Context: an optimization exercise on an open-source flow, tuned for small area, a short achievable clock period and few clock cycles. The choices shown serve that exercise and are no tape-out recipe. At most, simulation tests tie the RTL to the original design; equivalence was not proved. The series may have gaps, and a smaller design here may also do less where the tests do not look. For runs 3 to 8, only the layout was checked, not whether the RTL still works.

<file path="flow/run.sh">
#!/bin/bash
# synth_recipe.tcl (not shown) runs the flow's synth.tcl, then flattens the netlist and writes it again
# the make line also repeats each setting of config.mk as NAME=value (left out here)
make -C /OpenROAD-flow-scripts/flow DESIGN_CONFIG=/design/flow/config.mk WORK_HOME=/design/flow/orfs CLKGATE_MAP_FILE= SYNTH_SCRIPT=/design/flow/synth_recipe.tcl finish
</file>
<file path="flow/design.v">
module median_fliter(
  input                  clk,
  input                  rst,
  input               enable,
  input  [7:0]     RAM_IMG_Q,
  input  [7:0]     RAM_OUT_Q,
  output          RAM_IMG_OE,
  output          RAM_IMG_WE,
  output [15:0]    RAM_IMG_A,
  output [7:0]     RAM_IMG_D,
  output          RAM_OUT_OE,
  output          RAM_OUT_WE,
  output [15:0]    RAM_OUT_A,
  output [7:0]     RAM_OUT_D,
  output                done
);
  parameter INITIAL  = 2'd0;
  parameter READ     = 2'd1;
  parameter SORT     = 2'd2;
  parameter WRITE    = 2'd3;
  parameter WIDTH    = 8;
  parameter DEPTH    = 515;
  reg  [15:0] p0_addr;
  wire [15:0] p1_addr;
  wire [15:0] p2_addr;
  wire [15:0] p3_addr;
  wire [15:0] p4_addr;
  wire [15:0] p5_addr;
  wire [15:0] p6_addr;
  wire [15:0] p7_addr;
  wire [15:0] p8_addr;
  wire [15:0] p0_addr_cnt_up;
  reg  [7:0]  reg0;
  reg  [7:0]  reg1;
  reg  [7:0]  reg2;
  reg  [7:0]  reg3;
  reg  [7:0]  reg4;
  reg  [7:0]  reg5;
  reg  [7:0]  reg6;
  reg  [7:0]  reg7;
  reg  [7:0]  reg8;
  reg  [7:0]  pad0;
  reg  [7:0]  pad1;
  reg  [7:0]  pad2;
  reg  [7:0]  pad3;
  reg  [7:0]  pad4;
  reg  [7:0]  pad5;
  reg  [7:0]  pad6;
  reg  [7:0]  pad7;
  reg  [7:0]  pad8;
  reg  [7:0]  sortNum1;
  reg  [7:0]  sortNum2;
  reg  [7:0]  sortNum3;
  reg  [7:0]  sortNum4;
  reg  [7:0]  sortNum5;
  reg  [7:0]  sortNum6;
  reg  [7:0]  sortNum7;
  reg  [7:0]  sortNum8;
  reg  [7:0]  sortNum9;
  reg  [7:0]  sort1_o;
  reg  [7:0]  sort2_o;
  reg  [7:0]  sort3_o;
  reg  [7:0]  sort4_o;
  reg  [7:0]  sort5_o;
  reg  [7:0]  sort6_o;
  reg  [7:0]  sort7_o;
  reg  [7:0]  sort8_o;
  reg  [1:0]  cs;
  reg  [1:0]  ns;
  reg  [15:0] RAM_IMG_A_reg;
  reg  [15:0] RAM_OUT_A_reg;
  wire [15:0] RAM_IMG_A_cnt_up;
  wire [15:0] RAM_OUT_A_cnt_up;
  reg         RAM_IMG_OE_reg;
  reg         RAM_OUT_WE_reg;
  reg  [8:0]  column_cnt;
  wire [8:0]  column_cnt_up;
  reg  [8:0]  row_cnt;
  wire [8:0]  row_cnt_up;
  reg  [3:0]  read_cnt;
  wire [3:0]  read_cnt_up;
  wire        read_done;
  reg  [2:0]  sort_cnt;
  wire [2:0]  sort_cnt_up;
  wire        sort_done;
  wire        write_done;
  reg         done_reg;
  assign p1_addr = p0_addr-16'h0101;
  assign p2_addr = p0_addr-16'h0100;
  assign p3_addr = p0_addr-16'h00ff;
  assign p4_addr = p0_addr-16'h0001;
  assign p5_addr = p0_addr+16'h0001;
  assign p6_addr = p0_addr+16'h00ff;
  assign p7_addr = p0_addr+16'h0100;
  assign p8_addr = p0_addr+16'h0101;
  assign RAM_IMG_A = RAM_IMG_A_reg;
  assign RAM_OUT_A = RAM_OUT_A_reg;
  assign RAM_IMG_A_cnt_up = RAM_IMG_A+1'd1;
  assign RAM_OUT_A_cnt_up = RAM_OUT_A+1'd1;
  assign column_cnt_up = column_cnt+1'd1;
  assign row_cnt_up = row_cnt+1'd1;
  assign read_cnt_up = read_cnt+1'd1;
  assign sort_cnt_up = sort_cnt+1'd1;
  assign p0_addr_cnt_up = p0_addr+1'd1;
  assign RAM_IMG_OE = RAM_IMG_OE_reg;
  assign RAM_OUT_WE = RAM_OUT_WE_reg;
  assign RAM_IMG_WE = 1'b0;
  assign RAM_IMG_D  = 8'd0;
  assign RAM_OUT_OE = 1'b0;
  assign RAM_OUT_D = sort5_o;
  assign read_done = (read_cnt==4'd10);
  assign sort_done = (sort_cnt==3'd7);
  assign done = done_reg;
  assign write_done = (RAM_OUT_A==16'd65535);
  always @(posedge clk, posedge rst) begin
    if (rst) begin
      cs <= INITIAL;
    end else cs <= ns;
  end
  always @(*) begin
    ns = cs;
    case (cs)
      INITIAL:
        begin
          if (enable) begin
            ns = READ;
          end
        end
      READ:
        begin
          if (!read_done) begin
            ns = READ;
          end else ns = SORT;
        end
      SORT:
        begin
          if (!sort_done) begin
            ns = SORT;
          end else ns = WRITE;
        end
      WRITE:
        begin
          if (write_done) begin
            ns = INITIAL;
          end else ns = READ;
        end
    endcase
  end
  always @(*) begin
    RAM_IMG_OE_reg=0;
    RAM_OUT_WE_reg=0;
    case (cs)
      INITIAL:
        begin
        end
      READ:
        begin
          RAM_IMG_OE_reg=1;
        end
      SORT:
        begin
        end
      WRITE:
        begin
          RAM_OUT_WE_reg=1;
        end
    endcase
  end
  always @(posedge clk, posedge rst) begin
    if (rst) begin
      column_cnt <= 0;
    end else if (column_cnt!=9'd255 && RAM_OUT_WE) begin
      column_cnt <= column_cnt_up;
    end else if (column_cnt==9'd255 && RAM_OUT_WE) begin
      column_cnt <= 0;
    end
  end
  always @(posedge clk, posedge rst) begin
    if (rst) begin
      row_cnt <= 0;
    end else if (column_cnt==9'd255 && row_cnt==9'd255 && RAM_OUT_WE) begin
      row_cnt <= 0;
    end else if (column_cnt==9'd255 && RAM_OUT_WE) begin
      row_cnt <= row_cnt_up;
    end
  end
  always @(posedge clk, posedge rst) begin
    if (rst) begin
      p0_addr <= 0;
    end else if (RAM_OUT_WE) begin
      p0_addr <= p0_addr_cnt_up;
    end 
  end
  always @(posedge clk, posedge rst) begin
    if (rst) begin
      read_cnt <= 0;
    end else if (!read_done && RAM_IMG_OE) begin
      read_cnt <= read_cnt_up;
    end else if (read_done && RAM_IMG_OE) begin
      read_cnt <= 0;
    end
  end
  always @(posedge clk, posedge rst) begin
    if (rst) begin
      RAM_IMG_A_reg <= 0;
    end else if (RAM_IMG_OE) begin
      case (read_cnt)
        4'd0:
          begin
            RAM_IMG_A_reg <= p1_addr;
          end
        4'd1:
          begin
            RAM_IMG_A_reg <= p2_addr;
          end
        4'd2:
          begin
            RAM_IMG_A_reg <= p3_addr;
          end
        4'd3:
          begin
            RAM_IMG_A_reg <= p4_addr;
          end
        4'd4:
          begin
            RAM_IMG_A_reg <= p0_addr;
          end
        4'd5:
          begin
            RAM_IMG_A_reg <= p5_addr;
          end
        4'd6:
          begin
            RAM_IMG_A_reg <= p6_addr;
          end
        4'd7:
          begin
            RAM_IMG_A_reg <= p7_addr;
          end
        4'd8:
          begin
            RAM_IMG_A_reg <= p8_addr;
          end   
      endcase
    end
  end
  always @(posedge clk, posedge rst) begin
    if (rst) begin
      reg0 <=0;
      reg1 <=0;
      reg2 <=0;
      reg3 <=0;
      reg4 <=0;
      reg5 <=0;
      reg6 <=0;
      reg7 <=0;
      reg8 <=0;
    end else if (RAM_IMG_OE) begin
      case (read_cnt)
        4'd2:
          begin
            reg0 <= RAM_IMG_Q;
          end
        4'd3:
          begin
            reg1 <= RAM_IMG_Q;
          end
        4'd4:
          begin
            reg2 <= RAM_IMG_Q;
          end
        4'd5:
          begin
            reg3 <= RAM_IMG_Q;
          end
        4'd6:
          begin
            reg4 <= RAM_IMG_Q;
          end
        4'd7:
          begin
            reg5 <= RAM_IMG_Q;
          end
        4'd8:
          begin
            reg6 <= RAM_IMG_Q;
          end
        4'd9:
          begin
            reg7 <= RAM_IMG_Q;
          end
        4'd10:
          begin
            reg8 <= RAM_IMG_Q;
          end   
      endcase
    end
  end
  always @(*) begin
    pad0 = reg0;
    pad1 = reg1;
    pad2 = reg2;
    pad3 = reg3;
    pad4 = reg4;
    pad5 = reg5;
    pad6 = reg6;
    pad7 = reg7;
    pad8 = reg8;
    if (cs==SORT) begin
      if (row_cnt!=9'd0 && row_cnt!=9'd255 && column_cnt!=9'd0 && column_cnt!=9'd255) begin
        pad0 = reg0;
        pad1 = reg1;
        pad2 = reg2;
        pad3 = reg3;
        pad4 = reg4;
        pad5 = reg5;
        pad6 = reg6;
        pad7 = reg7;
        pad8 = reg8;
      end else begin
        if (row_cnt==9'd0) begin  
          pad0 = 0;
          pad1 = 0;
          pad2 = 0;
        end
        if (row_cnt==9'd255) begin  
          pad6 = 0;
          pad7 = 0;
          pad8 = 0;
        end
        if (column_cnt==9'd0) begin  
          pad0 = 0;
          pad3 = 0;
          pad6 = 0;
        end 
        if (column_cnt==9'd255) begin  
          pad2 = 0;
          pad5 = 0;
          pad8 = 0;
        end
      end
    end
  end
  always @(*) begin  
    sortNum1 = pad0;
    sortNum2 = pad1;
    sortNum3 = pad2;
    sortNum4 = pad3;
    sortNum5 = pad4;
    sortNum6 = pad5;
    sortNum7 = pad6;
    sortNum8 = pad7;
    sortNum9 = pad8;
    if (cs==SORT) begin
      if (pad0>=pad1 && pad0>=pad2 && pad0>=pad3 && pad0>=pad4 && pad0>=pad5 && pad0>=pad6 && pad0>=pad7 && pad0>=pad8) begin
        sortNum9 = pad0;
        sortNum1 = pad1;
        sortNum2 = pad2;
        sortNum3 = pad3;
        sortNum4 = pad4;
        sortNum5 = pad5;
        sortNum6 = pad6;
        sortNum7 = pad7;
        sortNum8 = pad8;
      end else if (pad1>=pad0 && pad1>=pad2 && pad1>=pad3 && pad1>=pad4 && pad1>=pad5 && pad1>=pad6 && pad1>=pad7 && pad1>=pad8) begin
        sortNum9 = pad1;
        sortNum1 = pad0;
        sortNum2 = pad2;
        sortNum3 = pad3;
        sortNum4 = pad4;
        sortNum5 = pad5;
        sortNum6 = pad6;
        sortNum7 = pad7;
        sortNum8 = pad8;
      end else if (pad2>=pad1 && pad2>=pad0 && pad2>=pad3 && pad2>=pad4 && pad2>=pad5 && pad2>=pad6 && pad2>=pad7 && pad2>=pad8) begin
        sortNum9 = pad2;
        sortNum1 = pad0;
        sortNum2 = pad1;
        sortNum3 = pad3;
        sortNum4 = pad4;
        sortNum5 = pad5;
        sortNum6 = pad6;
        sortNum7 = pad7;
        sortNum8 = pad8;
      end else if (pad3>=pad1 && pad3>=pad2 && pad3>=pad0 && pad3>=pad4 && pad3>=pad5 && pad3>=pad6 && pad3>=pad7 && pad3>=pad8) begin
        sortNum9 = pad3;
        sortNum1 = pad0;
        sortNum2 = pad1;
        sortNum3 = pad2;
        sortNum4 = pad4;
        sortNum5 = pad5;
        sortNum6 = pad6;
        sortNum7 = pad7;
        sortNum8 = pad8;
      end else if (pad4>=pad1 && pad4>=pad2 && pad4>=pad3 && pad4>=pad0 && pad4>=pad5 && pad4>=pad6 && pad4>=pad7 && pad4>=pad8) begin
        sortNum9 = pad4;
        sortNum1 = pad0;
        sortNum2 = pad1;
        sortNum3 = pad2;
        sortNum4 = pad3;
        sortNum5 = pad5;
        sortNum6 = pad6;
        sortNum7 = pad7;
        sortNum8 = pad8;
      end else if (pad5>=pad1 && pad5>=pad2 && pad5>=pad3 && pad5>=pad4 && pad5>=pad0 && pad5>=pad6 && pad5>=pad7 && pad5>=pad8) begin
        sortNum9 = pad5;
        sortNum1 = pad0;
        sortNum2 = pad1;
        sortNum3 = pad2;
        sortNum4 = pad3;
        sortNum5 = pad4;
        sortNum6 = pad6;
        sortNum7 = pad7;
        sortNum8 = pad8;
      end else if (pad6>=pad1 && pad6>=pad2 && pad6>=pad3 && pad6>=pad4 && pad6>=pad5 && pad6>=pad0 && pad6>=pad7 && pad6>=pad8) begin
        sortNum9 = pad6;
        sortNum1 = pad0;
        sortNum2 = pad1;
        sortNum3 = pad2;
        sortNum4 = pad3;
        sortNum5 = pad4;
        sortNum6 = pad5;
        sortNum7 = pad7;
        sortNum8 = pad8;
      end else if (pad7>=pad1 && pad7>=pad2 && pad7>=pad3 && pad7>=pad4 && pad7>=pad5 && pad7>=pad6 && pad7>=pad0 && pad7>=pad8) begin
        sortNum9 = pad7;
        sortNum1 = pad0;
        sortNum2 = pad1;
        sortNum3 = pad2;
        sortNum4 = pad3;
        sortNum5 = pad4;
        sortNum6 = pad5;
        sortNum7 = pad6;
        sortNum8 = pad8;
      end else if (pad8>=pad1 && pad8>=pad2 && pad8>=pad3 && pad8>=pad4 && pad8>=pad5 && pad8>=pad6 && pad8>=pad7 && pad8>=pad0) begin
        sortNum9 = pad8;
        sortNum1 = pad0;
        sortNum2 = pad1;
        sortNum3 = pad2;
        sortNum4 = pad3;
        sortNum5 = pad4;
        sortNum6 = pad5;
        sortNum7 = pad6;
        sortNum8 = pad7;
      end
    end
  end
  always @(posedge clk, posedge rst) begin 
    if (rst) begin
      sort1_o <= 0;
      sort2_o <= 0;
      sort3_o <= 0;
      sort4_o <= 0;
      sort5_o <= 0;
      sort6_o <= 0;
      sort7_o <= 0;
      sort8_o <= 0;
    end else if (cs==SORT) begin
      case (sort_cnt)
        3'd0:
          begin 
            sort1_o <= sortNum1;
            sort2_o <= sortNum2;
            sort3_o <= sortNum3;
            sort4_o <= sortNum4;
            sort5_o <= sortNum5;
            sort6_o <= sortNum6;
            sort7_o <= sortNum7;
            sort8_o <= sortNum8;
          end
        3'd1:  
          begin 
            if (sort1_o>=sort2_o) begin
              sort1_o <= sort2_o;
              sort2_o <= sort1_o;
            end
            if (sort3_o>=sort4_o) begin
              sort3_o <= sort4_o;
              sort4_o <= sort3_o;
            end 
            if (sort5_o>=sort6_o) begin
              sort5_o <= sort6_o;
              sort6_o <= sort5_o;
            end
            if (sort7_o>=sort8_o) begin
              sort7_o <= sort8_o;
              sort8_o <= sort7_o;
            end
          end
        3'd2:  
          begin
            if (sort1_o>=sort4_o) begin
              sort1_o <= sort4_o;
              sort4_o <= sort1_o;
            end
            if (sort2_o>=sort3_o) begin
              sort2_o <= sort3_o;
              sort3_o <= sort2_o;
            end
            if (sort5_o>=sort8_o) begin
              sort5_o <= sort8_o;
              sort8_o <= sort5_o;
            end
            if (sort6_o>=sort7_o) begin
              sort6_o <= sort7_o;
              sort7_o <= sort6_o;
            end
          end
        3'd3:  
          begin 
            if (sort1_o>=sort2_o) begin
              sort1_o <= sort2_o;
              sort2_o <= sort1_o;
            end
            if (sort3_o>=sort4_o) begin
              sort3_o <= sort4_o;
              sort4_o <= sort3_o;
            end 
            if (sort5_o>=sort6_o) begin
              sort5_o <= sort6_o;
              sort6_o <= sort5_o;
            end
            if (sort7_o>=sort8_o) begin
              sort7_o <= sort8_o;
              sort8_o <= sort7_o;
            end
          end
        3'd4:  
          begin 
            if (sort1_o>=sort8_o) begin
              sort1_o <= sort8_o;
              sort8_o <= sort1_o;
            end
            if (sort2_o>=sort7_o) begin
              sort2_o <= sort7_o;
              sort7_o <= sort2_o;
            end 
            if (sort3_o>=sort6_o) begin
              sort3_o <= sort6_o;
              sort6_o <= sort3_o;
            end
            if (sort4_o>=sort5_o) begin
              sort4_o <= sort5_o;
              sort5_o <= sort4_o;
            end
          end
        3'd5:  
          begin 
            if (sort1_o>=sort2_o) begin
              sort1_o <= sort2_o;
              sort2_o <= sort1_o;
            end
            if (sort3_o>=sort4_o) begin
              sort3_o <= sort4_o;
              sort4_o <= sort3_o;
            end 
            if (sort5_o>=sort6_o) begin
              sort5_o <= sort6_o;
              sort6_o <= sort5_o;
            end
            if (sort7_o>=sort8_o) begin
              sort7_o <= sort8_o;
              sort8_o <= sort7_o;
            end
          end
        3'd6:  
          begin 
            if (sort1_o>=sort4_o) begin
              sort1_o <= sort4_o;
              sort4_o <= sort1_o;
            end
            if (sort2_o>=sort3_o) begin
              sort2_o <= sort3_o;
              sort3_o <= sort2_o;
            end
            if (sort5_o>=sort8_o) begin
              sort5_o <= sort8_o;
              sort8_o <= sort5_o;
            end
            if (sort6_o>=sort7_o) begin
              sort6_o <= sort7_o;
              sort7_o <= sort6_o;
            end
          end
        3'd7:  
          begin 
            if (sort1_o>=sort2_o) begin
              sort1_o <= sort2_o;
              sort2_o <= sort1_o;
            end
            if (sort3_o>=sort4_o) begin
              sort3_o <= sort4_o;
              sort4_o <= sort3_o;
            end 
            if (sort5_o>=sort6_o) begin
              sort5_o <= sort6_o;
              sort6_o <= sort5_o;
            end
            if (sort7_o>=sort8_o) begin
              sort7_o <= sort8_o;
              sort8_o <= sort7_o;
            end
          end
      endcase
    end
  end
  always @(posedge clk, posedge rst) begin
    if (rst) begin
      sort_cnt <= 0;
    end else if (!sort_done && cs==SORT) begin
      sort_cnt <= sort_cnt_up; 
    end else if (sort_done && cs==SORT) begin
      sort_cnt <= 0;
    end
  end
  always @(posedge clk, posedge rst) begin
    if (rst) begin
      RAM_OUT_A_reg <= 0;
    end else if (RAM_OUT_WE) begin
      RAM_OUT_A_reg <= RAM_OUT_A_cnt_up;
    end
  end
  always @(posedge clk, posedge rst) begin
    if (rst) begin
      done_reg <= 0;
    end else if (RAM_OUT_WE && write_done) begin
      done_reg <= 1;
    end else if (cs==INITIAL && enable) begin
      done_reg <= 0;
    end
  end
endmodule
</file>
<file path="flow/constraint.sdc">
create_clock -name core_clock -period 10.0 [get_ports {clk}]
set_input_delay 2.0000 -clock core_clock [delete_from_list [all_inputs] [get_ports {clk}]]
set_output_delay 2.0000 -clock core_clock [all_outputs]
set_load 0.01 [all_outputs]
</file>
<file path="flow/config.mk">
export PLATFORM = sky130hd
export DESIGN_NAME = median_fliter
export DESIGN_NICKNAME = median_fliter
export VERILOG_FILES = /design/flow/design.v
export SDC_FILE = /design/flow/constraint.sdc
export NUM_CORES = 4
export LEC_CHECK = 0
export CAP_MARGIN = 20
export CORE_MARGIN = 2
export CORE_UTILIZATION = 40
export SLEW_MARGIN = 20
</file>
==> flow_metrics.env, run 1 <==
export IMPL_status="finished clean"
export IMPL_fin_skew_ns=0.04106
export IMPL_setup_worst_path_start="row_cnt[4]"
export IMPL_cts_tree="yes"
export IMPL_cts_max_level=1
export IMPL_grt_pass1_vias=18940
export IMPL_yosysWarnings=1
export IMPL_cp_slowest_cell="nor4_4"
export IMPL_fp_dieH_um=234.9
export IMPL_drtIter0Drc=2390
export IMPL_dp_hpwl_um=54250
export IMPL_most_common_layout_cells="ha_1, dfrtp_1, nand2_1"
export IMPL_start_util_pct=40.52
export IMPL_crit_path_max_incr_delay_ns=0.84
export IMPL_finalSetupViolCount=0
export IMPL_grt_pass1_wl_um=111700
export IMPL_synth_distinct_cells=81
export IMPL_cp_cell_sequence="and3_1 -> and3_1 -> and3_1 -> ha_1 -> nand3b_1 -> and2_1 -> nand2_1 -> inv_1 -> ha_1 -> nand4_1 -> nand2b_1 -> a21oi_1 -> a2111oi_0 -> o2111ai_1 -> nor4_4 -> nor3_4 -> buf_4 -> nand4_1 -> mux2i_1 -> a31oi_1"
export IMPL_hold_viol=0
export IMPL_post_cts_setup_buffers=0
export IMPL_min_to="RAM_IMG_A_reg[12]"
export IMPL_fin_crit_ns=6.788
export IMPL_drcViolationCount=0
export IMPL_synth_most_common_cell="ha_1"
export IMPL_syn_inst=2389
export IMPL_cp_depth=20
export IMPL_path_max_fanout=33
export IMPL_slew_viol_final=0
export IMPL_synthArstFlopShare_pct=100.0
export IMPL_worst_pin_slew_ns=1.128
export IMPL_required_ns=10.37
export IMPL_gp_routability_congestion=0.9539
export IMPL_clk_pin_slew_ns=0.07
export IMPL_cts_resized=0
export IMPL_hold_start="RAM_IMG_A_reg[12]"
export IMPL_synth_enable_flop_cells=0
export IMPL_post_dp_cell_area_um2=22570
export IMPL_clock_latency_ns=0.56
export IMPL_startpoint_type="flip-flop"
export IMPL_setup_slack_ns=3.212
export IMPL_path_class="flip-flop to flip-flop"
export IMPL_die_w_um=234.9
export IMPL_netlist_area_leader_share_pct=24.87
export IMPL_final_cells=3116
export IMPL_arrival_ns=7.16
export IMPL_critPathBufInv=2
export IMPL_fin_area_um2=23380
export IMPL_grt_max_degree=136
export IMPL_seq_area_frac_synth_pct=24.87
export IMPL_dp_cells=3071
export IMPL_rsz0062_at_grt="false"
export IMPL_crit_path_frequent_cell="and3_1"
export IMPL_cts_root_buf="clkbuf_16"
export IMPL_reg2reg_depth=20
export IMPL_relSlewSlack_pct=24.25
export IMPL_cap_violations=0
export IMPL_worstReg2RegStart="row_cnt[4]"
export IMPL_detail_route_vias_per_cell=6.283
export IMPL_hold_slack_ns=0.4853
export IMPL_drt_antenna_violating_nets=0
export IMPL_fin_crit_sh_pct=67.88
export IMPL_ff2ff_setup_slack_ns=3.21
export IMPL_layout_commonest_cell="ha_1"
export IMPL_fp_coreArea_um2=52660
export IMPL_num_io_pins=72
export IMPL_worstReg2RegEnd="sort8_o[2]"
export IMPL_crit_family="simple AND/OR/NAND/NOR gates"
export IMPL_cts_hold_buf=0
export IMPL_setup_tns_ns=0
export IMPL_clock_sinks=212
export IMPL_yosys_area_top_type="dfrtp_1"
export IMPL_cts_buffer_depth=3
export IMPL_fmax_mhz=147.3
export IMPL_grt_overflow_total=0
export IMPL_cp_endpoint="sort8_o[2]"
export IMPL_via_count=19580
export IMPL_synthFlopType="dfrtp_1"
export IMPL_synth_area_um2=21330
export IMPL_hold_class="flip-flop to flip-flop"
Testbench counts for the RTL of run 1, summed over its fixed seeds: cycles 5,242,884.
-- run 1: layout make-up --
type                            instances  area (um2)
Timing Repair Buffer                   71       665.6
Inverter                              150       570.5
Antenna cell                            2       5.005
Tap cell                              688       860.8
Multi-Input combinational cell       1950       15180
Fill cell                            5067       29270
Sequential cell                       212        5305
Clock buffer                           33       674.4
Clock inverter                         10       122.6
-- run 1: layer usage --
layer	share of wire, %	vias to the layer above	track usage, %
met5	0	-	0
met4	4.8	0	11.22
met2	44	827	41.03
li1	-	9052	-
met1	42	9509	33.81
met3	8.8	189	5.815
-- run 1: kinds of logic after synthesis --
| logic type | after synthesis | synth area share [%] |
|---|---|---|
| compound gates | 705 | 21.60 |
| fa+ha+maj | 419 | 24.63 |
| buf+inv | 236 | 4.393 |
| other cells | 1 | 0.01758 |
| xor+xnor | 58 | 2.381 |
| flops | 212 | 24.87 |
| mux | 143 | 7.442 |
| simple gates | 615 | 14.67 |
Run 1, metal layers overlaid:
Scale: 2 px per um.
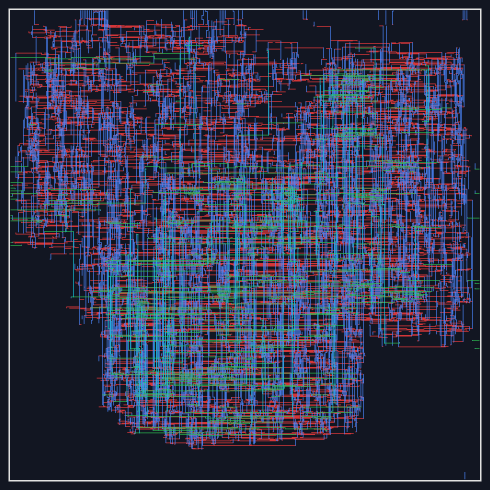
| color | layer | wire length |
|---|---|---|
| cyan | met4 | 3590 um |
| red | met1 | 31.1 mm |
| blue | met2 | 33.0 mm |
| green | met3 | 6570 um |
WL final: 74260 um
Avg WL per Cell: 23.83 um
GRT Util Overall: 25.90%

Run 1, placement by cell class:
Scale: 3 px per um.
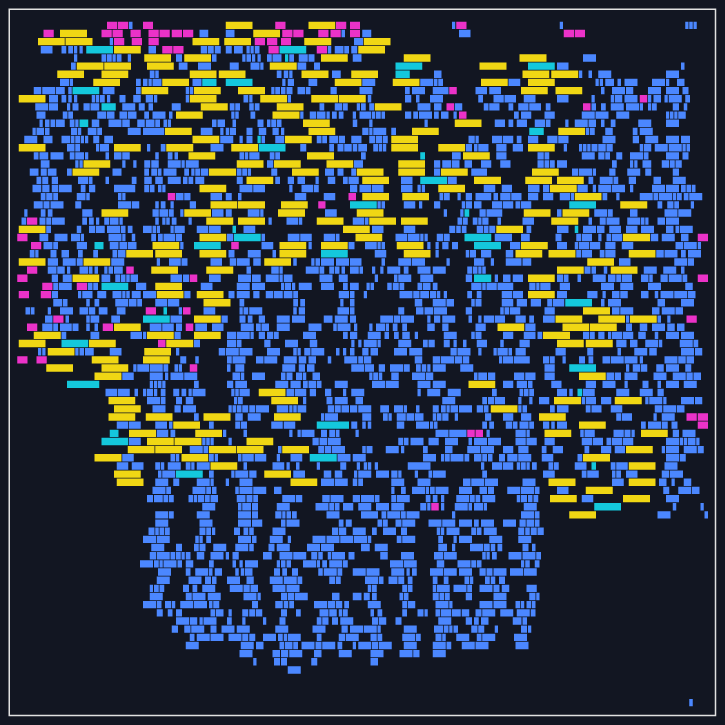
| color | class | cells |
|---|---|---|
| yellow | flip-flops | 212 |
| cyan | clock drivers and dummy loads | 43 |
| magenta | other buffers and delay cells | 71 |
| blue | all other logic | 2100 |

Run 1, gate families picked out:
Scale: 1.5 px per um.
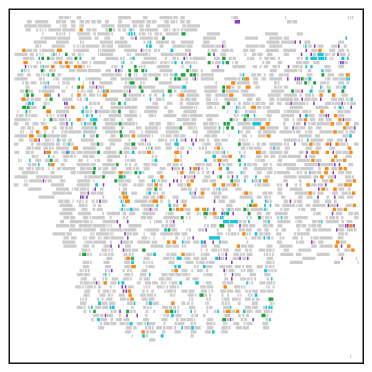
| color | family | cells |
|---|---|---|
| purple | inverters | 150 |
| green | AND and OR gates | 103 |
| cyan | NOR gates | 185 |
| orange | AND-OR and OR-AND gates | 134 |

==> run 1 -> run 2 <==
==> flow/design.v (replaced) <==
module median_fliter(
  input                  clk,
  input                  rst,
  input               enable,
  input  [7:0]     RAM_IMG_Q,
  input  [7:0]     RAM_OUT_Q,
  output          RAM_IMG_OE,
  output          RAM_IMG_WE,
  output [15:0]    RAM_IMG_A,
  output [7:0]     RAM_IMG_D,
  output          RAM_OUT_OE,
  output          RAM_OUT_WE,
  output [15:0]    RAM_OUT_A,
  output [7:0]     RAM_OUT_D,
  output                done
);
  localparam LK = 3;             
  localparam K  = 1 << LK;       
  localparam L  = K + 2;         
  localparam [3:0] RI_LAST = L - 1;
  reg        running;    
  reg        first;      
  reg        flush;      
  reg  [7:0] rrow;       
  reg  [7:0] rcol;       
  reg  [3:0] ri;         
  reg        done_reg;
  reg  [4:0] vp;         
  wire       busy = |vp;
  wire start    = enable & ~running & ~busy;
  wire ri_last  = (ri == RI_LAST);
  wire row_pad  = ((ri == 4'd0) & (rrow == 8'd255)) | (ri_last & (rrow == 8'd0));
  always @(posedge clk, posedge rst) begin
    if (rst) begin
      running <= 1'b0;
      first   <= 1'b0;
      flush   <= 1'b0;
      rrow    <= 8'd0;
      rcol    <= 8'd0;
      ri      <= 4'd0;
    end else if (start) begin
      running <= 1'b1;
      first   <= 1'b1;
      flush   <= 1'b0;
      rrow    <= 8'd255;
      rcol    <= 8'd0;
      ri      <= 4'd0;
    end else if (running) begin
      if (!ri_last) begin
        ri   <= ri + 4'd1;
        rrow <= rrow + 8'd1;
      end else begin
        ri    <= 4'd0;
        first <= 1'b0;
        rcol  <= rcol + 8'd1;
        if (rcol == 8'd255) begin
          rrow <= rrow - 8'd1;
          if (rrow == 8'd0) flush <= 1'b1;    
        end else begin
          rrow <= rrow - RI_LAST;
        end
        if (flush) running <= 1'b0;
      end
    end
  end
  wire v0 = running & ~first & (ri >= 4'd2);    
  wire mn0 = (rcol == 8'd0);                    
  wire mo0 = (rcol == 8'd1);                    
  reg       pad1;
  reg [1:0] mn, mo;
  always @(posedge clk, posedge rst) begin
    if (rst) vp <= 5'd0;
    else     vp <= {vp[3:0], v0};
  end
  always @(posedge clk) begin
    pad1 <= row_pad;
    mn   <= {mn[0], mn0};
    mo   <= {mo[0], mo0};
  end
  reg [7:0] din;
  reg [7:0] dl [1:2*L];
  integer k;
  always @(posedge clk) begin
    din   <= RAM_IMG_Q & {8{~pad1}};
    dl[1] <= din;
    for (k = 2; k <= 2*L; k = k + 1) dl[k] <= dl[k-1];
  end
  wire [7:0] ta = dl[2*L] & {8{~mo[1]}};    
  wire [7:0] tb = dl[L];                    
  wire [7:0] tc = din & {8{~mn[1]}};        
  wire ab = ta > tb;
  wire bc = tb > tc;
  wire ac = ta > tc;
  wire [7:0] s_lo = (!ab && !ac) ? ta : (ab && !bc) ? tb : tc;
  wire [7:0] s_hi = (ab && ac) ? ta : (!ab && bc) ? tb : tc;
  wire [7:0] s_md = (ab ^ ac) ? ta : (ab ^ bc) ? tc : tb;
  reg [7:0] lo0, md0, hi0, lo1, md1, hi1, lo2, md2, hi2;
  always @(posedge clk) begin
    lo0 <= s_lo; md0 <= s_md; hi0 <= s_hi;
    lo1 <= lo0;  md1 <= md0;  hi1 <= hi0;
    lo2 <= lo1;  md2 <= md1;  hi2 <= hi1;
  end
  function [7:0] max3(input [7:0] a, input [7:0] b, input [7:0] c);
    reg [7:0] m;
    begin
      m = (a > b) ? a : b;
      max3 = (m > c) ? m : c;
    end
  endfunction
  function [7:0] min3(input [7:0] a, input [7:0] b, input [7:0] c);
    reg [7:0] m;
    begin
      m = (a < b) ? a : b;
      min3 = (m < c) ? m : c;
    end
  endfunction
  function [7:0] med3(input [7:0] a, input [7:0] b, input [7:0] c);
    reg x, y, z;
    begin
      x = a > b;
      y = b > c;
      z = a > c;
      med3 = (x ^ z) ? a : (x ^ y) ? c : b;
    end
  endfunction
  reg [7:0] mxlo, mdmd, mnhi, dout;
  always @(posedge clk) begin
    mxlo <= max3(lo0, lo1, lo2);
    mdmd <= med3(md0, md1, md2);
    mnhi <= min3(hi0, hi1, hi2);
    dout <= med3(mxlo, mdmd, mnhi);
  end
  wire we = vp[4];
  reg [15:0] wcnt;    
  always @(posedge clk, posedge rst) begin
    if (rst) begin
      wcnt     <= 16'd0;
      done_reg <= 1'b0;
    end else begin
      if (we) wcnt <= wcnt + 16'd1;
      if (start) done_reg <= 1'b0;
      else if (we && wcnt == 16'hffff) done_reg <= 1'b1;
    end
  end
  assign RAM_IMG_OE = running;
  assign RAM_IMG_WE = 1'b0;
  assign RAM_IMG_A  = {rrow, rcol};
  assign RAM_IMG_D  = 8'd0;
  assign RAM_OUT_OE = 1'b0;
  assign RAM_OUT_WE = we;
  assign RAM_OUT_A  = {wcnt[15:8+LK], wcnt[LK-1:0], wcnt[7+LK:LK]};
  assign RAM_OUT_D  = dout;
  assign done       = done_reg;
endmodule
Run 2, drive-strength map:
Scale: 4 px per um.
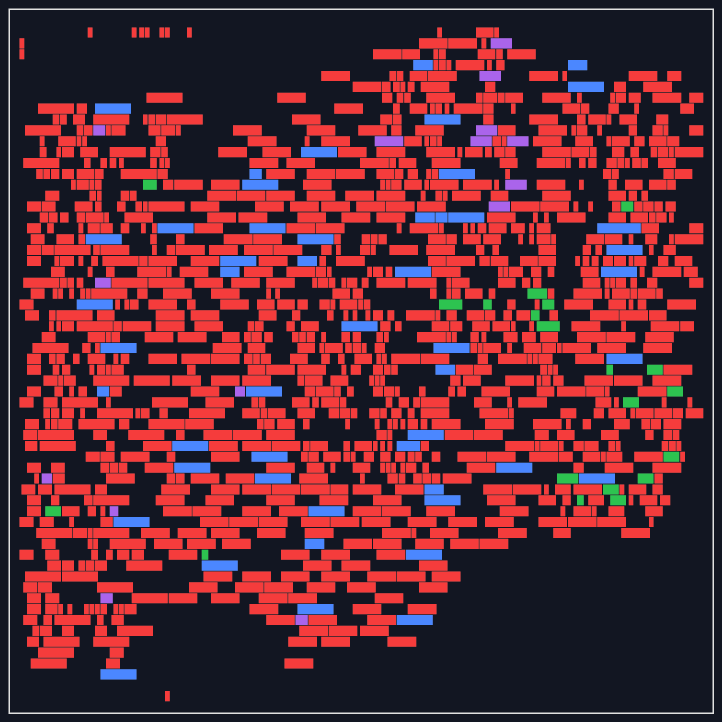
| color | size | cells | most used |
|---|---|---|---|
| purple | drive 3 to 4 | 15 | mux2_4 |
| green | drive 2 | 20 | mux2_2 |
| blue | drive 6 and up | 49 | clkbuf_16 |
| red | drive 1 or less | 1063 | dfxtp_1 |
fin worst setup slack: 5.898 ns
Plain + repair buffers: 54

Run 2, placement by cell class:
Scale: 4 px per um.
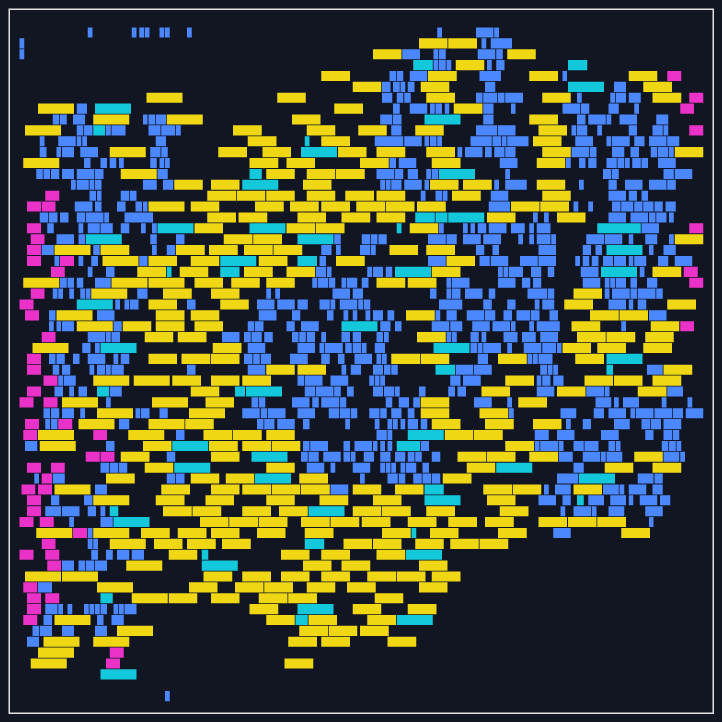
| color | class | cells |
|---|---|---|
| yellow | flip-flops | 322 |
| cyan | clock drivers and dummy loads | 61 |
| magenta | other buffers and delay cells | 54 |
| blue | all other logic | 710 |

Run 2, gate families picked out:
Scale: 2 px per um.
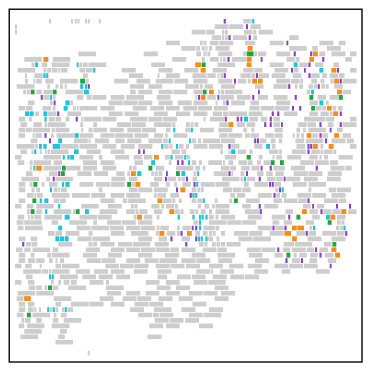
| color | family | cells |
|---|---|---|
| green | AND and OR gates | 28 |
| orange | AND-OR and OR-AND gates | 42 |
| cyan | NOR gates | 84 |
| purple | inverters | 105 |
Final Non-Filler Cells: 1531
multi-input combinational area share: 33.14%
most common cell after layout, fill and taps aside: dfxtp_1

==> flow_metrics.env, run 2 <==
export IMPL_hold_slack_ns=0.3218
export IMPL_finalSetupViolCount=0
export IMPL_fin_crit_ns=4.102
export IMPL_synth_compound_area_share_pct=11.68
export IMPL_cts_max_level=2
export IMPL_yosysWarnings=2
export IMPL_synth_most_common_cell="dfxtp_1"
export IMPL_required_ns=10.38
export IMPL_met3_wirelength_um=759
export IMPL_num_io_pins=72
export IMPL_grt_busiest_layer="met2"
export IMPL_cts_buffer_depth=3
export IMPL_crit_path_max_incr_delay_ns=0.64
export IMPL_met2_length_um=9835
export IMPL_crit_family="compound AO/OA/AOI/OAI gates"
export IMPL_fin_skew_ns=0.02420
export IMPL_cp_endpoint="mxlo[7]"
export IMPL_fmax_mhz=243.8
export IMPL_dieArea_um2=30840
export IMPL_grt_pass1_wl_um=35880
export IMPL_synthAdderAreaFrac_pct=12.49
export IMPL_post_dp_cell_area_um2=12660
export IMPL_diodes=0
export IMPL_hold_start="dl[6][3]"
export IMPL_path_max_fanout=9
export IMPL_finalWirelength_um=21220
export IMPL_synth_top_family_by_area="adder cells"
export IMPL_min_to="dl[7][3]"
export IMPL_grt_pass1_vias=7388
export IMPL_place_ws_ns=5.885
export IMPL_synth_enable_flop_cells=0
export IMPL_fin_area_um2=13820
export IMPL_nFillCells=2646
export IMPL_cts_resized=0
export IMPL_startpoint_type="flip-flop"
export IMPL_cp_depth=14
export IMPL_slew_viol_final=0
export IMPL_dp_cells=1470
export IMPL_met1_length_um=10180
export IMPL_drt_wirelength_per_cell_um=13.86
export IMPL_cp_cell_sequence="inv_1 -> ha_1 -> and3_1 -> a221o_1 -> a221oi_2 -> a41o_1 -> mux2_1 -> ha_1 -> nor2b_1 -> o21a_1 -> o21a_1 -> o21ai_0 -> a21oi_1 -> mux2_2"
export IMPL_syn_inst=1055
export IMPL_critPathBufInv=1
export IMPL_fp_coreArea_um2=28860
export IMPL_fin_crit_sh_pct=41.02
export IMPL_grt_max_degree=46
export IMPL_dp_hpwl_um=15090
export IMPL_start_util_pct=40.83
export IMPL_most_common_layout_cells="dfxtp_1, ha_1, inv_1"
export IMPL_synthArstFlopShare_pct=13.98
export IMPL_worst_pin_slew_ns=0.9997
export IMPL_yosys_area_share_simple_pct=9.526
export IMPL_rsz0062_at_grt="false"
export IMPL_worstReg2RegEnd="mxlo[7]"
export IMPL_clock_sinks=322
export IMPL_gp_routability_congestion=0.7996
export IMPL_relSlewSlack_pct=32.84
export IMPL_setup_tns_ns=0
export IMPL_fp_dieH_um=175.6
export IMPL_post_cts_setup_buffers=0
export IMPL_grt_use_total_pct=14.24
export IMPL_seq_area_frac_synth_pct=56.63
export IMPL_synth_distinct_cells=62
export IMPL_hold_viol=0
export IMPL_path_class="flip-flop to flip-flop"
export IMPL_drt_antenna_violating_nets=0
export IMPL_cap_violations=0
export IMPL_reg2reg_depth=14
export IMPL_clk_pin_slew_ns=0.06
export IMPL_status="finished clean"
export IMPL_ff2ff_setup_slack_ns=5.90
export IMPL_synth_area_um2=11780
export IMPL_cp_slowest_cell="a21oi_1"
export IMPL_gr_usage_met2_pct=23.47
export IMPL_setup_worst_path_start="lo1[3]"
export IMPL_yosys_area_top_type="dfxtp_1"
export IMPL_highest_layer="met4"
export IMPL_rows=62
export IMPL_clock_latency_ns=0.51
export IMPL_hold_class="flip-flop to flip-flop"
export IMPL_port_buffer_count=53
export IMPL_synthXorXnorAreaFrac_pct=2.071
export IMPL_grt_overflow_total=0
export IMPL_postSynthAreaPerCell_um2=11.17
export IMPL_use_met1_pct=18.83
export IMPL_netlist_area_leader_share_pct=47.07
export IMPL_grtUsageMet3_pct=2.771
export IMPL_synthFlopType="dfxtp_1"
export IMPL_via_count=7393
export IMPL_cts_root_buf="clkbuf_16"
export IMPL_synthMuxAreaShare_pct=2.782
export IMPL_cts_hold_buf=0
export IMPL_worstReg2RegStart="lo1[3]"
export IMPL_die_w_um=175.6
export IMPL_drcViolationCount=0
export IMPL_detail_route_vias_per_cell=4.829
export IMPL_drtIter0Drc=392
export IMPL_arrival_ns=4.48
export IMPL_cts_tree="yes"
Testbench counts for the RTL of run 2, summed over its fixed seeds: cycles 327,744.
==> run 2: cell types whose count changed in the layout (fill, tap and decap cells not counted), sizes merged, moves of 121 or more <==
cell / before / now
o21ai: 178 / 44
dfxtp: 0 / 277
ha: 416 / 116
a21oi: 181 / 60
dfrtp: 212 / 45
nand2: 192 / 38
==> run 2: layout make-up <==
type,count,area [um2],share of cell area (%)
clock buffer,48,1026,7.425
clock inverter,13,127.6,0.9237
inverter,105,394.1,2.852
multi-input combinational,605,4579,33.14
sequential,322,6671,48.28
tap,384,480.5,3.477
timing repair buffer,54,538.0,3.894
==> run 2: kinds of logic (layout without fill, tap and decap cells) <==
family                   after synthesis  after routing
XOR/XNOR                              27             27
AND/OR/NAND/NOR                      216            216
buffers and inverters                137            220
adder cells (fa/ha/maj)              117            117
AO/OA/AOI/OAI                        208            208
other                                  1             10
multiplexers                          27             27
flip-flops                           322            322
==> run 2 -> run 3 <==
--- a/flow/design.v
+++ b/flow/design.v
@@ -88,9 +88,19 @@
   wire [7:0] ta = dl[2*L] & {8{~mo[1]}};    
   wire [7:0] tb = dl[L];                    
   wire [7:0] tc = din & {8{~mn[1]}};        
-  wire ab = ta > tb;
-  wire bc = tb > tc;
-  wire ac = ta > tc;
+  function gt8(input [7:0] a, input [7:0] b);
+    integer i;
+    reg g;
+    begin
+      g = 1'b0;
+      for (i = 0; i < 8; i = i + 1)
+        g = (a[i] & ~b[i]) | (~(a[i] ^ b[i]) & g);
+      gt8 = g;
+    end
+  endfunction
+  wire ab = gt8(ta, tb);
+  wire bc = gt8(tb, tc);
+  wire ac = gt8(ta, tc);
   wire [7:0] s_lo = (!ab && !ac) ? ta : (ab && !bc) ? tb : tc;
   wire [7:0] s_hi = (ab && ac) ? ta : (!ab && bc) ? tb : tc;
   wire [7:0] s_md = (ab ^ ac) ? ta : (ab ^ bc) ? tc : tb;
@@ -103,23 +113,23 @@
   function [7:0] max3(input [7:0] a, input [7:0] b, input [7:0] c);
     reg [7:0] m;
     begin
-      m = (a > b) ? a : b;
-      max3 = (m > c) ? m : c;
+      m = gt8(a, b) ? a : b;
+      max3 = gt8(m, c) ? m : c;
     end
   endfunction
   function [7:0] min3(input [7:0] a, input [7:0] b, input [7:0] c);
     reg [7:0] m;
     begin
-      m = (a < b) ? a : b;
-      min3 = (m < c) ? m : c;
+      m = gt8(b, a) ? a : b;
+      min3 = gt8(c, m) ? m : c;
     end
   endfunction
   function [7:0] med3(input [7:0] a, input [7:0] b, input [7:0] c);
     reg x, y, z;
     begin
-      x = a > b;
-      y = b > c;
-      z = a > c;
+      x = gt8(a, b);
+      y = gt8(b, c);
+      z = gt8(a, c);
       med3 = (x ^ z) ? a : (x ^ y) ? c : b;
     end
   endfunction
Run 3, drive-strength map:
Scale: 4 px per um.
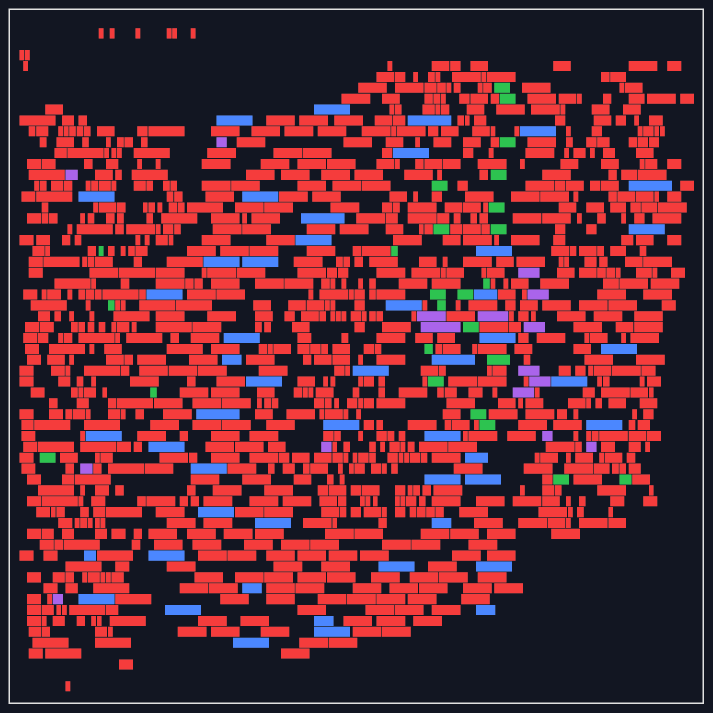
| color | size | cells |
|---|---|---|
| purple | drive 3 to 4 | 16 |
| green | drive 2 | 25 |
| red | drive 1 or less | 1002 |
| blue | drive 6 and up | 49 |
fin worst setup slack: 6.089 ns
final instance area: 13580 um2

Run 3, gate families picked out:
Scale: 2 px per um.
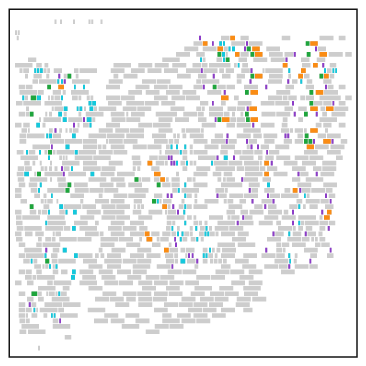
| color | family | cells |
|---|---|---|
| green | AND and OR gates | 33 |
| cyan | NOR gates | 101 |
| orange | AND-OR and OR-AND gates | 38 |
| purple | inverters | 87 |
multi-input combinational area share: 31.91%
Final Non-Filler Cells: 1470

Run 3, placement by cell class:
Scale: 4 px per um.
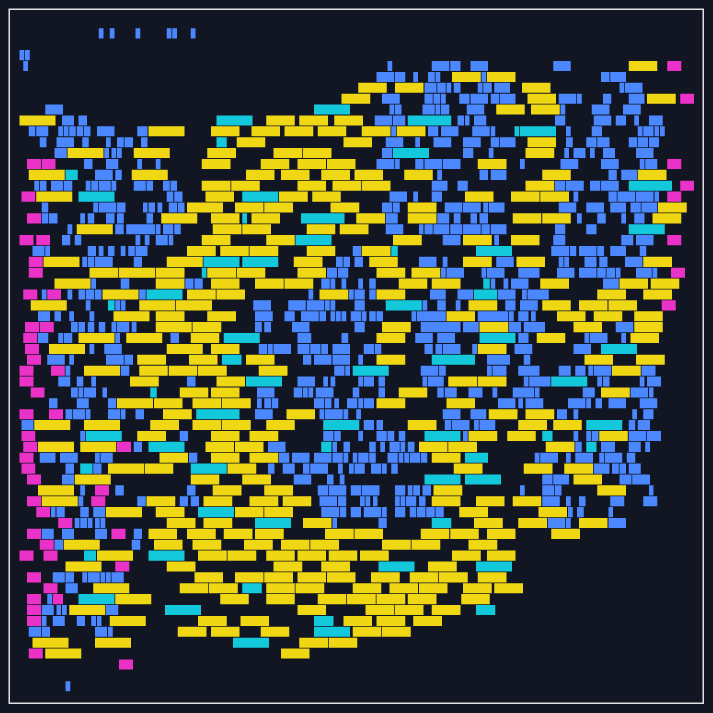
| color | class | cells |
|---|---|---|
| cyan | clock drivers and dummy loads | 62 |
| yellow | flip-flops | 322 |
| magenta | other buffers and delay cells | 54 |
| blue | all other logic | 654 |
Util after Layout: 48.50%
core outline area: 28010 um2

==> flow_metrics.env, run 3 <==
export IMPL_regArea_um2=6671
export IMPL_rsz0062_at_grt="false"
export IMPL_ff2ff_setup_slack_ns=6.27
export IMPL_worst_pin_slew_ns=0.8758
export IMPL_use_met1_pct=17.22
export IMPL_fin_crit_sh_pct=39.11
export IMPL_cts_hold_buf=0
export IMPL_post_cts_setup_buffers=0
export IMPL_dp_hpwl_um=14070
export IMPL_hold_class="flip-flop to flip-flop"
export IMPL_cts_root_buf="clkbuf_16"
export IMPL_layout_commonest_cell="dfxtp_1"
export IMPL_detail_route_vias_per_cell=4.721
export IMPL_finalSetupViolCount=0
export IMPL_path_max_fanout=19
export IMPL_met3_wirelength_um=858
export IMPL_crit_family="flip-flops"
export IMPL_synth_distinct_cells=64
export IMPL_critPathBufInv=1
export IMPL_clock_sinks=322
export IMPL_rows=61
export IMPL_slew_viol_final=0
export IMPL_synth_area_um2=11440
export IMPL_start_util_pct=40.85
export IMPL_cp_slowest_cell="dfrtp_1"
export IMPL_cts_resized=0
export IMPL_synthXorXnorAreaFrac_pct=2.296
export IMPL_fp_dieH_um=173.1
export IMPL_synth_top_family_by_area="adder cells"
export IMPL_setup_tns_ns=0
export IMPL_hold_viol=0
export IMPL_clock_latency_ns=0.51
export IMPL_drt_wirelength_per_cell_um=13.36
export IMPL_highest_layer="met4"
export IMPL_met1_length_um=9264
export IMPL_synth_most_common_cell="dfxtp_1"
export IMPL_multi_input_area_um2=4335
export IMPL_grt_use_total_pct=13.42
export IMPL_grt_pass1_vias=6868
export IMPL_place_ws_ns=6.198
export IMPL_finalWirelength_um=19650
export IMPL_arrival_ns=1.91
export IMPL_drtIter0Drc=295
export IMPL_nNonClkBuffers=54
export IMPL_synthAdderAreaFrac_pct=12.09
export IMPL_seq_share_pct=49.11
export IMPL_cts_buffer_depth=3
export IMPL_synth_enable_flop_cells=0
export IMPL_synthFlopType="dfxtp_1"
export IMPL_clk_pin_slew_ns=0.06
export IMPL_postSynthAreaPerCell_um2=11.50
export IMPL_num_io_pins=72
export IMPL_dp_cells=1408
export IMPL_met2_length_um=9105
export IMPL_grt_max_degree=46
export IMPL_relSlewSlack_pct=41.61
export IMPL_reg2reg_depth=14
export IMPL_clkbuf_count=44
export IMPL_fin_skew_ns=0.01940
export IMPL_gp_routability_congestion=0.7750
export IMPL_synthArstFlopShare_pct=13.98
export IMPL_nFillCells=2548
export IMPL_cts_tree="yes"
export IMPL_yosys_area_share_simple_pct=9.557
export IMPL_grt_pass1_wl_um=33240
export IMPL_synthMuxAreaShare_pct=2.460
export IMPL_status="finished clean"
export IMPL_fin_crit_ns=3.911
export IMPL_cap_violations=0
export IMPL_drcViolationCount=0
export IMPL_crit_path_max_incr_delay_ns=0.74
export IMPL_multi_input_gates=567
export IMPL_cp_cell_sequence="clkdlybuf4s50_1"
export IMPL_tap_cells=378
export IMPL_seq_area_frac_synth_pct=58.31
export IMPL_buffer_area_share_pct=3.961
export IMPL_hold_slack_ns=0.3143
export IMPL_syn_inst=995
export IMPL_most_common_layout_cells="dfxtp_1, ha_1, inv_1"
export IMPL_seq_cell_count=322
export IMPL_netlist_area_leader_share_pct=48.46
run 3: cell count changes after synthesis, moves of 9 or more:
cell / delta
and3_1: -13
nand4_1: -14
o21ai_0: -32
o21a_1: -9
inv_1: -19
a21o_1: -11
nor2_1: +21
run 3: worst paths after layout:
path / to / start
worst max-delay path: RAM_IMG_OE / running
worst min-delay path: dl[10][4] / dl[9][4]
worst max register to register: mnhi[0] / hi0[5]
worst min register to register: dl[10][4] / dl[9][4]
max in group asynchronous: vp[4] / rst
min in group asynchronous: wcnt[10] / rst
run 3: stage by stage:
step | util, % | area (um2)
after floorplan | - | 11480
after global placement | 44.07 | 12340
after detailed placement | 44.07 | 12340
after CTS | 48.50 | 13580
after global routing | 48.50 | 13580
final | 48.50 | 13580
run 3: cell families after synthesis:
logic type / Yosys count
flip-flops: 322
AND/OR/NAND/NOR: 215
AO/OA/AOI/OAI: 178
buffers and inverters: 115
adder cells (fa/ha/maj): 110
XOR/XNOR: 30
multiplexers: 24
other: 1
==> run 3 -> run 4 <==
--- a/flow/design.v
+++ b/flow/design.v
@@ -25,7 +25,7 @@
   reg  [7:0] rcol;       
   reg  [3:0] ri;         
   reg        done_reg;
-  reg  [4:0] vp;         
+  reg  [3:0] vp;         
   wire       busy = |vp;
   wire start    = enable & ~running & ~busy;
   wire ri_last  = (ri == RI_LAST);
@@ -70,7 +70,7 @@
   reg [1:0] mn, mo;
   always @(posedge clk, posedge rst) begin
     if (rst) vp <= 5'd0;
-    else     vp <= {vp[3:0], v0};
+    else     vp <= {vp[2:0], v0};
   end
   always @(posedge clk) begin
     pad1 <= row_pad;
@@ -133,14 +133,10 @@
       med3 = (x ^ z) ? a : (x ^ y) ? c : b;
     end
   endfunction
-  reg [7:0] mxlo, mdmd, mnhi, dout;
-  always @(posedge clk) begin
-    mxlo <= max3(lo0, lo1, lo2);
-    mdmd <= med3(md0, md1, md2);
-    mnhi <= min3(hi0, hi1, hi2);
-    dout <= med3(mxlo, mdmd, mnhi);
-  end
-  wire we = vp[4];
+  reg [7:0] dout;
+  always @(posedge clk)
+    dout <= med3(max3(lo0, lo1, lo2), med3(md0, md1, md2), min3(hi0, hi1, hi2));
+  wire we = vp[3];
   reg [15:0] wcnt;    
   always @(posedge clk, posedge rst) begin
     if (rst) begin
Run 4, clock wiring as the flow saved it:
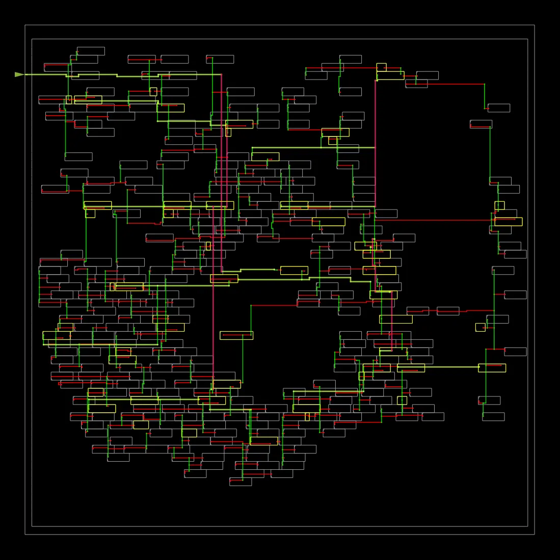
CTS sink count: 297
CTS Buf Count: 29
clock buf count: 38
Seq cells: 297
worst skew pair latency: 0.55 ns

Run 4, placement by cell class:
Scale: 4 px per um.
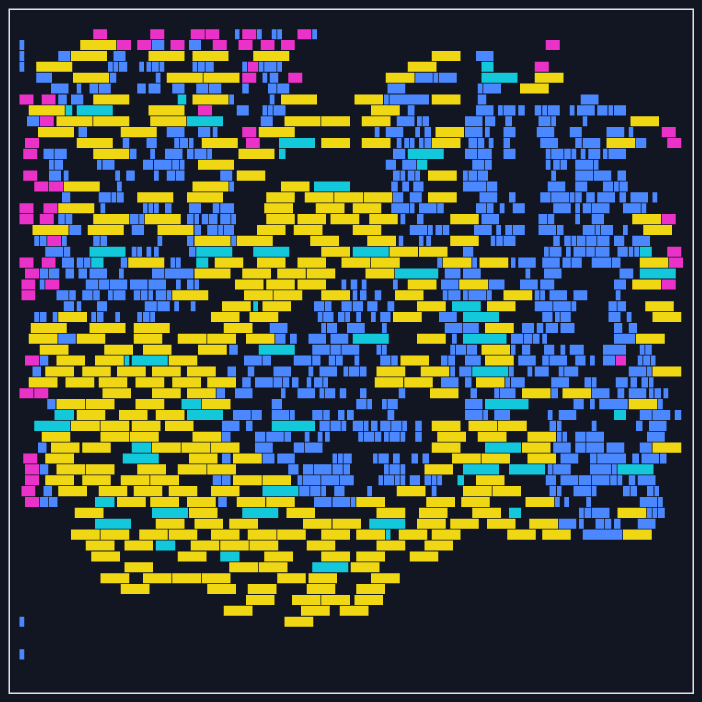
| color | class | cells |
|---|---|---|
| blue | all other logic | 697 |
| yellow | flip-flops | 297 |
| cyan | clock drivers and dummy loads | 54 |
| magenta | other buffers and delay cells | 55 |
final instance area: 13020 um2
Seq area share: 47.36%
row count: 60
Util after Layout: 48.04%
core outline area: 27100 um2

Run 4, gate families picked out:
Scale: 2 px per um.
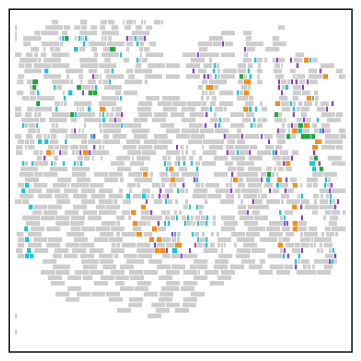
| color | family | cells |
|---|---|---|
| orange | AND-OR and OR-AND gates | 36 |
| purple | inverters | 88 |
| cyan | NOR gates | 111 |
| green | AND and OR gates | 18 |
Final Non-Filler Cells: 1475
multi-input combinational area share: 34.34%

==> flow_metrics.env, run 4 <==
export IMPL_status="finished clean"
export IMPL_place_ws_ns=3.099
export IMPL_cap_violations=0
export IMPL_worstReg2RegStart="lo1[5]"
export IMPL_crit_family="compound AO/OA/AOI/OAI gates"
export IMPL_worstReg2RegEnd="dout[2]"
export IMPL_tap_cells=372
export IMPL_multi_input_gates=609
export IMPL_grt_pass1_wl_um=34490
export IMPL_critPathBufInv=2
export IMPL_hold_class="flip-flop to flip-flop"
export IMPL_path_max_fanout=8
export IMPL_cp_cell_sequence="inv_1 -> ha_1 -> a2111oi_0 -> nand2_1 -> o21a_1 -> mux2_2 -> ha_1 -> a21o_1 -> a211oi_1 -> nand2_1 -> o21ai_1 -> mux2i_1 -> inv_1 -> ha_1 -> a21oi_1 -> o21ai_0 -> a221oi_1 -> o21ai_1 -> or4_1 -> a221oi_1 -> a221oi_1"
export IMPL_detail_route_vias_per_cell=4.800
export IMPL_setup_slack_ns=3.406
export IMPL_finalWirelength_um=20340
export IMPL_num_io_pins=72
export IMPL_nNonClkBuffers=55
export IMPL_slew_viol_final=0
export IMPL_netlist_area_leader_share_pct=45.62
export IMPL_syn_inst=1019
export IMPL_setup_tns_ns=0
export IMPL_hold_slack_ns=0.3225
export IMPL_fin_crit_ns=6.594
export IMPL_finalSetupViolCount=0
export IMPL_start_util_pct=40.97
export IMPL_cts_hold_buf=0
export IMPL_met2_length_um=9069
export IMPL_synth_distinct_cells=69
export IMPL_grt_use_total_pct=14.57
export IMPL_met3_wirelength_um=838
export IMPL_worst_pin_slew_ns=0.7189
export IMPL_grt_pass1_vias=6993
export IMPL_cts_root_buf="clkbuf_16"
export IMPL_relSlewSlack_pct=51.75
export IMPL_grt_max_degree=45
export IMPL_fin_skew_ns=0.009278
export IMPL_setup_worst_path_start="lo1[5]"
export IMPL_synth_area_um2=11100
export IMPL_hold_viol=0
export IMPL_ff2ff_setup_slack_ns=3.41
export IMPL_fp_dieH_um=170.6
export IMPL_use_met1_pct=19.65
export IMPL_reg2reg_depth=21
export IMPL_clk_pin_slew_ns=0.07
export IMPL_seq_area_frac_synth_pct=55.53
==> run 4: cell types whose count changed after synthesis, sizes merged, moves of 8 or more <==
cell    delta
dfxtp     -24
mux2       -8
nor2      +14
o221a     -16
a21oi     +18
a221oi    +15
nand3     +11
or2       -13
nand2     +11
==> run 4: cell families (layout without fill, tap and decap cells) <==
kind of cell,Yosys count,in the layout,share of synthesized area (%)
buffers and inverters,122,197,4.508
other,1,10,0.03377
flip-flops,297,297,55.53
AND/OR/NAND/NOR,231,231,10.11
XOR/XNOR,32,32,2.592
multiplexers,15,15,1.431
adder cells (fa/ha/maj),110,110,12.46
AO/OA/AOI/OAI,211,211,13.33
==> run 4: how the worst min path moves through the flow <==
| stage | endpoint | slack, ns | depth (start not counted) |
|---|---|---|---|
| after CTS | dl[18][0] | 0.32 | 0 |
| after detailed placement | dl[20][1] | 0.31 | 0 |
| after floorplan | dl[10][0] | 0.31 | 0 |
| after global placement | dl[9][1] | 0.31 | 0 |
| final | dl[18][0] | 0.32 | 0 |
| after global routing | dl[12][6] | 0.32 | 0 |
## Run 5: files that changed since run 4, shown whole
removed: flow/run.sh
==> flow/design.v <==
module median_fliter(
  input                  clk,
  input                  rst,
  input               enable,
  input  [7:0]     RAM_IMG_Q,
  input  [7:0]     RAM_OUT_Q,
  output          RAM_IMG_OE,
  output          RAM_IMG_WE,
  output [15:0]    RAM_IMG_A,
  output [7:0]     RAM_IMG_D,
  output          RAM_OUT_OE,
  output          RAM_OUT_WE,
  output [15:0]    RAM_OUT_A,
  output [7:0]     RAM_OUT_D,
  output                done
);
  localparam LK = 3;             
  localparam K  = 1 << LK;       
  localparam L  = K + 2;         
  localparam [3:0] RI_LAST = L - 1;
  reg        go;         
  reg        running;    
  reg        oe;         
  reg        first;      
  reg        flush;      
  reg  [7:0] rrow;       
  reg  [7:0] rcol;       
  reg  [3:0] ri;         
  reg        done_reg;
  reg  [4:0] vp;         
  wire ri_last  = (ri == RI_LAST);
  wire row_pad  = ((ri == 4'd0) & (rrow == 8'd255)) | (ri_last & (rrow == 8'd0));
  always @(posedge clk, posedge rst) begin
    if (rst) begin
      go      <= 1'b0;
      running <= 1'b0;
      oe      <= 1'b0;
    end else begin
      go <= enable & ~running & ~go;
      if (go) begin
        running <= 1'b1;
        oe      <= 1'b1;
      end else if (ri_last) begin
        if (rcol == 8'd255 && rrow == 8'd0) oe <= 1'b0;    
        if (flush) running <= 1'b0;
      end
    end
  end
  always @(posedge clk) begin
    if (go) begin
      first <= 1'b1;
      flush <= 1'b0;
      rrow  <= 8'd255;
      rcol  <= 8'd0;
      ri    <= 4'd0;
    end else if (!ri_last) begin
      ri   <= ri + 4'd1;
      rrow <= rrow + 8'd1;
    end else begin
      ri    <= 4'd0;
      first <= 1'b0;
      rcol  <= rcol + 8'd1;
      if (rcol == 8'd255) begin
        rrow <= rrow - 8'd1;
        if (rrow == 8'd0) flush <= 1'b1;
      end else begin
        rrow <= rrow - RI_LAST;
      end
    end
  end
  wire v0  = running & ~first & (ri >= 4'd2);   
  wire mn0 = (rcol == 8'd0);                    
  reg       pad1;
  reg [1:0] mn;
  always @(posedge clk, posedge rst) begin
    if (rst) vp <= 5'd0;
    else     vp <= {vp[3:0], v0};
  end
  always @(posedge clk) begin
    pad1 <= row_pad;
    mn   <= {mn[0], mn0};
  end
  reg [7:0] din;
  reg [7:0] dl [1:2*L];
  integer k;
  always @(posedge clk) begin
    din     <= RAM_IMG_Q & {8{~pad1}};
    dl[1]   <= din;
    for (k = 2; k <= 2*L; k = k + 1) dl[k] <= dl[k-1];
    dl[L+1] <= dl[L] & {8{~mn[1]}};
  end
  wire [7:0] ta = dl[2*L];                  
  wire [7:0] tb = dl[L];                    
  wire [7:0] tc = din & {8{~mn[1]}};        
  function gt8(input [7:0] a, input [7:0] b);
    integer i;
    reg g;
    begin
      g = 1'b0;
      for (i = 0; i < 8; i = i + 1)
        g = (a[i] & ~b[i]) | (~(a[i] ^ b[i]) & g);
      gt8 = g;
    end
  endfunction
  function [7:0] max3(input [7:0] a, input [7:0] b, input [7:0] c);
    reg x, y, z;
    begin
      x = gt8(a, b);
      y = gt8(b, c);
      z = gt8(a, c);
      max3 = (x & z) ? a : (~x & y) ? b : c;
    end
  endfunction
  function [7:0] min3(input [7:0] a, input [7:0] b, input [7:0] c);
    reg x, y, z;
    begin
      x = gt8(a, b);
      y = gt8(b, c);
      z = gt8(a, c);
      min3 = (~x & ~z) ? a : (x & ~y) ? b : c;
    end
  endfunction
  function [7:0] med3(input [7:0] a, input [7:0] b, input [7:0] c);
    reg x, y, z;
    begin
      x = gt8(a, b);
      y = gt8(b, c);
      z = gt8(a, c);
      med3 = (x ^ z) ? a : (x ^ y) ? c : b;
    end
  endfunction
  reg [7:0] lo0, md0, hi0, lo1, md1, hi1, lo2, md2, hi2;
  always @(posedge clk) begin
    lo0 <= min3(ta, tb, tc);
    md0 <= med3(ta, tb, tc);
    hi0 <= max3(ta, tb, tc);
    lo1 <= lo0;  md1 <= md0;  hi1 <= hi0;
    lo2 <= lo1;  md2 <= md1;  hi2 <= hi1;
  end
  reg [7:0] mxlo, mdmd, mnhi, dout;
  always @(posedge clk) begin
    mxlo <= max3(lo0, lo1, lo2);
    mdmd <= med3(md0, md1, md2);
    mnhi <= min3(hi0, hi1, hi2);
    dout <= med3(mxlo, mdmd, mnhi);
  end
  wire we = vp[4];
  reg [15:0] wcnt;    
  always @(posedge clk, posedge rst) begin
    if (rst) begin
      wcnt     <= 16'd0;
      done_reg <= 1'b0;
    end else begin
      if (we) wcnt <= wcnt + 16'd1;
      if (enable && !running) done_reg <= 1'b0;
      else if (we && wcnt == 16'hffff) done_reg <= 1'b1;
    end
  end
  assign RAM_IMG_OE = oe;
  assign RAM_IMG_WE = 1'b0;
  assign RAM_IMG_A  = {rrow, rcol};
  assign RAM_IMG_D  = 8'd0;
  assign RAM_OUT_OE = 1'b0;
  assign RAM_OUT_WE = we;
  assign RAM_OUT_A  = {wcnt[15:8+LK], wcnt[LK-1:0], wcnt[7+LK:LK]};
  assign RAM_OUT_D  = dout;
  assign done       = done_reg;
endmodule
==> flow/flow/run.sh <==
#!/bin/bash
# The standard layout (standard.sh, standard synthesis), with the
# ports buffered by a stronger buffer than the default choice.
set -euo pipefail
bash standard.sh BUFFER_PORTS_ARGS="-buffer_cell sky130_fd_sc_hd__buf_4" finish > standard.log 2>&1
==> flow/standard.sh <==
#!/bin/bash
# synth_recipe.tcl (not shown) runs the flow's synth.tcl, then flattens the netlist and writes it again
# the make line also repeats each setting of config.mk as NAME=value (left out here)
make -C /OpenROAD-flow-scripts/flow DESIGN_CONFIG=/design/flow/config.mk WORK_HOME=/design/flow/orfs CLKGATE_MAP_FILE= SYNTH_SCRIPT=/design/flow/synth_recipe.tcl "${@:-finish}"
Run 5, gate families picked out:
Scale: 2 px per um.
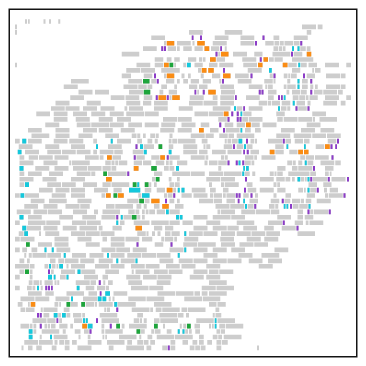
| color | family | cells |
|---|---|---|
| orange | AND-OR and OR-AND gates | 36 |
| green | AND and OR gates | 20 |
| purple | inverters | 94 |
| cyan | NOR gates | 88 |

Run 5, sequential cells colored by netlist name:
Scale: 3 px per um.
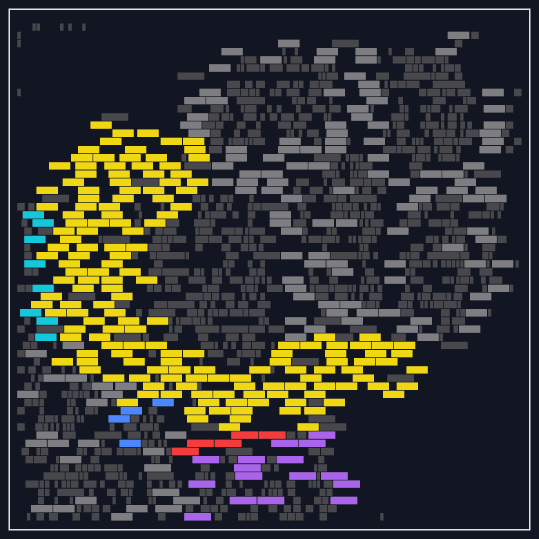
| color | name in the netlist | flops |
|---|---|---|
| purple | wcnt | 16 |
| blue | ri | 4 |
| yellow | dl | 160 |
| cyan | din | 8 |
| red | vp | 5 |
not colored: 129

Run 5, clock wiring as the flow saved it:
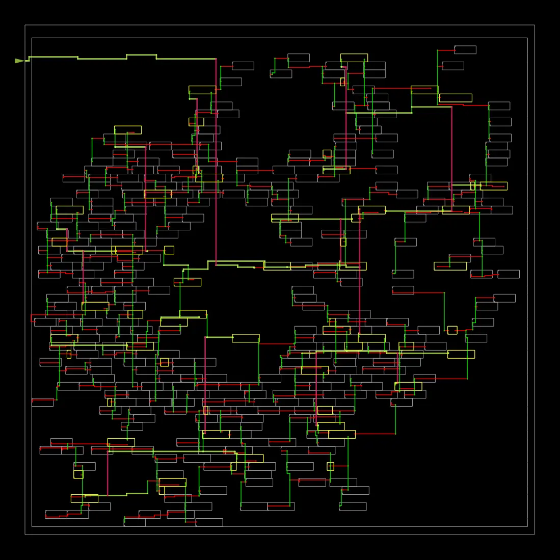
worst skew pair latency: 0.51 ns
Clock Skew: 0.02253 ns
CTS sink count: 322
Seq cells: 322

==> flow_metrics.env, run 5 <==
export IMPL_synth_cells_most_frequent="dfxtp_1, ha_1, inv_1"
export IMPL_status="finished clean"
export IMPL_grt_pass1_vias=6978
export IMPL_synth_area_um2=11430
export IMPL_final_cells=1478
export IMPL_detail_route_vias_per_cell=4.839
export IMPL_fp_dieH_um=173.0
export IMPL_fin_area_um2=13330
export IMPL_final_util_pct=47.71
export IMPL_use_met1_pct=18.85
export IMPL_critPathBufInv=1
export IMPL_cts_tree="yes"
export IMPL_multi_input_area_um2=4432
export IMPL_finalSetupViolCount=0
export IMPL_first_pass_iters=4
export IMPL_synthXorXnorAreaFrac_pct=2.070
export IMPL_synthTopCellsByArea="dfxtp_1, ha_1, dfrtp_1"
export IMPL_path_max_fanout=7
export IMPL_post_dp_cell_area_um2=12220
export IMPL_start_util_pct=40.90
export IMPL_slew_viol_final=0
export IMPL_cap_violations=0
export IMPL_num_io_pins=72
export IMPL_worst_pin_slew_ns=1.045
export IMPL_relSlewSlack_pct=29.74
export IMPL_numCtsBuffers=34
export IMPL_yosys_area_top_type="dfxtp_1"
export IMPL_synth_compound_area_share_pct=12.61
export IMPL_fin_crit_ns=3.140
export IMPL_rows=61
export IMPL_fp_coreArea_um2=27930
export IMPL_most_common_layout_cells="dfxtp_1, ha_1, inv_1"
export IMPL_grt_pass1_wl_um=33780
export IMPL_clk_pin_slew_ns=0.06
export IMPL_yosys_area_share_simple_pct=9.987
export IMPL_cts_hold_buf=0
export IMPL_hold_viol=0
export IMPL_synth_top_family_by_area="adder cells"
export IMPL_synthMuxAreaShare_pct=0.6570
export IMPL_synth_distinct_cells=72
export IMPL_netlist_area_leader_share_pct=52.04
export IMPL_place_ws_ns=6.882
export IMPL_min_path_cells=0
export IMPL_hold_class="flip-flop to flip-flop"
export IMPL_setup_tns_ns=0
export IMPL_crit_family="flip-flops"
export IMPL_setup_slack_ns=6.860
export IMPL_finalWirelength_um=20060
export IMPL_synthAdderAreaFrac_pct=13.10
export IMPL_grt_use_total_pct=13.56
export IMPL_cts_root_buf="clkbuf_16"
export IMPL_hold_slack_ns=0.3160
export IMPL_grt_max_degree=26
export IMPL_syn_inst=996
run 5: worst paths after layout:
check	start	endpoint	slack, ns
worst min register to register	dl[14][4]	dl[15][4]	0.32
worst min-delay path	dl[14][4]	dl[15][4]	0.32
max in group asynchronous	rst	wcnt[0]	7.76
worst max register to register	mn[1]	lo0[1]	7.00
worst max-delay path	vp[4]	RAM_OUT_WE	6.86
min in group asynchronous	rst	wcnt[12]	1.68
run 5: layer usage:
layer | part of all wire (%) | vias to the layer above | wire length [um]
met2 | 43 | 123 | 8718
met1 | 50 | 3324 | 10050
met5 | 0 | - | 0
li1 | - | 3665 | -
met4 | 2.6 | 0 | 521
met3 | 3.9 | 40 | 775
run 5: cell type report:
type | instances | area share, %
Inverter | 94 | 2.648
Clock buffer | 45 | 7.070
Timing Repair Buffer | 53 | 2.986
Sequential cell | 322 | 49.31
Clock inverter | 15 | 1.183
Tap cell | 378 | 3.549
Multi-Input combinational cell | 571 | 33.26
==> run 5 -> run 6 <==
==> flow/run.sh (new file) <==
#!/bin/bash
# synth_recipe.tcl (not shown) runs the flow's synth.tcl, then flattens the netlist and writes it again
# the make line also repeats each setting of config.mk as NAME=value (left out here)
make -C /OpenROAD-flow-scripts/flow DESIGN_CONFIG=/design/flow/config.mk WORK_HOME=/design/flow/orfs CLKGATE_MAP_FILE= SYNTH_SCRIPT=/design/flow/synth_recipe.tcl finish
removed: flow/flow/run.sh
removed: flow/standard.sh
Run 6, sequential cells colored by netlist name:
Scale: 3 px per um.
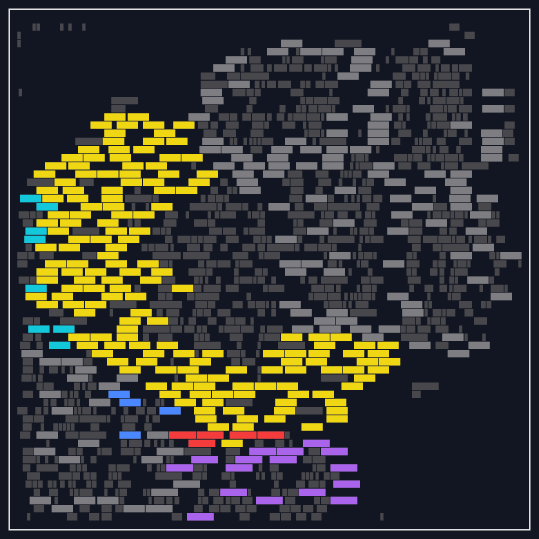
| color | name in the netlist | flops |
|---|---|---|
| red | vp | 5 |
| cyan | din | 8 |
| yellow | dl | 160 |
| purple | wcnt | 16 |
| blue | ri | 4 |
not colored: 129

Run 6, placement by cell class:
Scale: 4 px per um.
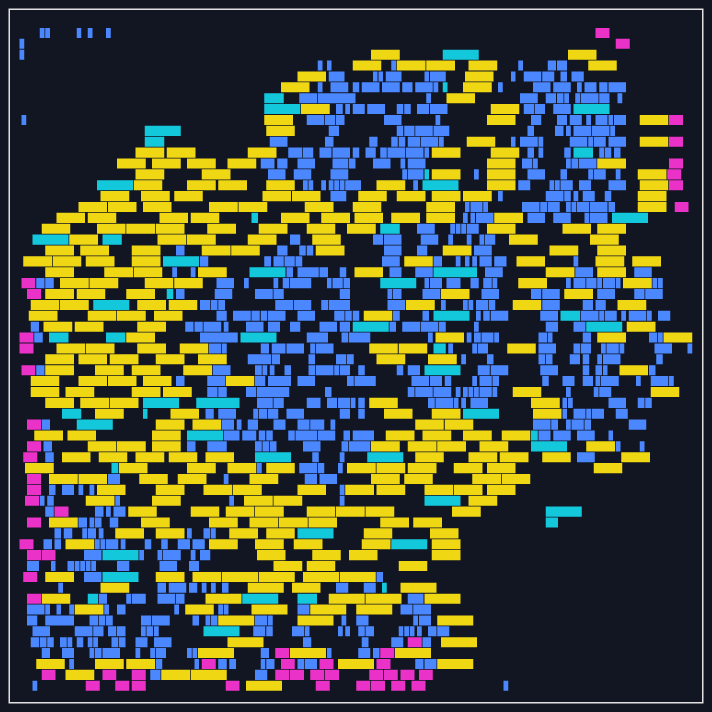
| color | class | cells |
|---|---|---|
| yellow | flip-flops | 322 |
| blue | all other logic | 665 |
| magenta | other buffers and delay cells | 53 |
| cyan | clock drivers and dummy loads | 55 |
row count: 61
final instance area: 13420 um2
core outline area: 27930 um2
Util after Layout: 48.03%

Run 6, drive-strength map:
Scale: 4 px per um.
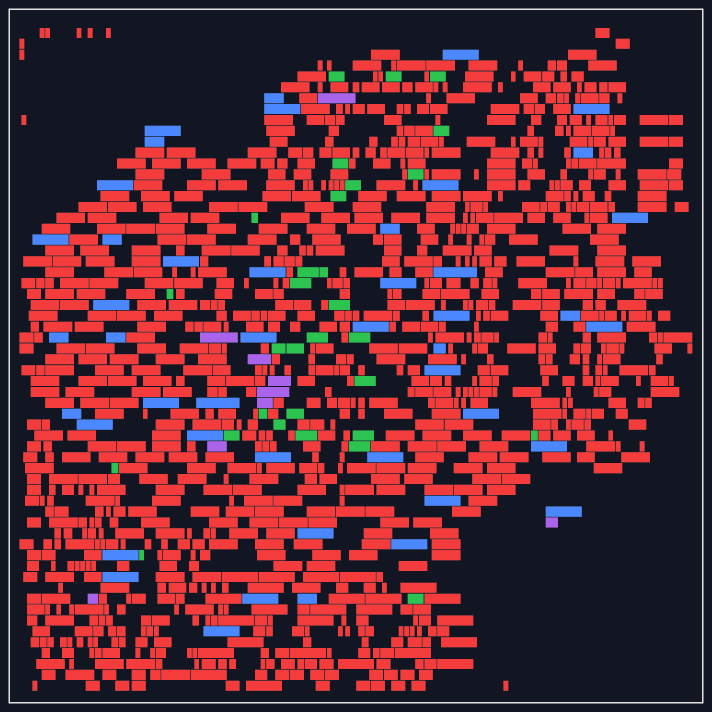
| color | size | cells |
|---|---|---|
| purple | drive 3 to 4 | 9 |
| green | drive 2 | 30 |
| blue | drive 6 and up | 45 |
| red | drive 1 or less | 1011 |

==> flow_metrics.env, run 6 <==
export IMPL_hold_viol=0
export IMPL_fin_skew_ns=0.01300
export IMPL_end_kind="primary output"
export IMPL_min_to="dl[12][0]"
export IMPL_relSlewSlack_pct=33.27
export IMPL_worst_pin_slew_ns=0.9925
export IMPL_critPathBufInv=1
export IMPL_drive_above_1_share_pct=7.671
export IMPL_multi_input_area_um2=4432
export IMPL_met3_wirelength_um=706
export IMPL_drt_antenna_violating_nets=0
export IMPL_slew_viol_final=0
export IMPL_numCtsBuffers=31
export IMPL_grt_use_total_pct=13.41
export IMPL_synthTopCellsByArea="dfxtp_1, ha_1, dfrtp_1"
export IMPL_start_util_pct=40.90
export IMPL_grt_pass1_vias=6873
export IMPL_cts_buffer_depth=3
export IMPL_grt_max_degree=26
export IMPL_worstReg2RegEnd="md0[7]"
export IMPL_status="finished clean"
export IMPL_place_ws_ns=6.815
export IMPL_use_met1_pct=19.11
export IMPL_worstReg2RegStart="mn[1]"
export IMPL_first_pass_iters=5
export IMPL_hold_class="flip-flop to flip-flop"
export IMPL_fp_dieH_um=173.0
export IMPL_hold_start="dl[11][0]"
export IMPL_post_dp_cell_area_um2=12360
export IMPL_synth_distinct_cells=72
export IMPL_setup_slack_ns=6.386
export IMPL_clock_latency_ns=0.54
export IMPL_setup_worst_path_start="vp[4]"
export IMPL_yosys_area_top_type="dfxtp_1"
export IMPL_synth_cells_most_frequent="dfxtp_1, ha_1, inv_1"
export IMPL_cts_root_buf="clkbuf_16"
export IMPL_finalSetupViolCount=0
export IMPL_crit_family="buffers and inverters"
export IMPL_cp_endpoint="RAM_OUT_WE"
export IMPL_setup_tns_ns=0
export IMPL_min_path_cells=0
export IMPL_finalWirelength_um=19940
export IMPL_fin_crit_ns=3.614
export IMPL_clk_pin_slew_ns=0.06
export IMPL_met2_length_um=8685
export IMPL_synth_area_um2=11430
export IMPL_most_common_layout_cells="dfxtp_1, ha_1, inv_1"
export IMPL_synth_enable_flop_cells=0
export IMPL_ff2ff_setup_slack_ns=6.96
export IMPL_final_cells=1473
export IMPL_startpoint_type="flip-flop"
export IMPL_met1_length_um=9933
export IMPL_cts_hold_buf=0
export IMPL_cts_tree="yes"
export IMPL_syn_inst=996
export IMPL_detail_route_vias_per_cell=4.848
export IMPL_hold_slack_ns=0.3223
export IMPL_clock_sinks=322
export IMPL_highest_layer="met4"
export IMPL_num_io_pins=72
## run 6: changes by cell type in the layout (fill, tap and decap cells not counted)
cell             before  now
clkbuf_1              6    4
buf_4                53    0
inv_6                 4    1
clkbuf_8              5   10
clkinvlp_4            2    1
clkinv_4              0    1
clkbuf_16            34   32
clkinv_8              1    0
clkinv_2              5    4
inv_4                 1    0
clkdlybuf4s50_1       0   53
## run 6: cells by family (layout without fill, tap and decap cells)
logic type,count (synthesis),in the layout,synth area share (%)
buf+inv,112,202,4.030
other cells,1,10,0.03282
xor+xnor,27,27,2.070
fa+ha+maj,119,119,13.10
mux,6,6,0.6570
simple gates,220,220,9.987
compound gates,189,189,12.62
flops,322,322,57.51
## run 6: area by class of cell
class / count / area share, %
timing repair buffer: 53 / 3.954
clock inverter: 9 / 0.7833
sequential: 322 / 48.97
multi-input combinational: 571 / 33.03
inverter: 94 / 2.630
tap: 378 / 3.525
clock buffer: 46 / 7.106
==> run 6 -> run 7 <==
==> flow/flow/run.sh (new file) <==
#!/bin/bash
set -euo pipefail
bash standard.sh BUFFER_PORTS_ARGS="-buffer_cell sky130_fd_sc_hd__buf_4" SETUP_SLACK_MARGIN=7.2 finish > standard.log 2>&1
==> flow/standard.sh (new file) <==
#!/bin/bash
# synth_recipe.tcl (not shown) runs the flow's synth.tcl, then flattens the netlist and writes it again
# the make line also repeats each setting of config.mk as NAME=value (left out here)
make -C /OpenROAD-flow-scripts/flow DESIGN_CONFIG=/design/flow/config.mk WORK_HOME=/design/flow/orfs CLKGATE_MAP_FILE= SYNTH_SCRIPT=/design/flow/synth_recipe.tcl "${@:-finish}"
removed: flow/run.sh
Run 7, gate families picked out:
Scale: 2 px per um.
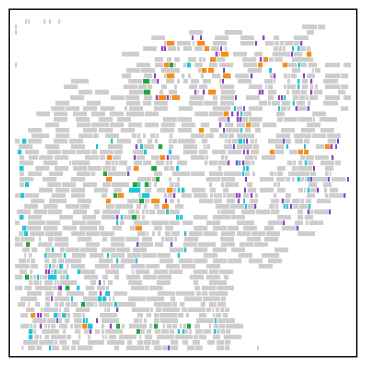
| color | family | cells |
|---|---|---|
| purple | inverters | 94 |
| green | AND and OR gates | 20 |
| cyan | NOR gates | 88 |
| orange | AND-OR and OR-AND gates | 36 |
Final Non-Filler Cells: 1527
multi-input combinational area share: 31.97%

Run 7, drive-strength map:
Scale: 4 px per um.
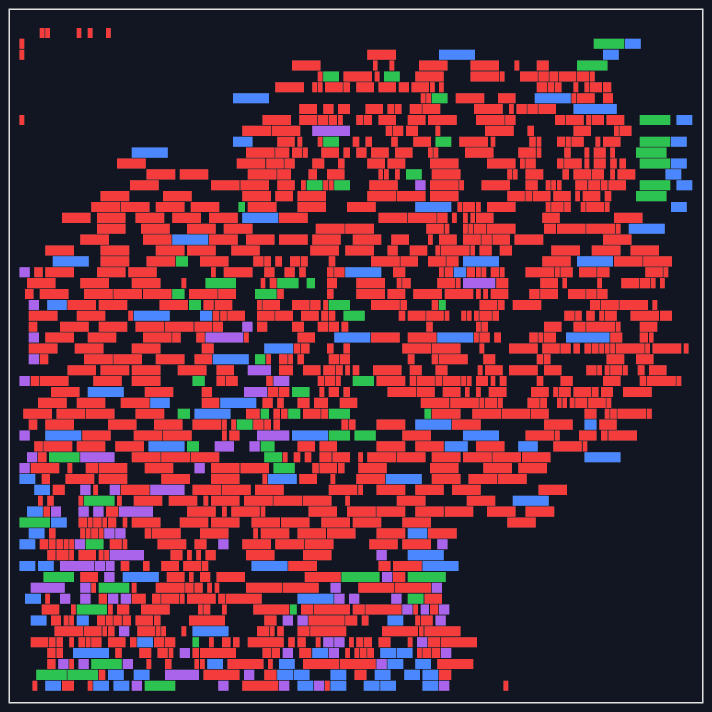
| color | size | cells | most used |
|---|---|---|---|
| purple | drive 3 to 4 | 76 | buf_4 |
| red | drive 1 or less | 923 | dfxtp_1 |
| green | drive 2 | 59 | dfxtp_2 |
| blue | drive 6 and up | 91 | buf_6 |

Run 7, placement by cell class:
Scale: 4 px per um.
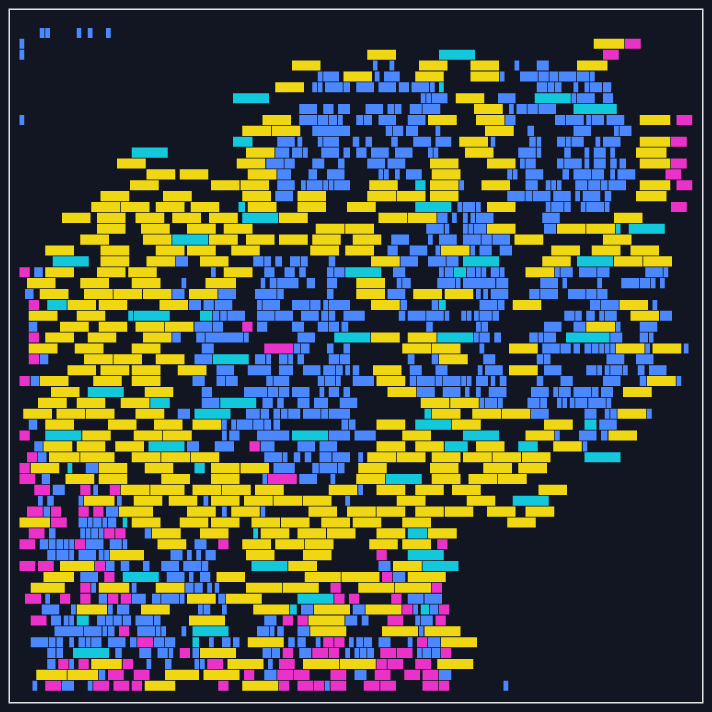
| color | class | cells |
|---|---|---|
| magenta | other buffers and delay cells | 102 |
| yellow | flip-flops | 322 |
| cyan | clock drivers and dummy loads | 60 |
| blue | all other logic | 665 |
final instance area: 13970 um2
Util after Layout: 50.01%
Seq area share: 47.41%

==> flow_metrics.env, run 7 <==
export IMPL_required_ns=8.00
export IMPL_cts_resized=70
export IMPL_synthXorXnorAreaFrac_pct=2.070
export IMPL_synth_compound_area_share_pct=12.61
export IMPL_cp_endpoint="RAM_OUT_A[1]"
export IMPL_fp_dieH_um=173.0
export IMPL_cts_root_buf="clkbuf_16"
export IMPL_port_buffer_count=53
export IMPL_slew_viol_final=0
export IMPL_met1_length_um=10260
export IMPL_nets=1263
export IMPL_most_common_layout_cells="dfxtp_1, ha_1, inv_1"
export IMPL_post_cts_setup_buffers=35
export IMPL_fin_crit_ns=3.041
export IMPL_num_io_pins=72
export IMPL_min_to="dl[15][4]"
export IMPL_synth_top_family_by_area="adder cells"
export IMPL_numCtsBuffers=34
export IMPL_crit_family="flip-flops"
export IMPL_synth_area_um2=11430
export IMPL_fmax_mhz=328.8
export IMPL_grt_use_total_pct=13.97
export IMPL_yosys_area_top_type="dfxtp_1"
export IMPL_clk_pin_slew_ns=0.06
export IMPL_hold_class="flip-flop to flip-flop"
export IMPL_finalSetupViolCount=0
export IMPL_arrival_ns=1.04
export IMPL_synth_cells_most_frequent="dfxtp_1, ha_1, inv_1"
export IMPL_drt_antenna_violating_nets=0
export IMPL_grt_pass1_wl_um=34800
export IMPL_fin_skew_ns=0.02227
export IMPL_cts_hold_buf=0
export IMPL_first_pass_iters=4
export IMPL_place_ws_ns=6.882
export IMPL_hold_start="dl[14][4]"
export IMPL_rows=61
export IMPL_synthTopCellsByArea="dfxtp_1, ha_1, dfrtp_1"
export IMPL_status="finished clean"
export IMPL_synth_most_common_cell="dfxtp_1"
export IMPL_nFillCells=2514
export IMPL_startpoint_type="flip-flop"
export IMPL_drive_above_1_share_pct=19.67
export IMPL_min_path_cells=0
export IMPL_synthMuxAreaShare_pct=0.6570
export IMPL_cp_depth=1
export IMPL_synth_distinct_cells=72
export IMPL_yosysWarnings=2
export IMPL_via_count=7403
export IMPL_postSynthAreaPerCell_um2=11.47
export IMPL_setup_tns_ns=0
export IMPL_synthAdderAreaFrac_pct=13.10
export IMPL_antenna_found_initial=0
export IMPL_crit_path_max_incr_delay_ns=0.41
export IMPL_critPathBufInv=1
export IMPL_yosys_area_share_simple_pct=9.987
export IMPL_hold_viol=0
export IMPL_finalWirelength_um=20820
export IMPL_cap_violations=0
export IMPL_path_max_fanout=3
export IMPL_gp_routability_congestion=0.8429
export IMPL_detail_route_vias_per_cell=4.848
export IMPL_cts_tree="yes"
export IMPL_highest_layer="met4"
export IMPL_worst_pin_slew_ns=1.022
export IMPL_grt_max_degree=26
export IMPL_end_kind="primary output"
export IMPL_worstReg2RegEnd="md0[4]"
export IMPL_worstReg2RegStart="mn[1]"
export IMPL_start_util_pct=40.90
export IMPL_cts_buffer_depth=3
export IMPL_largest_register_ff_count=160
export IMPL_clock_sinks=322
export IMPL_grt_pass1_vias=7248
export IMPL_setup_slack_ns=6.959
export IMPL_setup_worst_path_start="wcnt[4]"
export IMPL_met2_length_um=9244
export IMPL_diodes=0
export IMPL_clock_latency_ns=0.51
export IMPL_fin_crit_sh_pct=30.41
export IMPL_cts_max_level=2
export IMPL_fp_coreArea_um2=27930
export IMPL_synth_enable_flop_cells=0
export IMPL_syn_inst=996
export IMPL_netlist_area_leader_share_pct=52.04
export IMPL_relSlewSlack_pct=31.31
export IMPL_ff2ff_setup_slack_ns=7.33
export IMPL_met3_wirelength_um=796
[run 7: cell counts after synthesis]
No cell type changed its count.
[run 7: stage by stage]
step           hold WS, ns  std cells  area (um2)  util, %
6_report            0.3164       1527       13970    50.01
5_1_grt             0.3198       1527       13970    50.01
4_1_cts             0.3174       1513       13800    49.41
3_5_place_dp        0.3121       1418       12220    43.76
3_3_place_gp        0.3095       1418       12220    43.76
2_1_floorplan       0.3096       1005       11460        -
[run 7: routing by layer]
layer | track usage, % | up-vias
met5 | 0 | -
met4 | 4.873 | 0
met3 | 2.287 | 42
met2 | 22.38 | 128
met1 | 19.15 | 3467
li1 | - | 3766
[run 7: final cells by class]
class,count,area (um2),share of cell area (%)
multi-input cells,571,4467,31.97
clock buffers,45,942.2,6.744
well taps,378,473.0,3.385
clock inverters,15,157.7,1.128
flip-flops and latches,322,6624,47.41
inverters,94,355.3,2.543
repair buffers,102,952.2,6.815
==> run 7 -> run 8 <==
--- a/flow/design.v
+++ b/flow/design.v
@@ -98,7 +98,7 @@
     begin
       g = 1'b0;
       for (i = 0; i < 8; i = i + 1)
-        g = (a[i] & ~b[i]) | (~(a[i] ^ b[i]) & g);
+        g = (a[i] & ~b[i]) | ((a[i] | ~b[i]) & g);
       gt8 = g;
     end
   endfunction
==> flow/flow/run.sh (replaced) <==
#!/bin/bash
# The standard layout (standard.sh, standard synthesis), with the
# ports buffered by a stronger buffer than the default choice.
set -euo pipefail
bash standard.sh BUFFER_PORTS_ARGS="-buffer_cell sky130_fd_sc_hd__buf_4" finish > standard.log 2>&1
--- a/flow/config.mk
+++ b/flow/config.mk
@@ -8,4 +8,6 @@
 export CAP_MARGIN = 20
 export CORE_MARGIN = 2
 export CORE_UTILIZATION = 40
+export CTS_BUF_LIST = sky130_fd_sc_hd__clkbuf_8
+export CTS_CLUSTER_SIZE = 20
 export SLEW_MARGIN = 20
Run 8, gate families picked out:
Scale: 2 px per um.
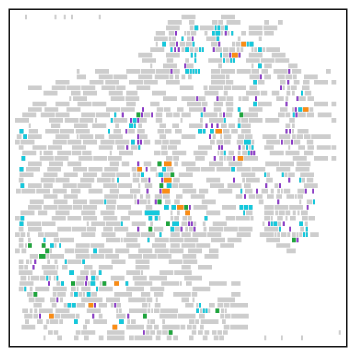
| color | family | cells |
|---|---|---|
| orange | AND-OR and OR-AND gates | 15 |
| cyan | NOR gates | 123 |
| green | AND and OR gates | 20 |
| purple | inverters | 91 |
Final Non-Filler Cells: 1421
multi-input combinational area share: 30.29%

Run 8, clock wiring as the flow saved it:
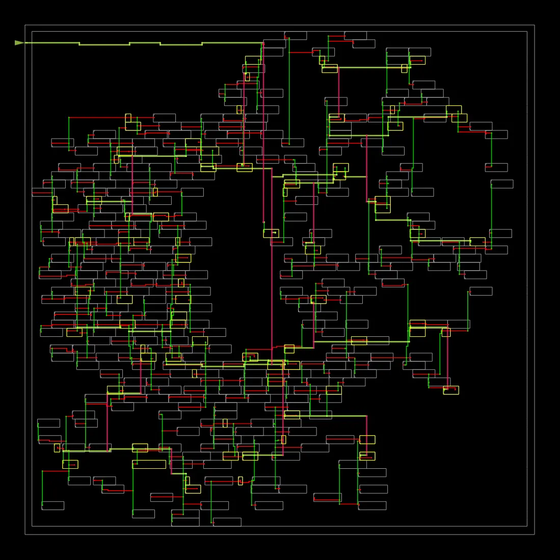
clock buf count: 56
worst skew pair latency: 0.57 ns
Clock Skew: 0.02923 ns
CTS Buf Count: 49

Run 8, drive-strength map:
Scale: 4 px per um.
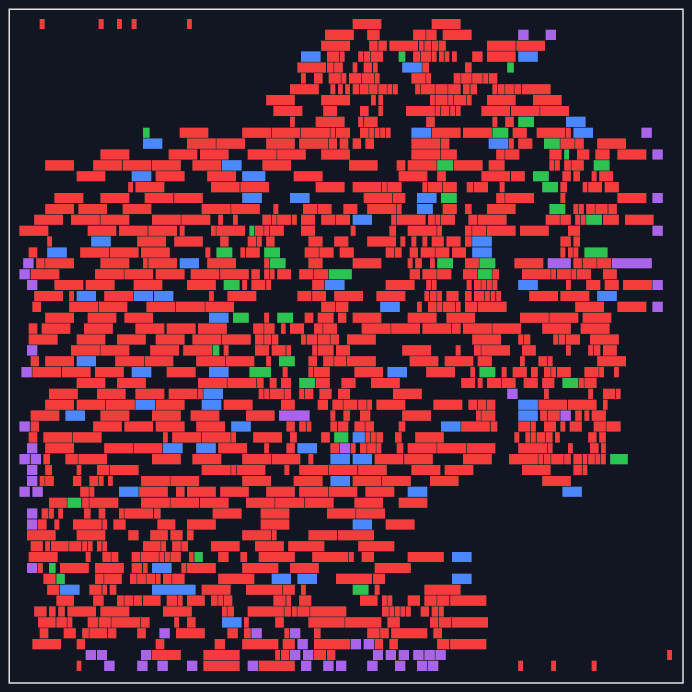
| color | size | cells | most used |
|---|---|---|---|
| blue | drive 6 and up | 60 | clkbuf_8 |
| red | drive 1 or less | 922 | dfxtp_1 |
| green | drive 2 | 39 | maj3_2 |
| purple | drive 3 to 4 | 59 | buf_4 |

==> flow_metrics.env, run 8 <==
export IMPL_gp_routability_congestion=0.7899
export IMPL_dp_cells=1339
export IMPL_final_util_pct=46.73
export IMPL_first_pass_iters=5
export IMPL_antenna_found_initial=0
export IMPL_yosysWarnings=2
export IMPL_synthXorXnorAreaFrac_pct=3.243
export IMPL_synthAdderAreaFrac_pct=6.032
export IMPL_cts_tree="yes"
export IMPL_grtUsageMet3_pct=3.150
export IMPL_nets=1082
export IMPL_hold_slack_ns=0.3071
export IMPL_arrival_ns=4.38
export IMPL_via_count=6718
export IMPL_num_io_pins=72
export IMPL_finalWirelength_um=18490
export IMPL_diodes=0
export IMPL_fin_area_um2=12450
export IMPL_nFillCells=2381
export IMPL_finalSetupViolCount=0
export IMPL_highest_layer="met4"
export IMPL_port_buffer_count=53
export IMPL_slew_viol_final=0
export IMPL_crit_path_max_incr_delay_ns=0.89
export IMPL_syn_inst=954
export IMPL_synth_top_family_by_area="simple AND/OR/NAND/NOR gates"
export IMPL_startpoint_type="flip-flop"
export IMPL_cts_max_level=2
export IMPL_fin_crit_sh_pct=39.99
export IMPL_cts_root_buf="clkbuf_8"
export IMPL_grt_pass1_wl_um=31230
export IMPL_status="finished clean"
export IMPL_use_met1_pct=18.03
export IMPL_start_util_pct=40.39
export IMPL_gr_usage_met2_pct=21.38
export IMPL_largest_register_ff_count=160
export IMPL_synth_most_common_cell="dfxtp_1"
export IMPL_synth_compound_area_share_pct=9.147
export IMPL_hold_class="flip-flop to flip-flop"
export IMPL_yosys_area_top_type="dfxtp_1"
export IMPL_clock_sinks=322
export IMPL_met1_length_um=9012
export IMPL_synthTopCellsByArea="dfxtp_1, dfrtp_1, mux2i_1"
export IMPL_cap_violations=0
export IMPL_grt_busiest_layer="met2"
export IMPL_drt_antenna_violating_nets=0
export IMPL_fp_coreArea_um2=26650
export IMPL_detail_route_vias_per_cell=4.728
export IMPL_yosys_area_share_simple_pct=11.05
export IMPL_drive_above_1_share_pct=14.63
export IMPL_cts_resized=0
export IMPL_clk_pin_slew_ns=0.06
export IMPL_hold_viol=0
export IMPL_worst_pin_slew_ns=0.9482
export IMPL_synth_area_um2=10770
export IMPL_path_max_fanout=17
export IMPL_relSlewSlack_pct=36.31
export IMPL_required_ns=10.38
export IMPL_synth_distinct_cells=70
export IMPL_crit_family="compound AO/OA/AOI/OAI gates"
export IMPL_fmax_mhz=250.1
export IMPL_setup_slack_ns=6.001
export IMPL_synthMuxAreaShare_pct=5.172
export IMPL_met2_length_um=8347
export IMPL_fin_crit_ns=3.999
export IMPL_post_dp_cell_area_um2=11520
export IMPL_regArea_um2=6571
export IMPL_fp_dieH_um=168.1
export IMPL_met3_wirelength_um=783
export IMPL_most_common_layout_cells="dfxtp_1, inv_1, nor2_1"
export IMPL_cts_buffer_depth=3
export IMPL_grt_pass1_vias=6462
export IMPL_postSynthAreaPerCell_um2=11.28
export IMPL_rows=60
export IMPL_synth_cells_most_frequent="dfxtp_1, inv_1, nor2_1"
export IMPL_end_kind="flip-flop"
export IMPL_grt_max_degree=26
export IMPL_grt_use_total_pct=13.38
export IMPL_critPathBufInv=1
export IMPL_post_cts_setup_buffers=0
run 8: cell families after synthesis:
logic type / Yosys count
AO/OA/AOI/OAI: 139
XOR/XNOR: 36
other: 1
multiplexers: 54
buffers and inverters: 111
adder cells (fa/ha/maj): 59
flip-flops: 322
AND/OR/NAND/NOR: 232
run 8: final timing paths:
path | startpoint | to | slack (ns) | depth (start not counted)
max in group asynchronous | rst | vp[4] | 8.07 | 2
hold reg to reg | dl[8][3] | dl[9][3] | 0.31 | 0
setup / recovery | mn[1] | md0[4] | 6.00 | 8
min in group asynchronous | rst | oe | 1.52 | 2
hold / removal | dl[8][3] | dl[9][3] | 0.31 | 0
setup reg to reg | mn[1] | md0[4] | 6.00 | 8
run 8: layout make-up:
type | instances | share of cell area [%]
sequential | 322 | 52.76
tap | 341 | 3.426
clock inverter | 26 | 1.276
inverter | 91 | 2.743
multi-input combinational | 530 | 30.29
timing repair buffer | 55 | 3.315
clock buffer | 56 | 6.188
==> run 8 -> run 9 <==
--- a/flow/design.v
+++ b/flow/design.v
@@ -93,13 +93,22 @@
   wire [7:0] tb = dl[L];                    
   wire [7:0] tc = din & {8{~mn[1]}};        
   function gt8(input [7:0] a, input [7:0] b);
+    reg [7:0] g, p;
+    reg [3:0] g1, p1;
+    reg [1:0] g2, p2;
     integer i;
-    reg g;
     begin
-      g = 1'b0;
-      for (i = 0; i < 8; i = i + 1)
-        g = (a[i] & ~b[i]) | ((a[i] | ~b[i]) & g);
-      gt8 = g;
+      g = a & ~b;
+      p = a | ~b;
+      for (i = 0; i < 4; i = i + 1) begin
+        g1[i] = g[2*i+1] | (p[2*i+1] & g[2*i]);
+        p1[i] = p[2*i+1] & p[2*i];
+      end
+      for (i = 0; i < 2; i = i + 1) begin
+        g2[i] = g1[2*i+1] | (p1[2*i+1] & g1[2*i]);
+        p2[i] = p1[2*i+1] & p1[2*i];
+      end
+      gt8 = g2[1] | (p2[1] & g2[0]);
     end
   endfunction
   function [7:0] max3(input [7:0] a, input [7:0] b, input [7:0] c);
@@ -145,16 +154,21 @@
     dout <= med3(mxlo, mdmd, mnhi);
   end
   wire we = vp[4];
-  reg [15:0] wcnt;    
+  reg [15:0] wa;      
+  reg        wlast;   
+  always @(posedge clk) begin
+    if (go) begin
+      wa    <= 16'hffff;
+      wlast <= 1'b0;
+    end else if (vp[3]) begin
+      wa    <= wa + 16'd1;
+      wlast <= (wa == 16'hfffe);
+    end
+  end
   always @(posedge clk, posedge rst) begin
-    if (rst) begin
-      wcnt     <= 16'd0;
-      done_reg <= 1'b0;
-    end else begin
-      if (we) wcnt <= wcnt + 16'd1;
-      if (enable && !running) done_reg <= 1'b0;
-      else if (we && wcnt == 16'hffff) done_reg <= 1'b1;
-    end
+    if (rst) done_reg <= 1'b0;
+    else if (enable && !running) done_reg <= 1'b0;
+    else if (we && wlast) done_reg <= 1'b1;
   end
   assign RAM_IMG_OE = oe;
   assign RAM_IMG_WE = 1'b0;
@@ -162,7 +176,7 @@
   assign RAM_IMG_D  = 8'd0;
   assign RAM_OUT_OE = 1'b0;
   assign RAM_OUT_WE = we;
-  assign RAM_OUT_A  = {wcnt[15:8+LK], wcnt[LK-1:0], wcnt[7+LK:LK]};
+  assign RAM_OUT_A  = {wa[15:8+LK], wa[LK-1:0], wa[7+LK:LK]};
   assign RAM_OUT_D  = dout;
   assign done       = done_reg;
 endmodule
==> flow/config.mk (replaced) <==
export PLATFORM = sky130hd
export DESIGN_NAME = median_fliter
export DESIGN_NICKNAME = median_fliter
export VERILOG_FILES = /design/flow/design.v
export SDC_FILE = /design/flow/constraint.sdc
export NUM_CORES = 4
export LEC_CHECK = 0
export ABC_AREA = 1
export CAP_MARGIN = 20
export CORE_MARGIN = 2
export CORE_UTILIZATION = 40
export CTS_CLUSTER_DIAMETER = 100
export CTS_CLUSTER_SIZE = 30
export SLEW_MARGIN = 20
Run 9, sequential cells colored by netlist name:
Scale: 3 px per um.
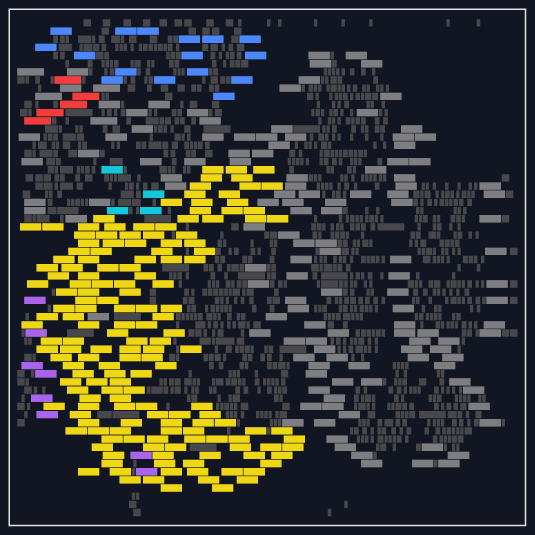
| color | name in the netlist | flops |
|---|---|---|
| blue | wa | 16 |
| yellow | dl | 160 |
| cyan | ri | 4 |
| purple | din | 8 |
| red | vp | 5 |
not colored: 130
Util after Layout: 44.67%
FF+latch area: 6511 um2
Seq area share: 52.61%

Run 9, drive-strength map:
Scale: 4 px per um.
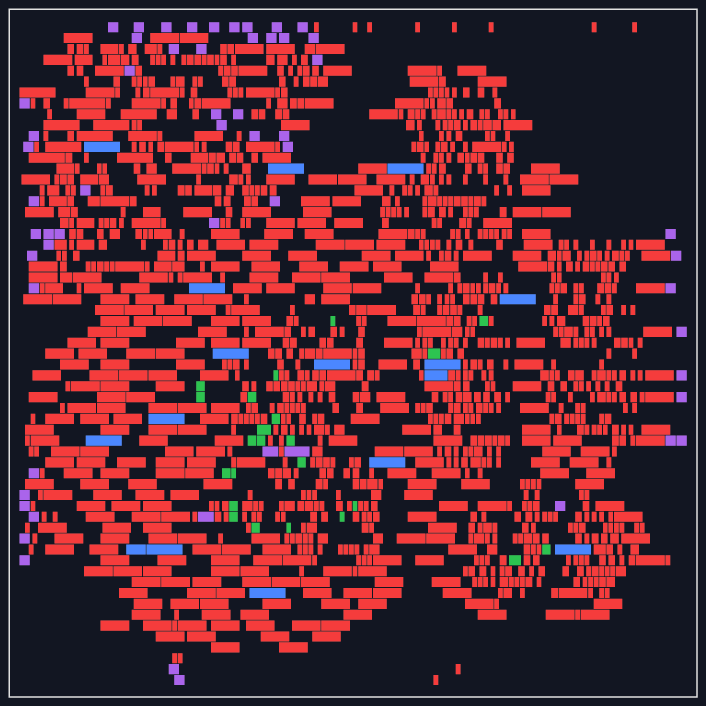
| color | size | cells | most used |
|---|---|---|---|
| red | drive 1 or less | 1297 | nand2_1 |
| blue | drive 6 and up | 16 | clkbuf_16 |
| green | drive 2 | 23 | nand2_2 |
| purple | drive 3 to 4 | 57 | buf_4 |

Run 9, placement by cell class:
Scale: 4 px per um.
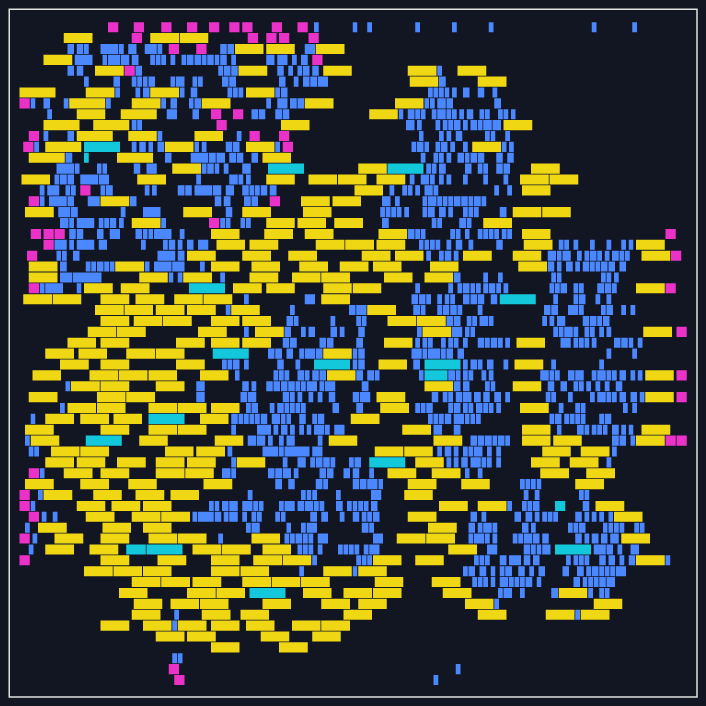
| color | class | cells |
|---|---|---|
| magenta | other buffers and delay cells | 53 |
| yellow | flip-flops | 323 |
| cyan | clock drivers and dummy loads | 18 |
| blue | all other logic | 999 |
core outline area: 27710 um2
final instance area: 12380 um2

==> flow_metrics.env, run 9 <==
export IMPL_status="finished clean"
export IMPL_met1_length_um=10290
export IMPL_worst_pin_slew_ns=0.8866
export IMPL_min_to="dl[18][5]"
export IMPL_post_cts_setup_buffers=0
export IMPL_grt_use_total_pct=14.60
export IMPL_synth_most_common_cell="nand2_1"
export IMPL_start_util_pct=40.55
export IMPL_synthTopCellsByArea="dfxtp_1, nand2_1, nand3_1"
export IMPL_slew_viol_final=0
export IMPL_first_pass_iters=7
export IMPL_cp_slowest_cell="inv_1"
export IMPL_hold_start="dl[17][5]"
export IMPL_numCtsBuffers=14
export IMPL_worstReg2RegStart="ri[1]"
export IMPL_cp_depth=14
export IMPL_path_max_fanout=12
export IMPL_startpoint_type="flip-flop"
export IMPL_gp_routability_congestion=0.9305
export IMPL_synth_cells_most_frequent="nand2_1, dfxtp_1, inv_1"
export IMPL_gr_usage_met2_pct=24.03
export IMPL_largest_register_ff_count=160
export IMPL_met3_wirelength_um=987
export IMPL_syn_inst=1335
export IMPL_setup_slack_ns=6.843
export IMPL_fin_skew_ns=0.01561
export IMPL_cts_max_level=1
export IMPL_clk_pin_slew_ns=0.11
export IMPL_clock_latency_ns=0.51
export IMPL_via_count=8349
export IMPL_drive_above_1_share_pct=6.892
export IMPL_worstReg2RegEnd="rrow[6]"
export IMPL_crit_family="simple AND/OR/NAND/NOR gates"
export IMPL_met2_length_um=9729
export IMPL_cts_tree="yes"
export IMPL_nFillCells=2725
export IMPL_hold_viol=0
export IMPL_synthMuxAreaShare_pct=0
export IMPL_synth_distinct_cells=42
export IMPL_min_path_cells=0
export IMPL_cap_violations=0
export IMPL_grt_pass1_wl_um=35320
export IMPL_end_kind="flip-flop"
export IMPL_highest_layer="met4"
export IMPL_grt_max_degree=32
export IMPL_diodes=0
export IMPL_hold_class="flip-flop to flip-flop"
export IMPL_num_io_pins=72
export IMPL_critPathBufInv=2
export IMPL_arrival_ns=3.56
export IMPL_postSynthAreaPerCell_um2=8.414
export IMPL_top_register="dl"
export IMPL_cts_resized=0
export IMPL_finalWirelength_um=21550
export IMPL_cts_root_buf="clkbuf_16"
export IMPL_finalSetupViolCount=0
export IMPL_grt_pass1_vias=7364
export IMPL_fin_crit_ns=3.157
export IMPL_fp_dieH_um=171.6
export IMPL_most_common_layout_cells="nand2_1, dfxtp_1, inv_1"
export IMPL_yosysWarnings=2
export IMPL_setup_tns_ns=0
export IMPL_hold_slack_ns=0.3314
export IMPL_reg2reg_depth=14
export IMPL_crit_path_max_incr_delay_ns=0.44
export IMPL_synth_top_family_by_area="simple AND/OR/NAND/NOR gates"
export IMPL_antenna_found_initial=0
export IMPL_yosys_area_top_type="dfxtp_1"
export IMPL_grt_busiest_layer="met2"
export IMPL_fin_crit_sh_pct=31.57
export IMPL_synth_area_um2=11230
export IMPL_post_dp_cell_area_um2=11990
export IMPL_detail_route_vias_per_cell=4.714
export IMPL_cts_buffer_depth=3
export IMPL_yosys_area_share_simple_pct=23.07
export IMPL_dp_hpwl_um=15700
export IMPL_synthAdderAreaFrac_pct=1.738
export IMPL_relSlewSlack_pct=40.83
export IMPL_drt_antenna_violating_nets=0
export IMPL_fmax_mhz=316.8
export IMPL_nets=1425
export IMPL_port_buffer_count=53
export IMPL_rows=61
export IMPL_use_met1_pct=19.95
export IMPL_grtUsageMet3_pct=2.209
export IMPL_required_ns=10.40
export IMPL_ff2ff_setup_slack_ns=6.84
export IMPL_synthXorXnorAreaFrac_pct=0.6237
export IMPL_synth_compound_area_share_pct=9.000
Testbench counts for the RTL of run 9, summed over its fixed seeds: cycles 327,748.
run 9: cell types whose count changed after synthesis, moves of 32 or more:
cell	delta
o21ai_0	+55
nor2b_1	-32
inv_1	+93
nand2_1	+273
mux2i_1	-41
nand3_1	+144
maj3_1	-32
run 9: area by class of cell:
class | count | area [um2] | area share [%]
sequential | 323 | 6511 | 52.61
clock buffer | 16 | 367.9 | 2.972
timing repair buffer | 53 | 397.9 | 3.215
clock inverter | 2 | 23.77 | 0.1921
multi-input combinational | 813 | 3905 | 31.55
inverter | 186 | 698.2 | 5.641
tap | 378 | 473.0 | 3.821
run 9: per-stage QoR:
| stage | cells |
|---|---|
| 3_5_place_dp | 1753 |
| 4_1_cts | 1771 |
| 6_report | 1771 |
| 5_1_grt | 1771 |
| 2_1_floorplan | 1344 |
| 3_3_place_gp | 1753 |
==> run 9 -> run 10 <==
--- a/flow/config.mk
+++ b/flow/config.mk
@@ -5,7 +5,6 @@
 export SDC_FILE = /design/flow/constraint.sdc
 export NUM_CORES = 4
 export LEC_CHECK = 0
-export ABC_AREA = 1
 export CAP_MARGIN = 20
 export CORE_MARGIN = 2
 export CORE_UTILIZATION = 40
Run 10, sequential cells colored by netlist name:
Scale: 3 px per um.
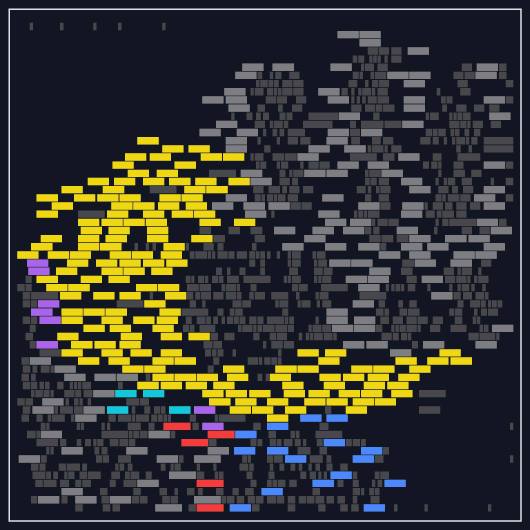
| color | name in the netlist | flops |
|---|---|---|
| cyan | ri | 4 |
| yellow | dl | 160 |
| purple | din | 8 |
| blue | wa | 16 |
| red | vp | 5 |
not colored: 130
Util after Layout: 45.12%
Seq area share: 53.40%

Run 10, drive-strength map:
Scale: 4 px per um.
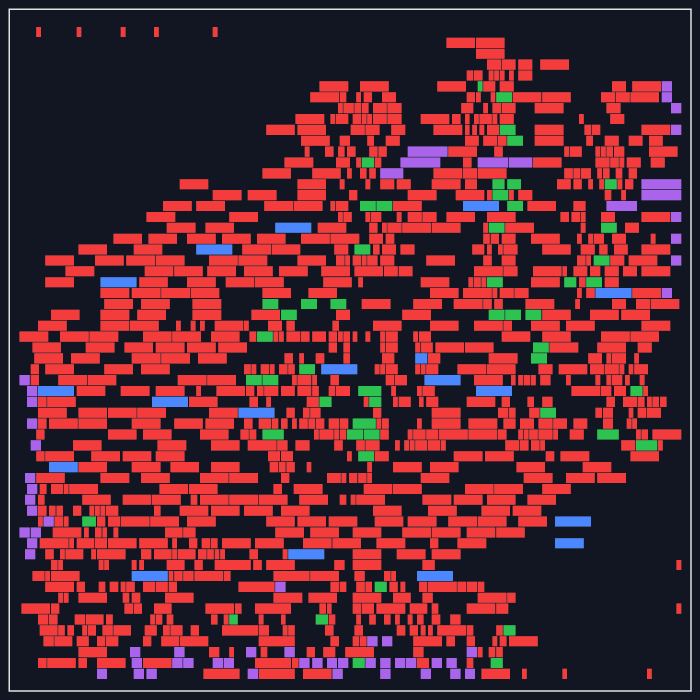
| color | size | cells | most used |
|---|---|---|---|
| purple | drive 3 to 4 | 62 | buf_4 |
| green | drive 2 | 51 | mux2_2 |
| red | drive 1 or less | 904 | dfxtp_1 |
| blue | drive 6 and up | 18 | clkbuf_16 |
area grow syn2layout: 10.56%
final instance area: 12190 um2

Run 10, placement by cell class:
Scale: 4 px per um.
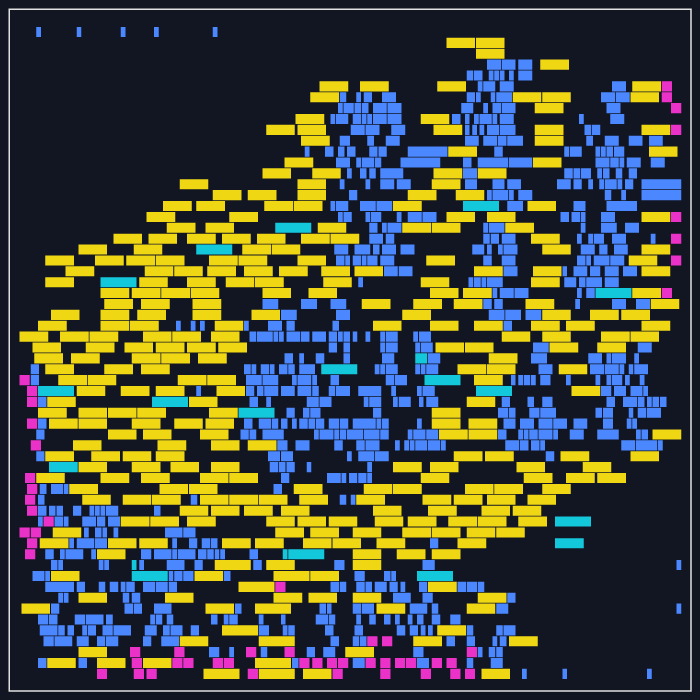
| color | class | cells |
|---|---|---|
| yellow | flip-flops | 323 |
| blue | all other logic | 638 |
| magenta | other buffers and delay cells | 54 |
| cyan | clock drivers and dummy loads | 20 |
core outline area: 27030 um2
row count: 60

==> flow_metrics.env, run 10 <==
export IMPL_status="finished clean"
export IMPL_dp_hpwl_um=13890
export IMPL_start_util_pct=40.81
export IMPL_required_ns=8.00
export IMPL_nFillCells=2534
export IMPL_port_buffer_count=53
export IMPL_top_register="dl"
export IMPL_min_to="dl[2][7]"
export IMPL_numCtsBuffers=15
export IMPL_worstReg2RegStart="ri[1]"
export IMPL_crit_path_max_incr_delay_ns=0.47
export IMPL_finalWirelength_um=19160
export IMPL_gp_routability_congestion=0.8538
export IMPL_grt_pass1_wl_um=31240
export IMPL_first_pass_iters=6
export IMPL_postSynthAreaPerCell_um2=11.31
export IMPL_regArea_um2=6511
export IMPL_cap_violations=0
export IMPL_antenna_found_initial=0
export IMPL_synth_area_um2=11030
export IMPL_slew_viol_final=0
export IMPL_drive_above_1_share_pct=12.66
export IMPL_fmax_mhz=317.8
export IMPL_min_path_cells=0
export IMPL_fin_skew_ns=0.02745
export IMPL_clock_latency_ns=0.51
export IMPL_clk_pin_slew_ns=0.11
export IMPL_post_cts_setup_buffers=0
export IMPL_crit_family="flip-flops"
export IMPL_cts_buffer_depth=3
export IMPL_cts_resized=0
export IMPL_worst_pin_slew_ns=0.8476
export IMPL_path_max_fanout=6
export IMPL_cp_depth=1
export IMPL_end_kind="primary output"
export IMPL_setup_slack_ns=6.853
export IMPL_fin_crit_sh_pct=31.47
export IMPL_yosys_area_share_simple_pct=10.13
export IMPL_drt_antenna_violating_nets=0
export IMPL_setup_tns_ns=0
export IMPL_yosysWarnings=2
export IMPL_synthTopCellsByArea="dfxtp_1, mux2i_1, inv_1"
export IMPL_cp_slowest_cell="dfxtp_1"
export IMPL_syn_inst=975
export IMPL_multi_input_area_um2=4078
export IMPL_hold_slack_ns=0.3017
export IMPL_yosys_area_top_type="dfxtp_1"
export IMPL_fp_dieH_um=170.1
export IMPL_fin_crit_ns=3.147
export IMPL_nets=1066
export IMPL_dp_cells=1356
export IMPL_synthAdderAreaFrac_pct=4.889
export IMPL_synth_compound_area_share_pct=11.89
-- run 10: changes by cell type after synthesis, moves of 18 or more --
cell,before,now
nor2_1,79,34
nand2b_1,0,44
nand3_1,155,4
maj3_1,0,22
inv_1,180,90
nand2_1,319,44
o21ai_0,77,34
mux2i_1,0,62
nor2b_1,0,30
o221ai_1,0,18
o211ai_1,20,1
-- run 10: area by class of cell --
cell class              count  share of cell area [%]
flip-flops and latches    323                   53.40
clock buffers              17                   3.140
well taps                 341                   3.499
repair buffers             54                   3.324
multi-input cells         547                   33.44
clock inverters             3                  0.4002
inverters                  91                   2.801
-- run 10: routing by layer --
layer	track usage, %	up-vias	wire (um)
li1	-	3460	-
met1	18.21	3189	9504
met2	21.35	109	8578
met3	2.070	23	687
met4	3.865	0	386
met5	0	-	0
-- run 10: per-stage QoR --
| step | util (%) | instance area [um2] |
|---|---|---|
| 2_1_floorplan | - | 11060 |
| 5_1_grt | 45.12 | 12190 |
| 4_1_cts | 45.12 | 12190 |
| 3_5_place_dp | 43.52 | 11760 |
| 3_3_place_gp | 43.52 | 11760 |
| 6_report | 45.12 | 12190 |

==> layout pictures side by side <==
Clock wiring as the flow saved it.
picture 1
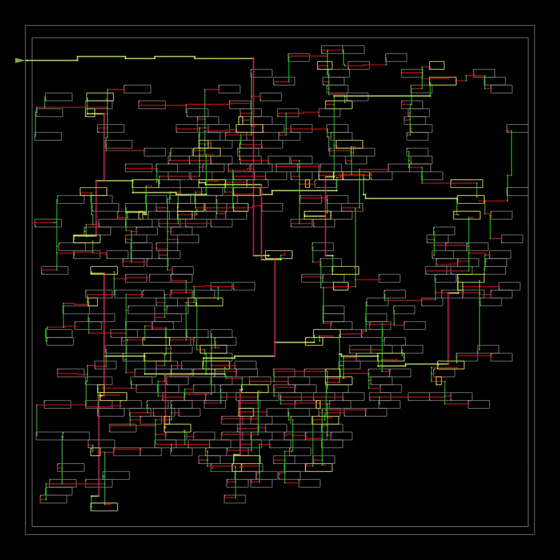
picture 2
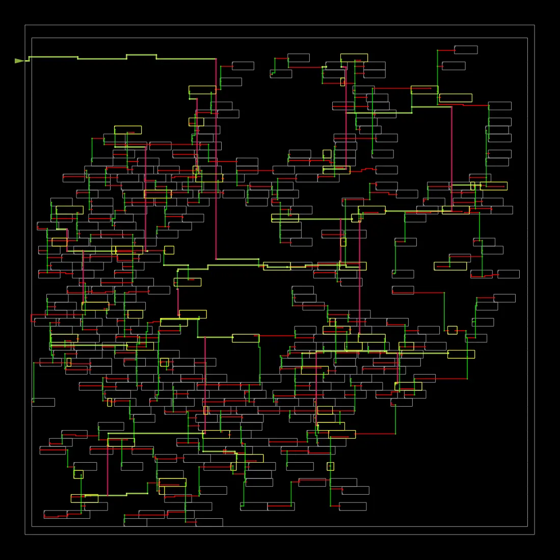
picture 3
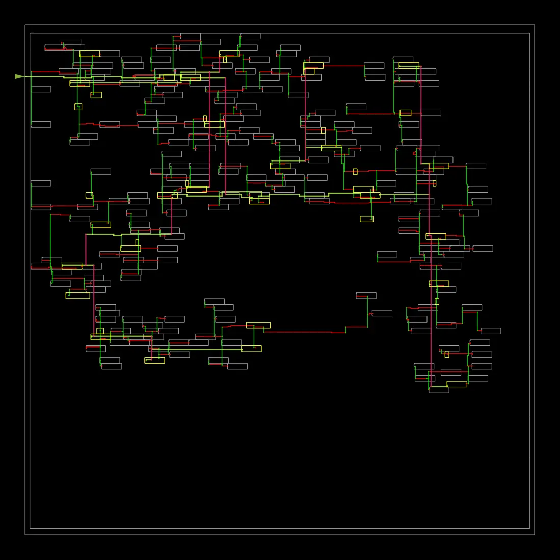
picture 4
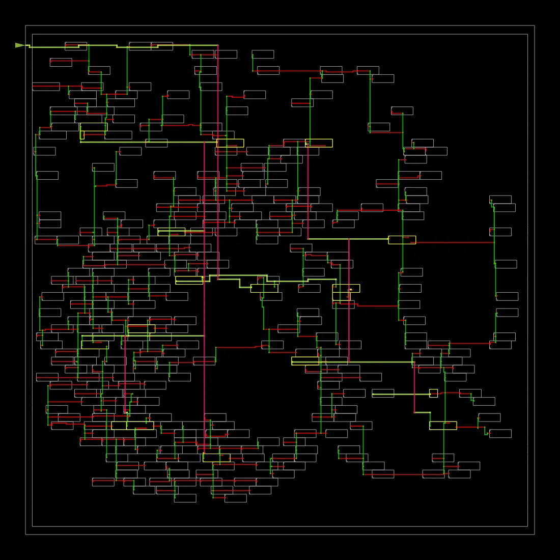
run 2 -> picture 1
run 9 -> picture 4
run 7 -> picture 2
run 1 -> picture 3

==> separate check: timing with driven ports <==
The results above use ideal ports. As a check the final layouts listed here were re-extracted and re-timed, cells and wires unchanged.
Step 1: set_driving_cell puts a clkbuf_16 on clk and a buf_2 on each other input, an assumption about the parent block.
Step 2 times the ports against the registers' clock, not the clock port: input delays grow and output delays shrink by t, the midpoint of the rising clock arrivals with the driver on.
Slacks: ideal ports / drivers / drivers and shift; pairs: ideal ports / drivers.
| run | shift t [ns] | slack for setup (ns) | worst hold slack (ns) | clock arrival spread, ns | cell pins on the clock port's net |
|---|---|---|---|---|---|
| run 1 | 0.589 | 3.212 / 3.212 / 3.212 | 0.485 / 0.485 / 0.485 | 0.041 / 0.041 | 1 |
| run 2 | 0.550 | 5.898 / 5.898 / 5.898 | 0.322 / 0.322 / 0.322 | 0.025 / 0.025 | 1 |
| run 3 | 0.548 | 6.089 / 6.041 / 6.206 | 0.314 / 0.314 / 0.314 | 0.020 / 0.021 | 1 |
| run 4 | 0.593 | 3.406 / 3.406 / 3.406 | 0.322 / 0.322 / 0.322 | 0.010 / 0.009 | 1 |
| run 5 | 0.542 | 6.860 / 6.814 / 6.997 | 0.316 / 0.316 / 0.316 | 0.024 / 0.024 | 1 |
| run 6 | 0.585 | 6.386 / 6.339 / 6.899 | 0.322 / 0.322 / 0.322 | 0.016 / 0.017 | 1 |
| run 7 | 0.542 | 6.959 / 6.913 / 7.180 | 0.316 / 0.316 / 0.316 | 0.023 / 0.023 | 1 |
| run 8 | 0.590 | 6.001 / 6.001 / 6.001 | 0.307 / 0.307 / 0.307 | 0.030 / 0.030 | 1 |
| run 9 | 0.548 | 6.843 / 6.825 / 6.843 | 0.331 / 0.331 / 0.331 | 0.024 / 0.024 | 1 |
| run 10 | 0.540 | 6.853 / 6.809 / 7.037 | 0.302 / 0.302 / 0.302 | 0.029 / 0.029 | 1 |
After both steps setup and hold are still met in every run listed. The worst setup slack also covers recovery checks on asynchronous resets.
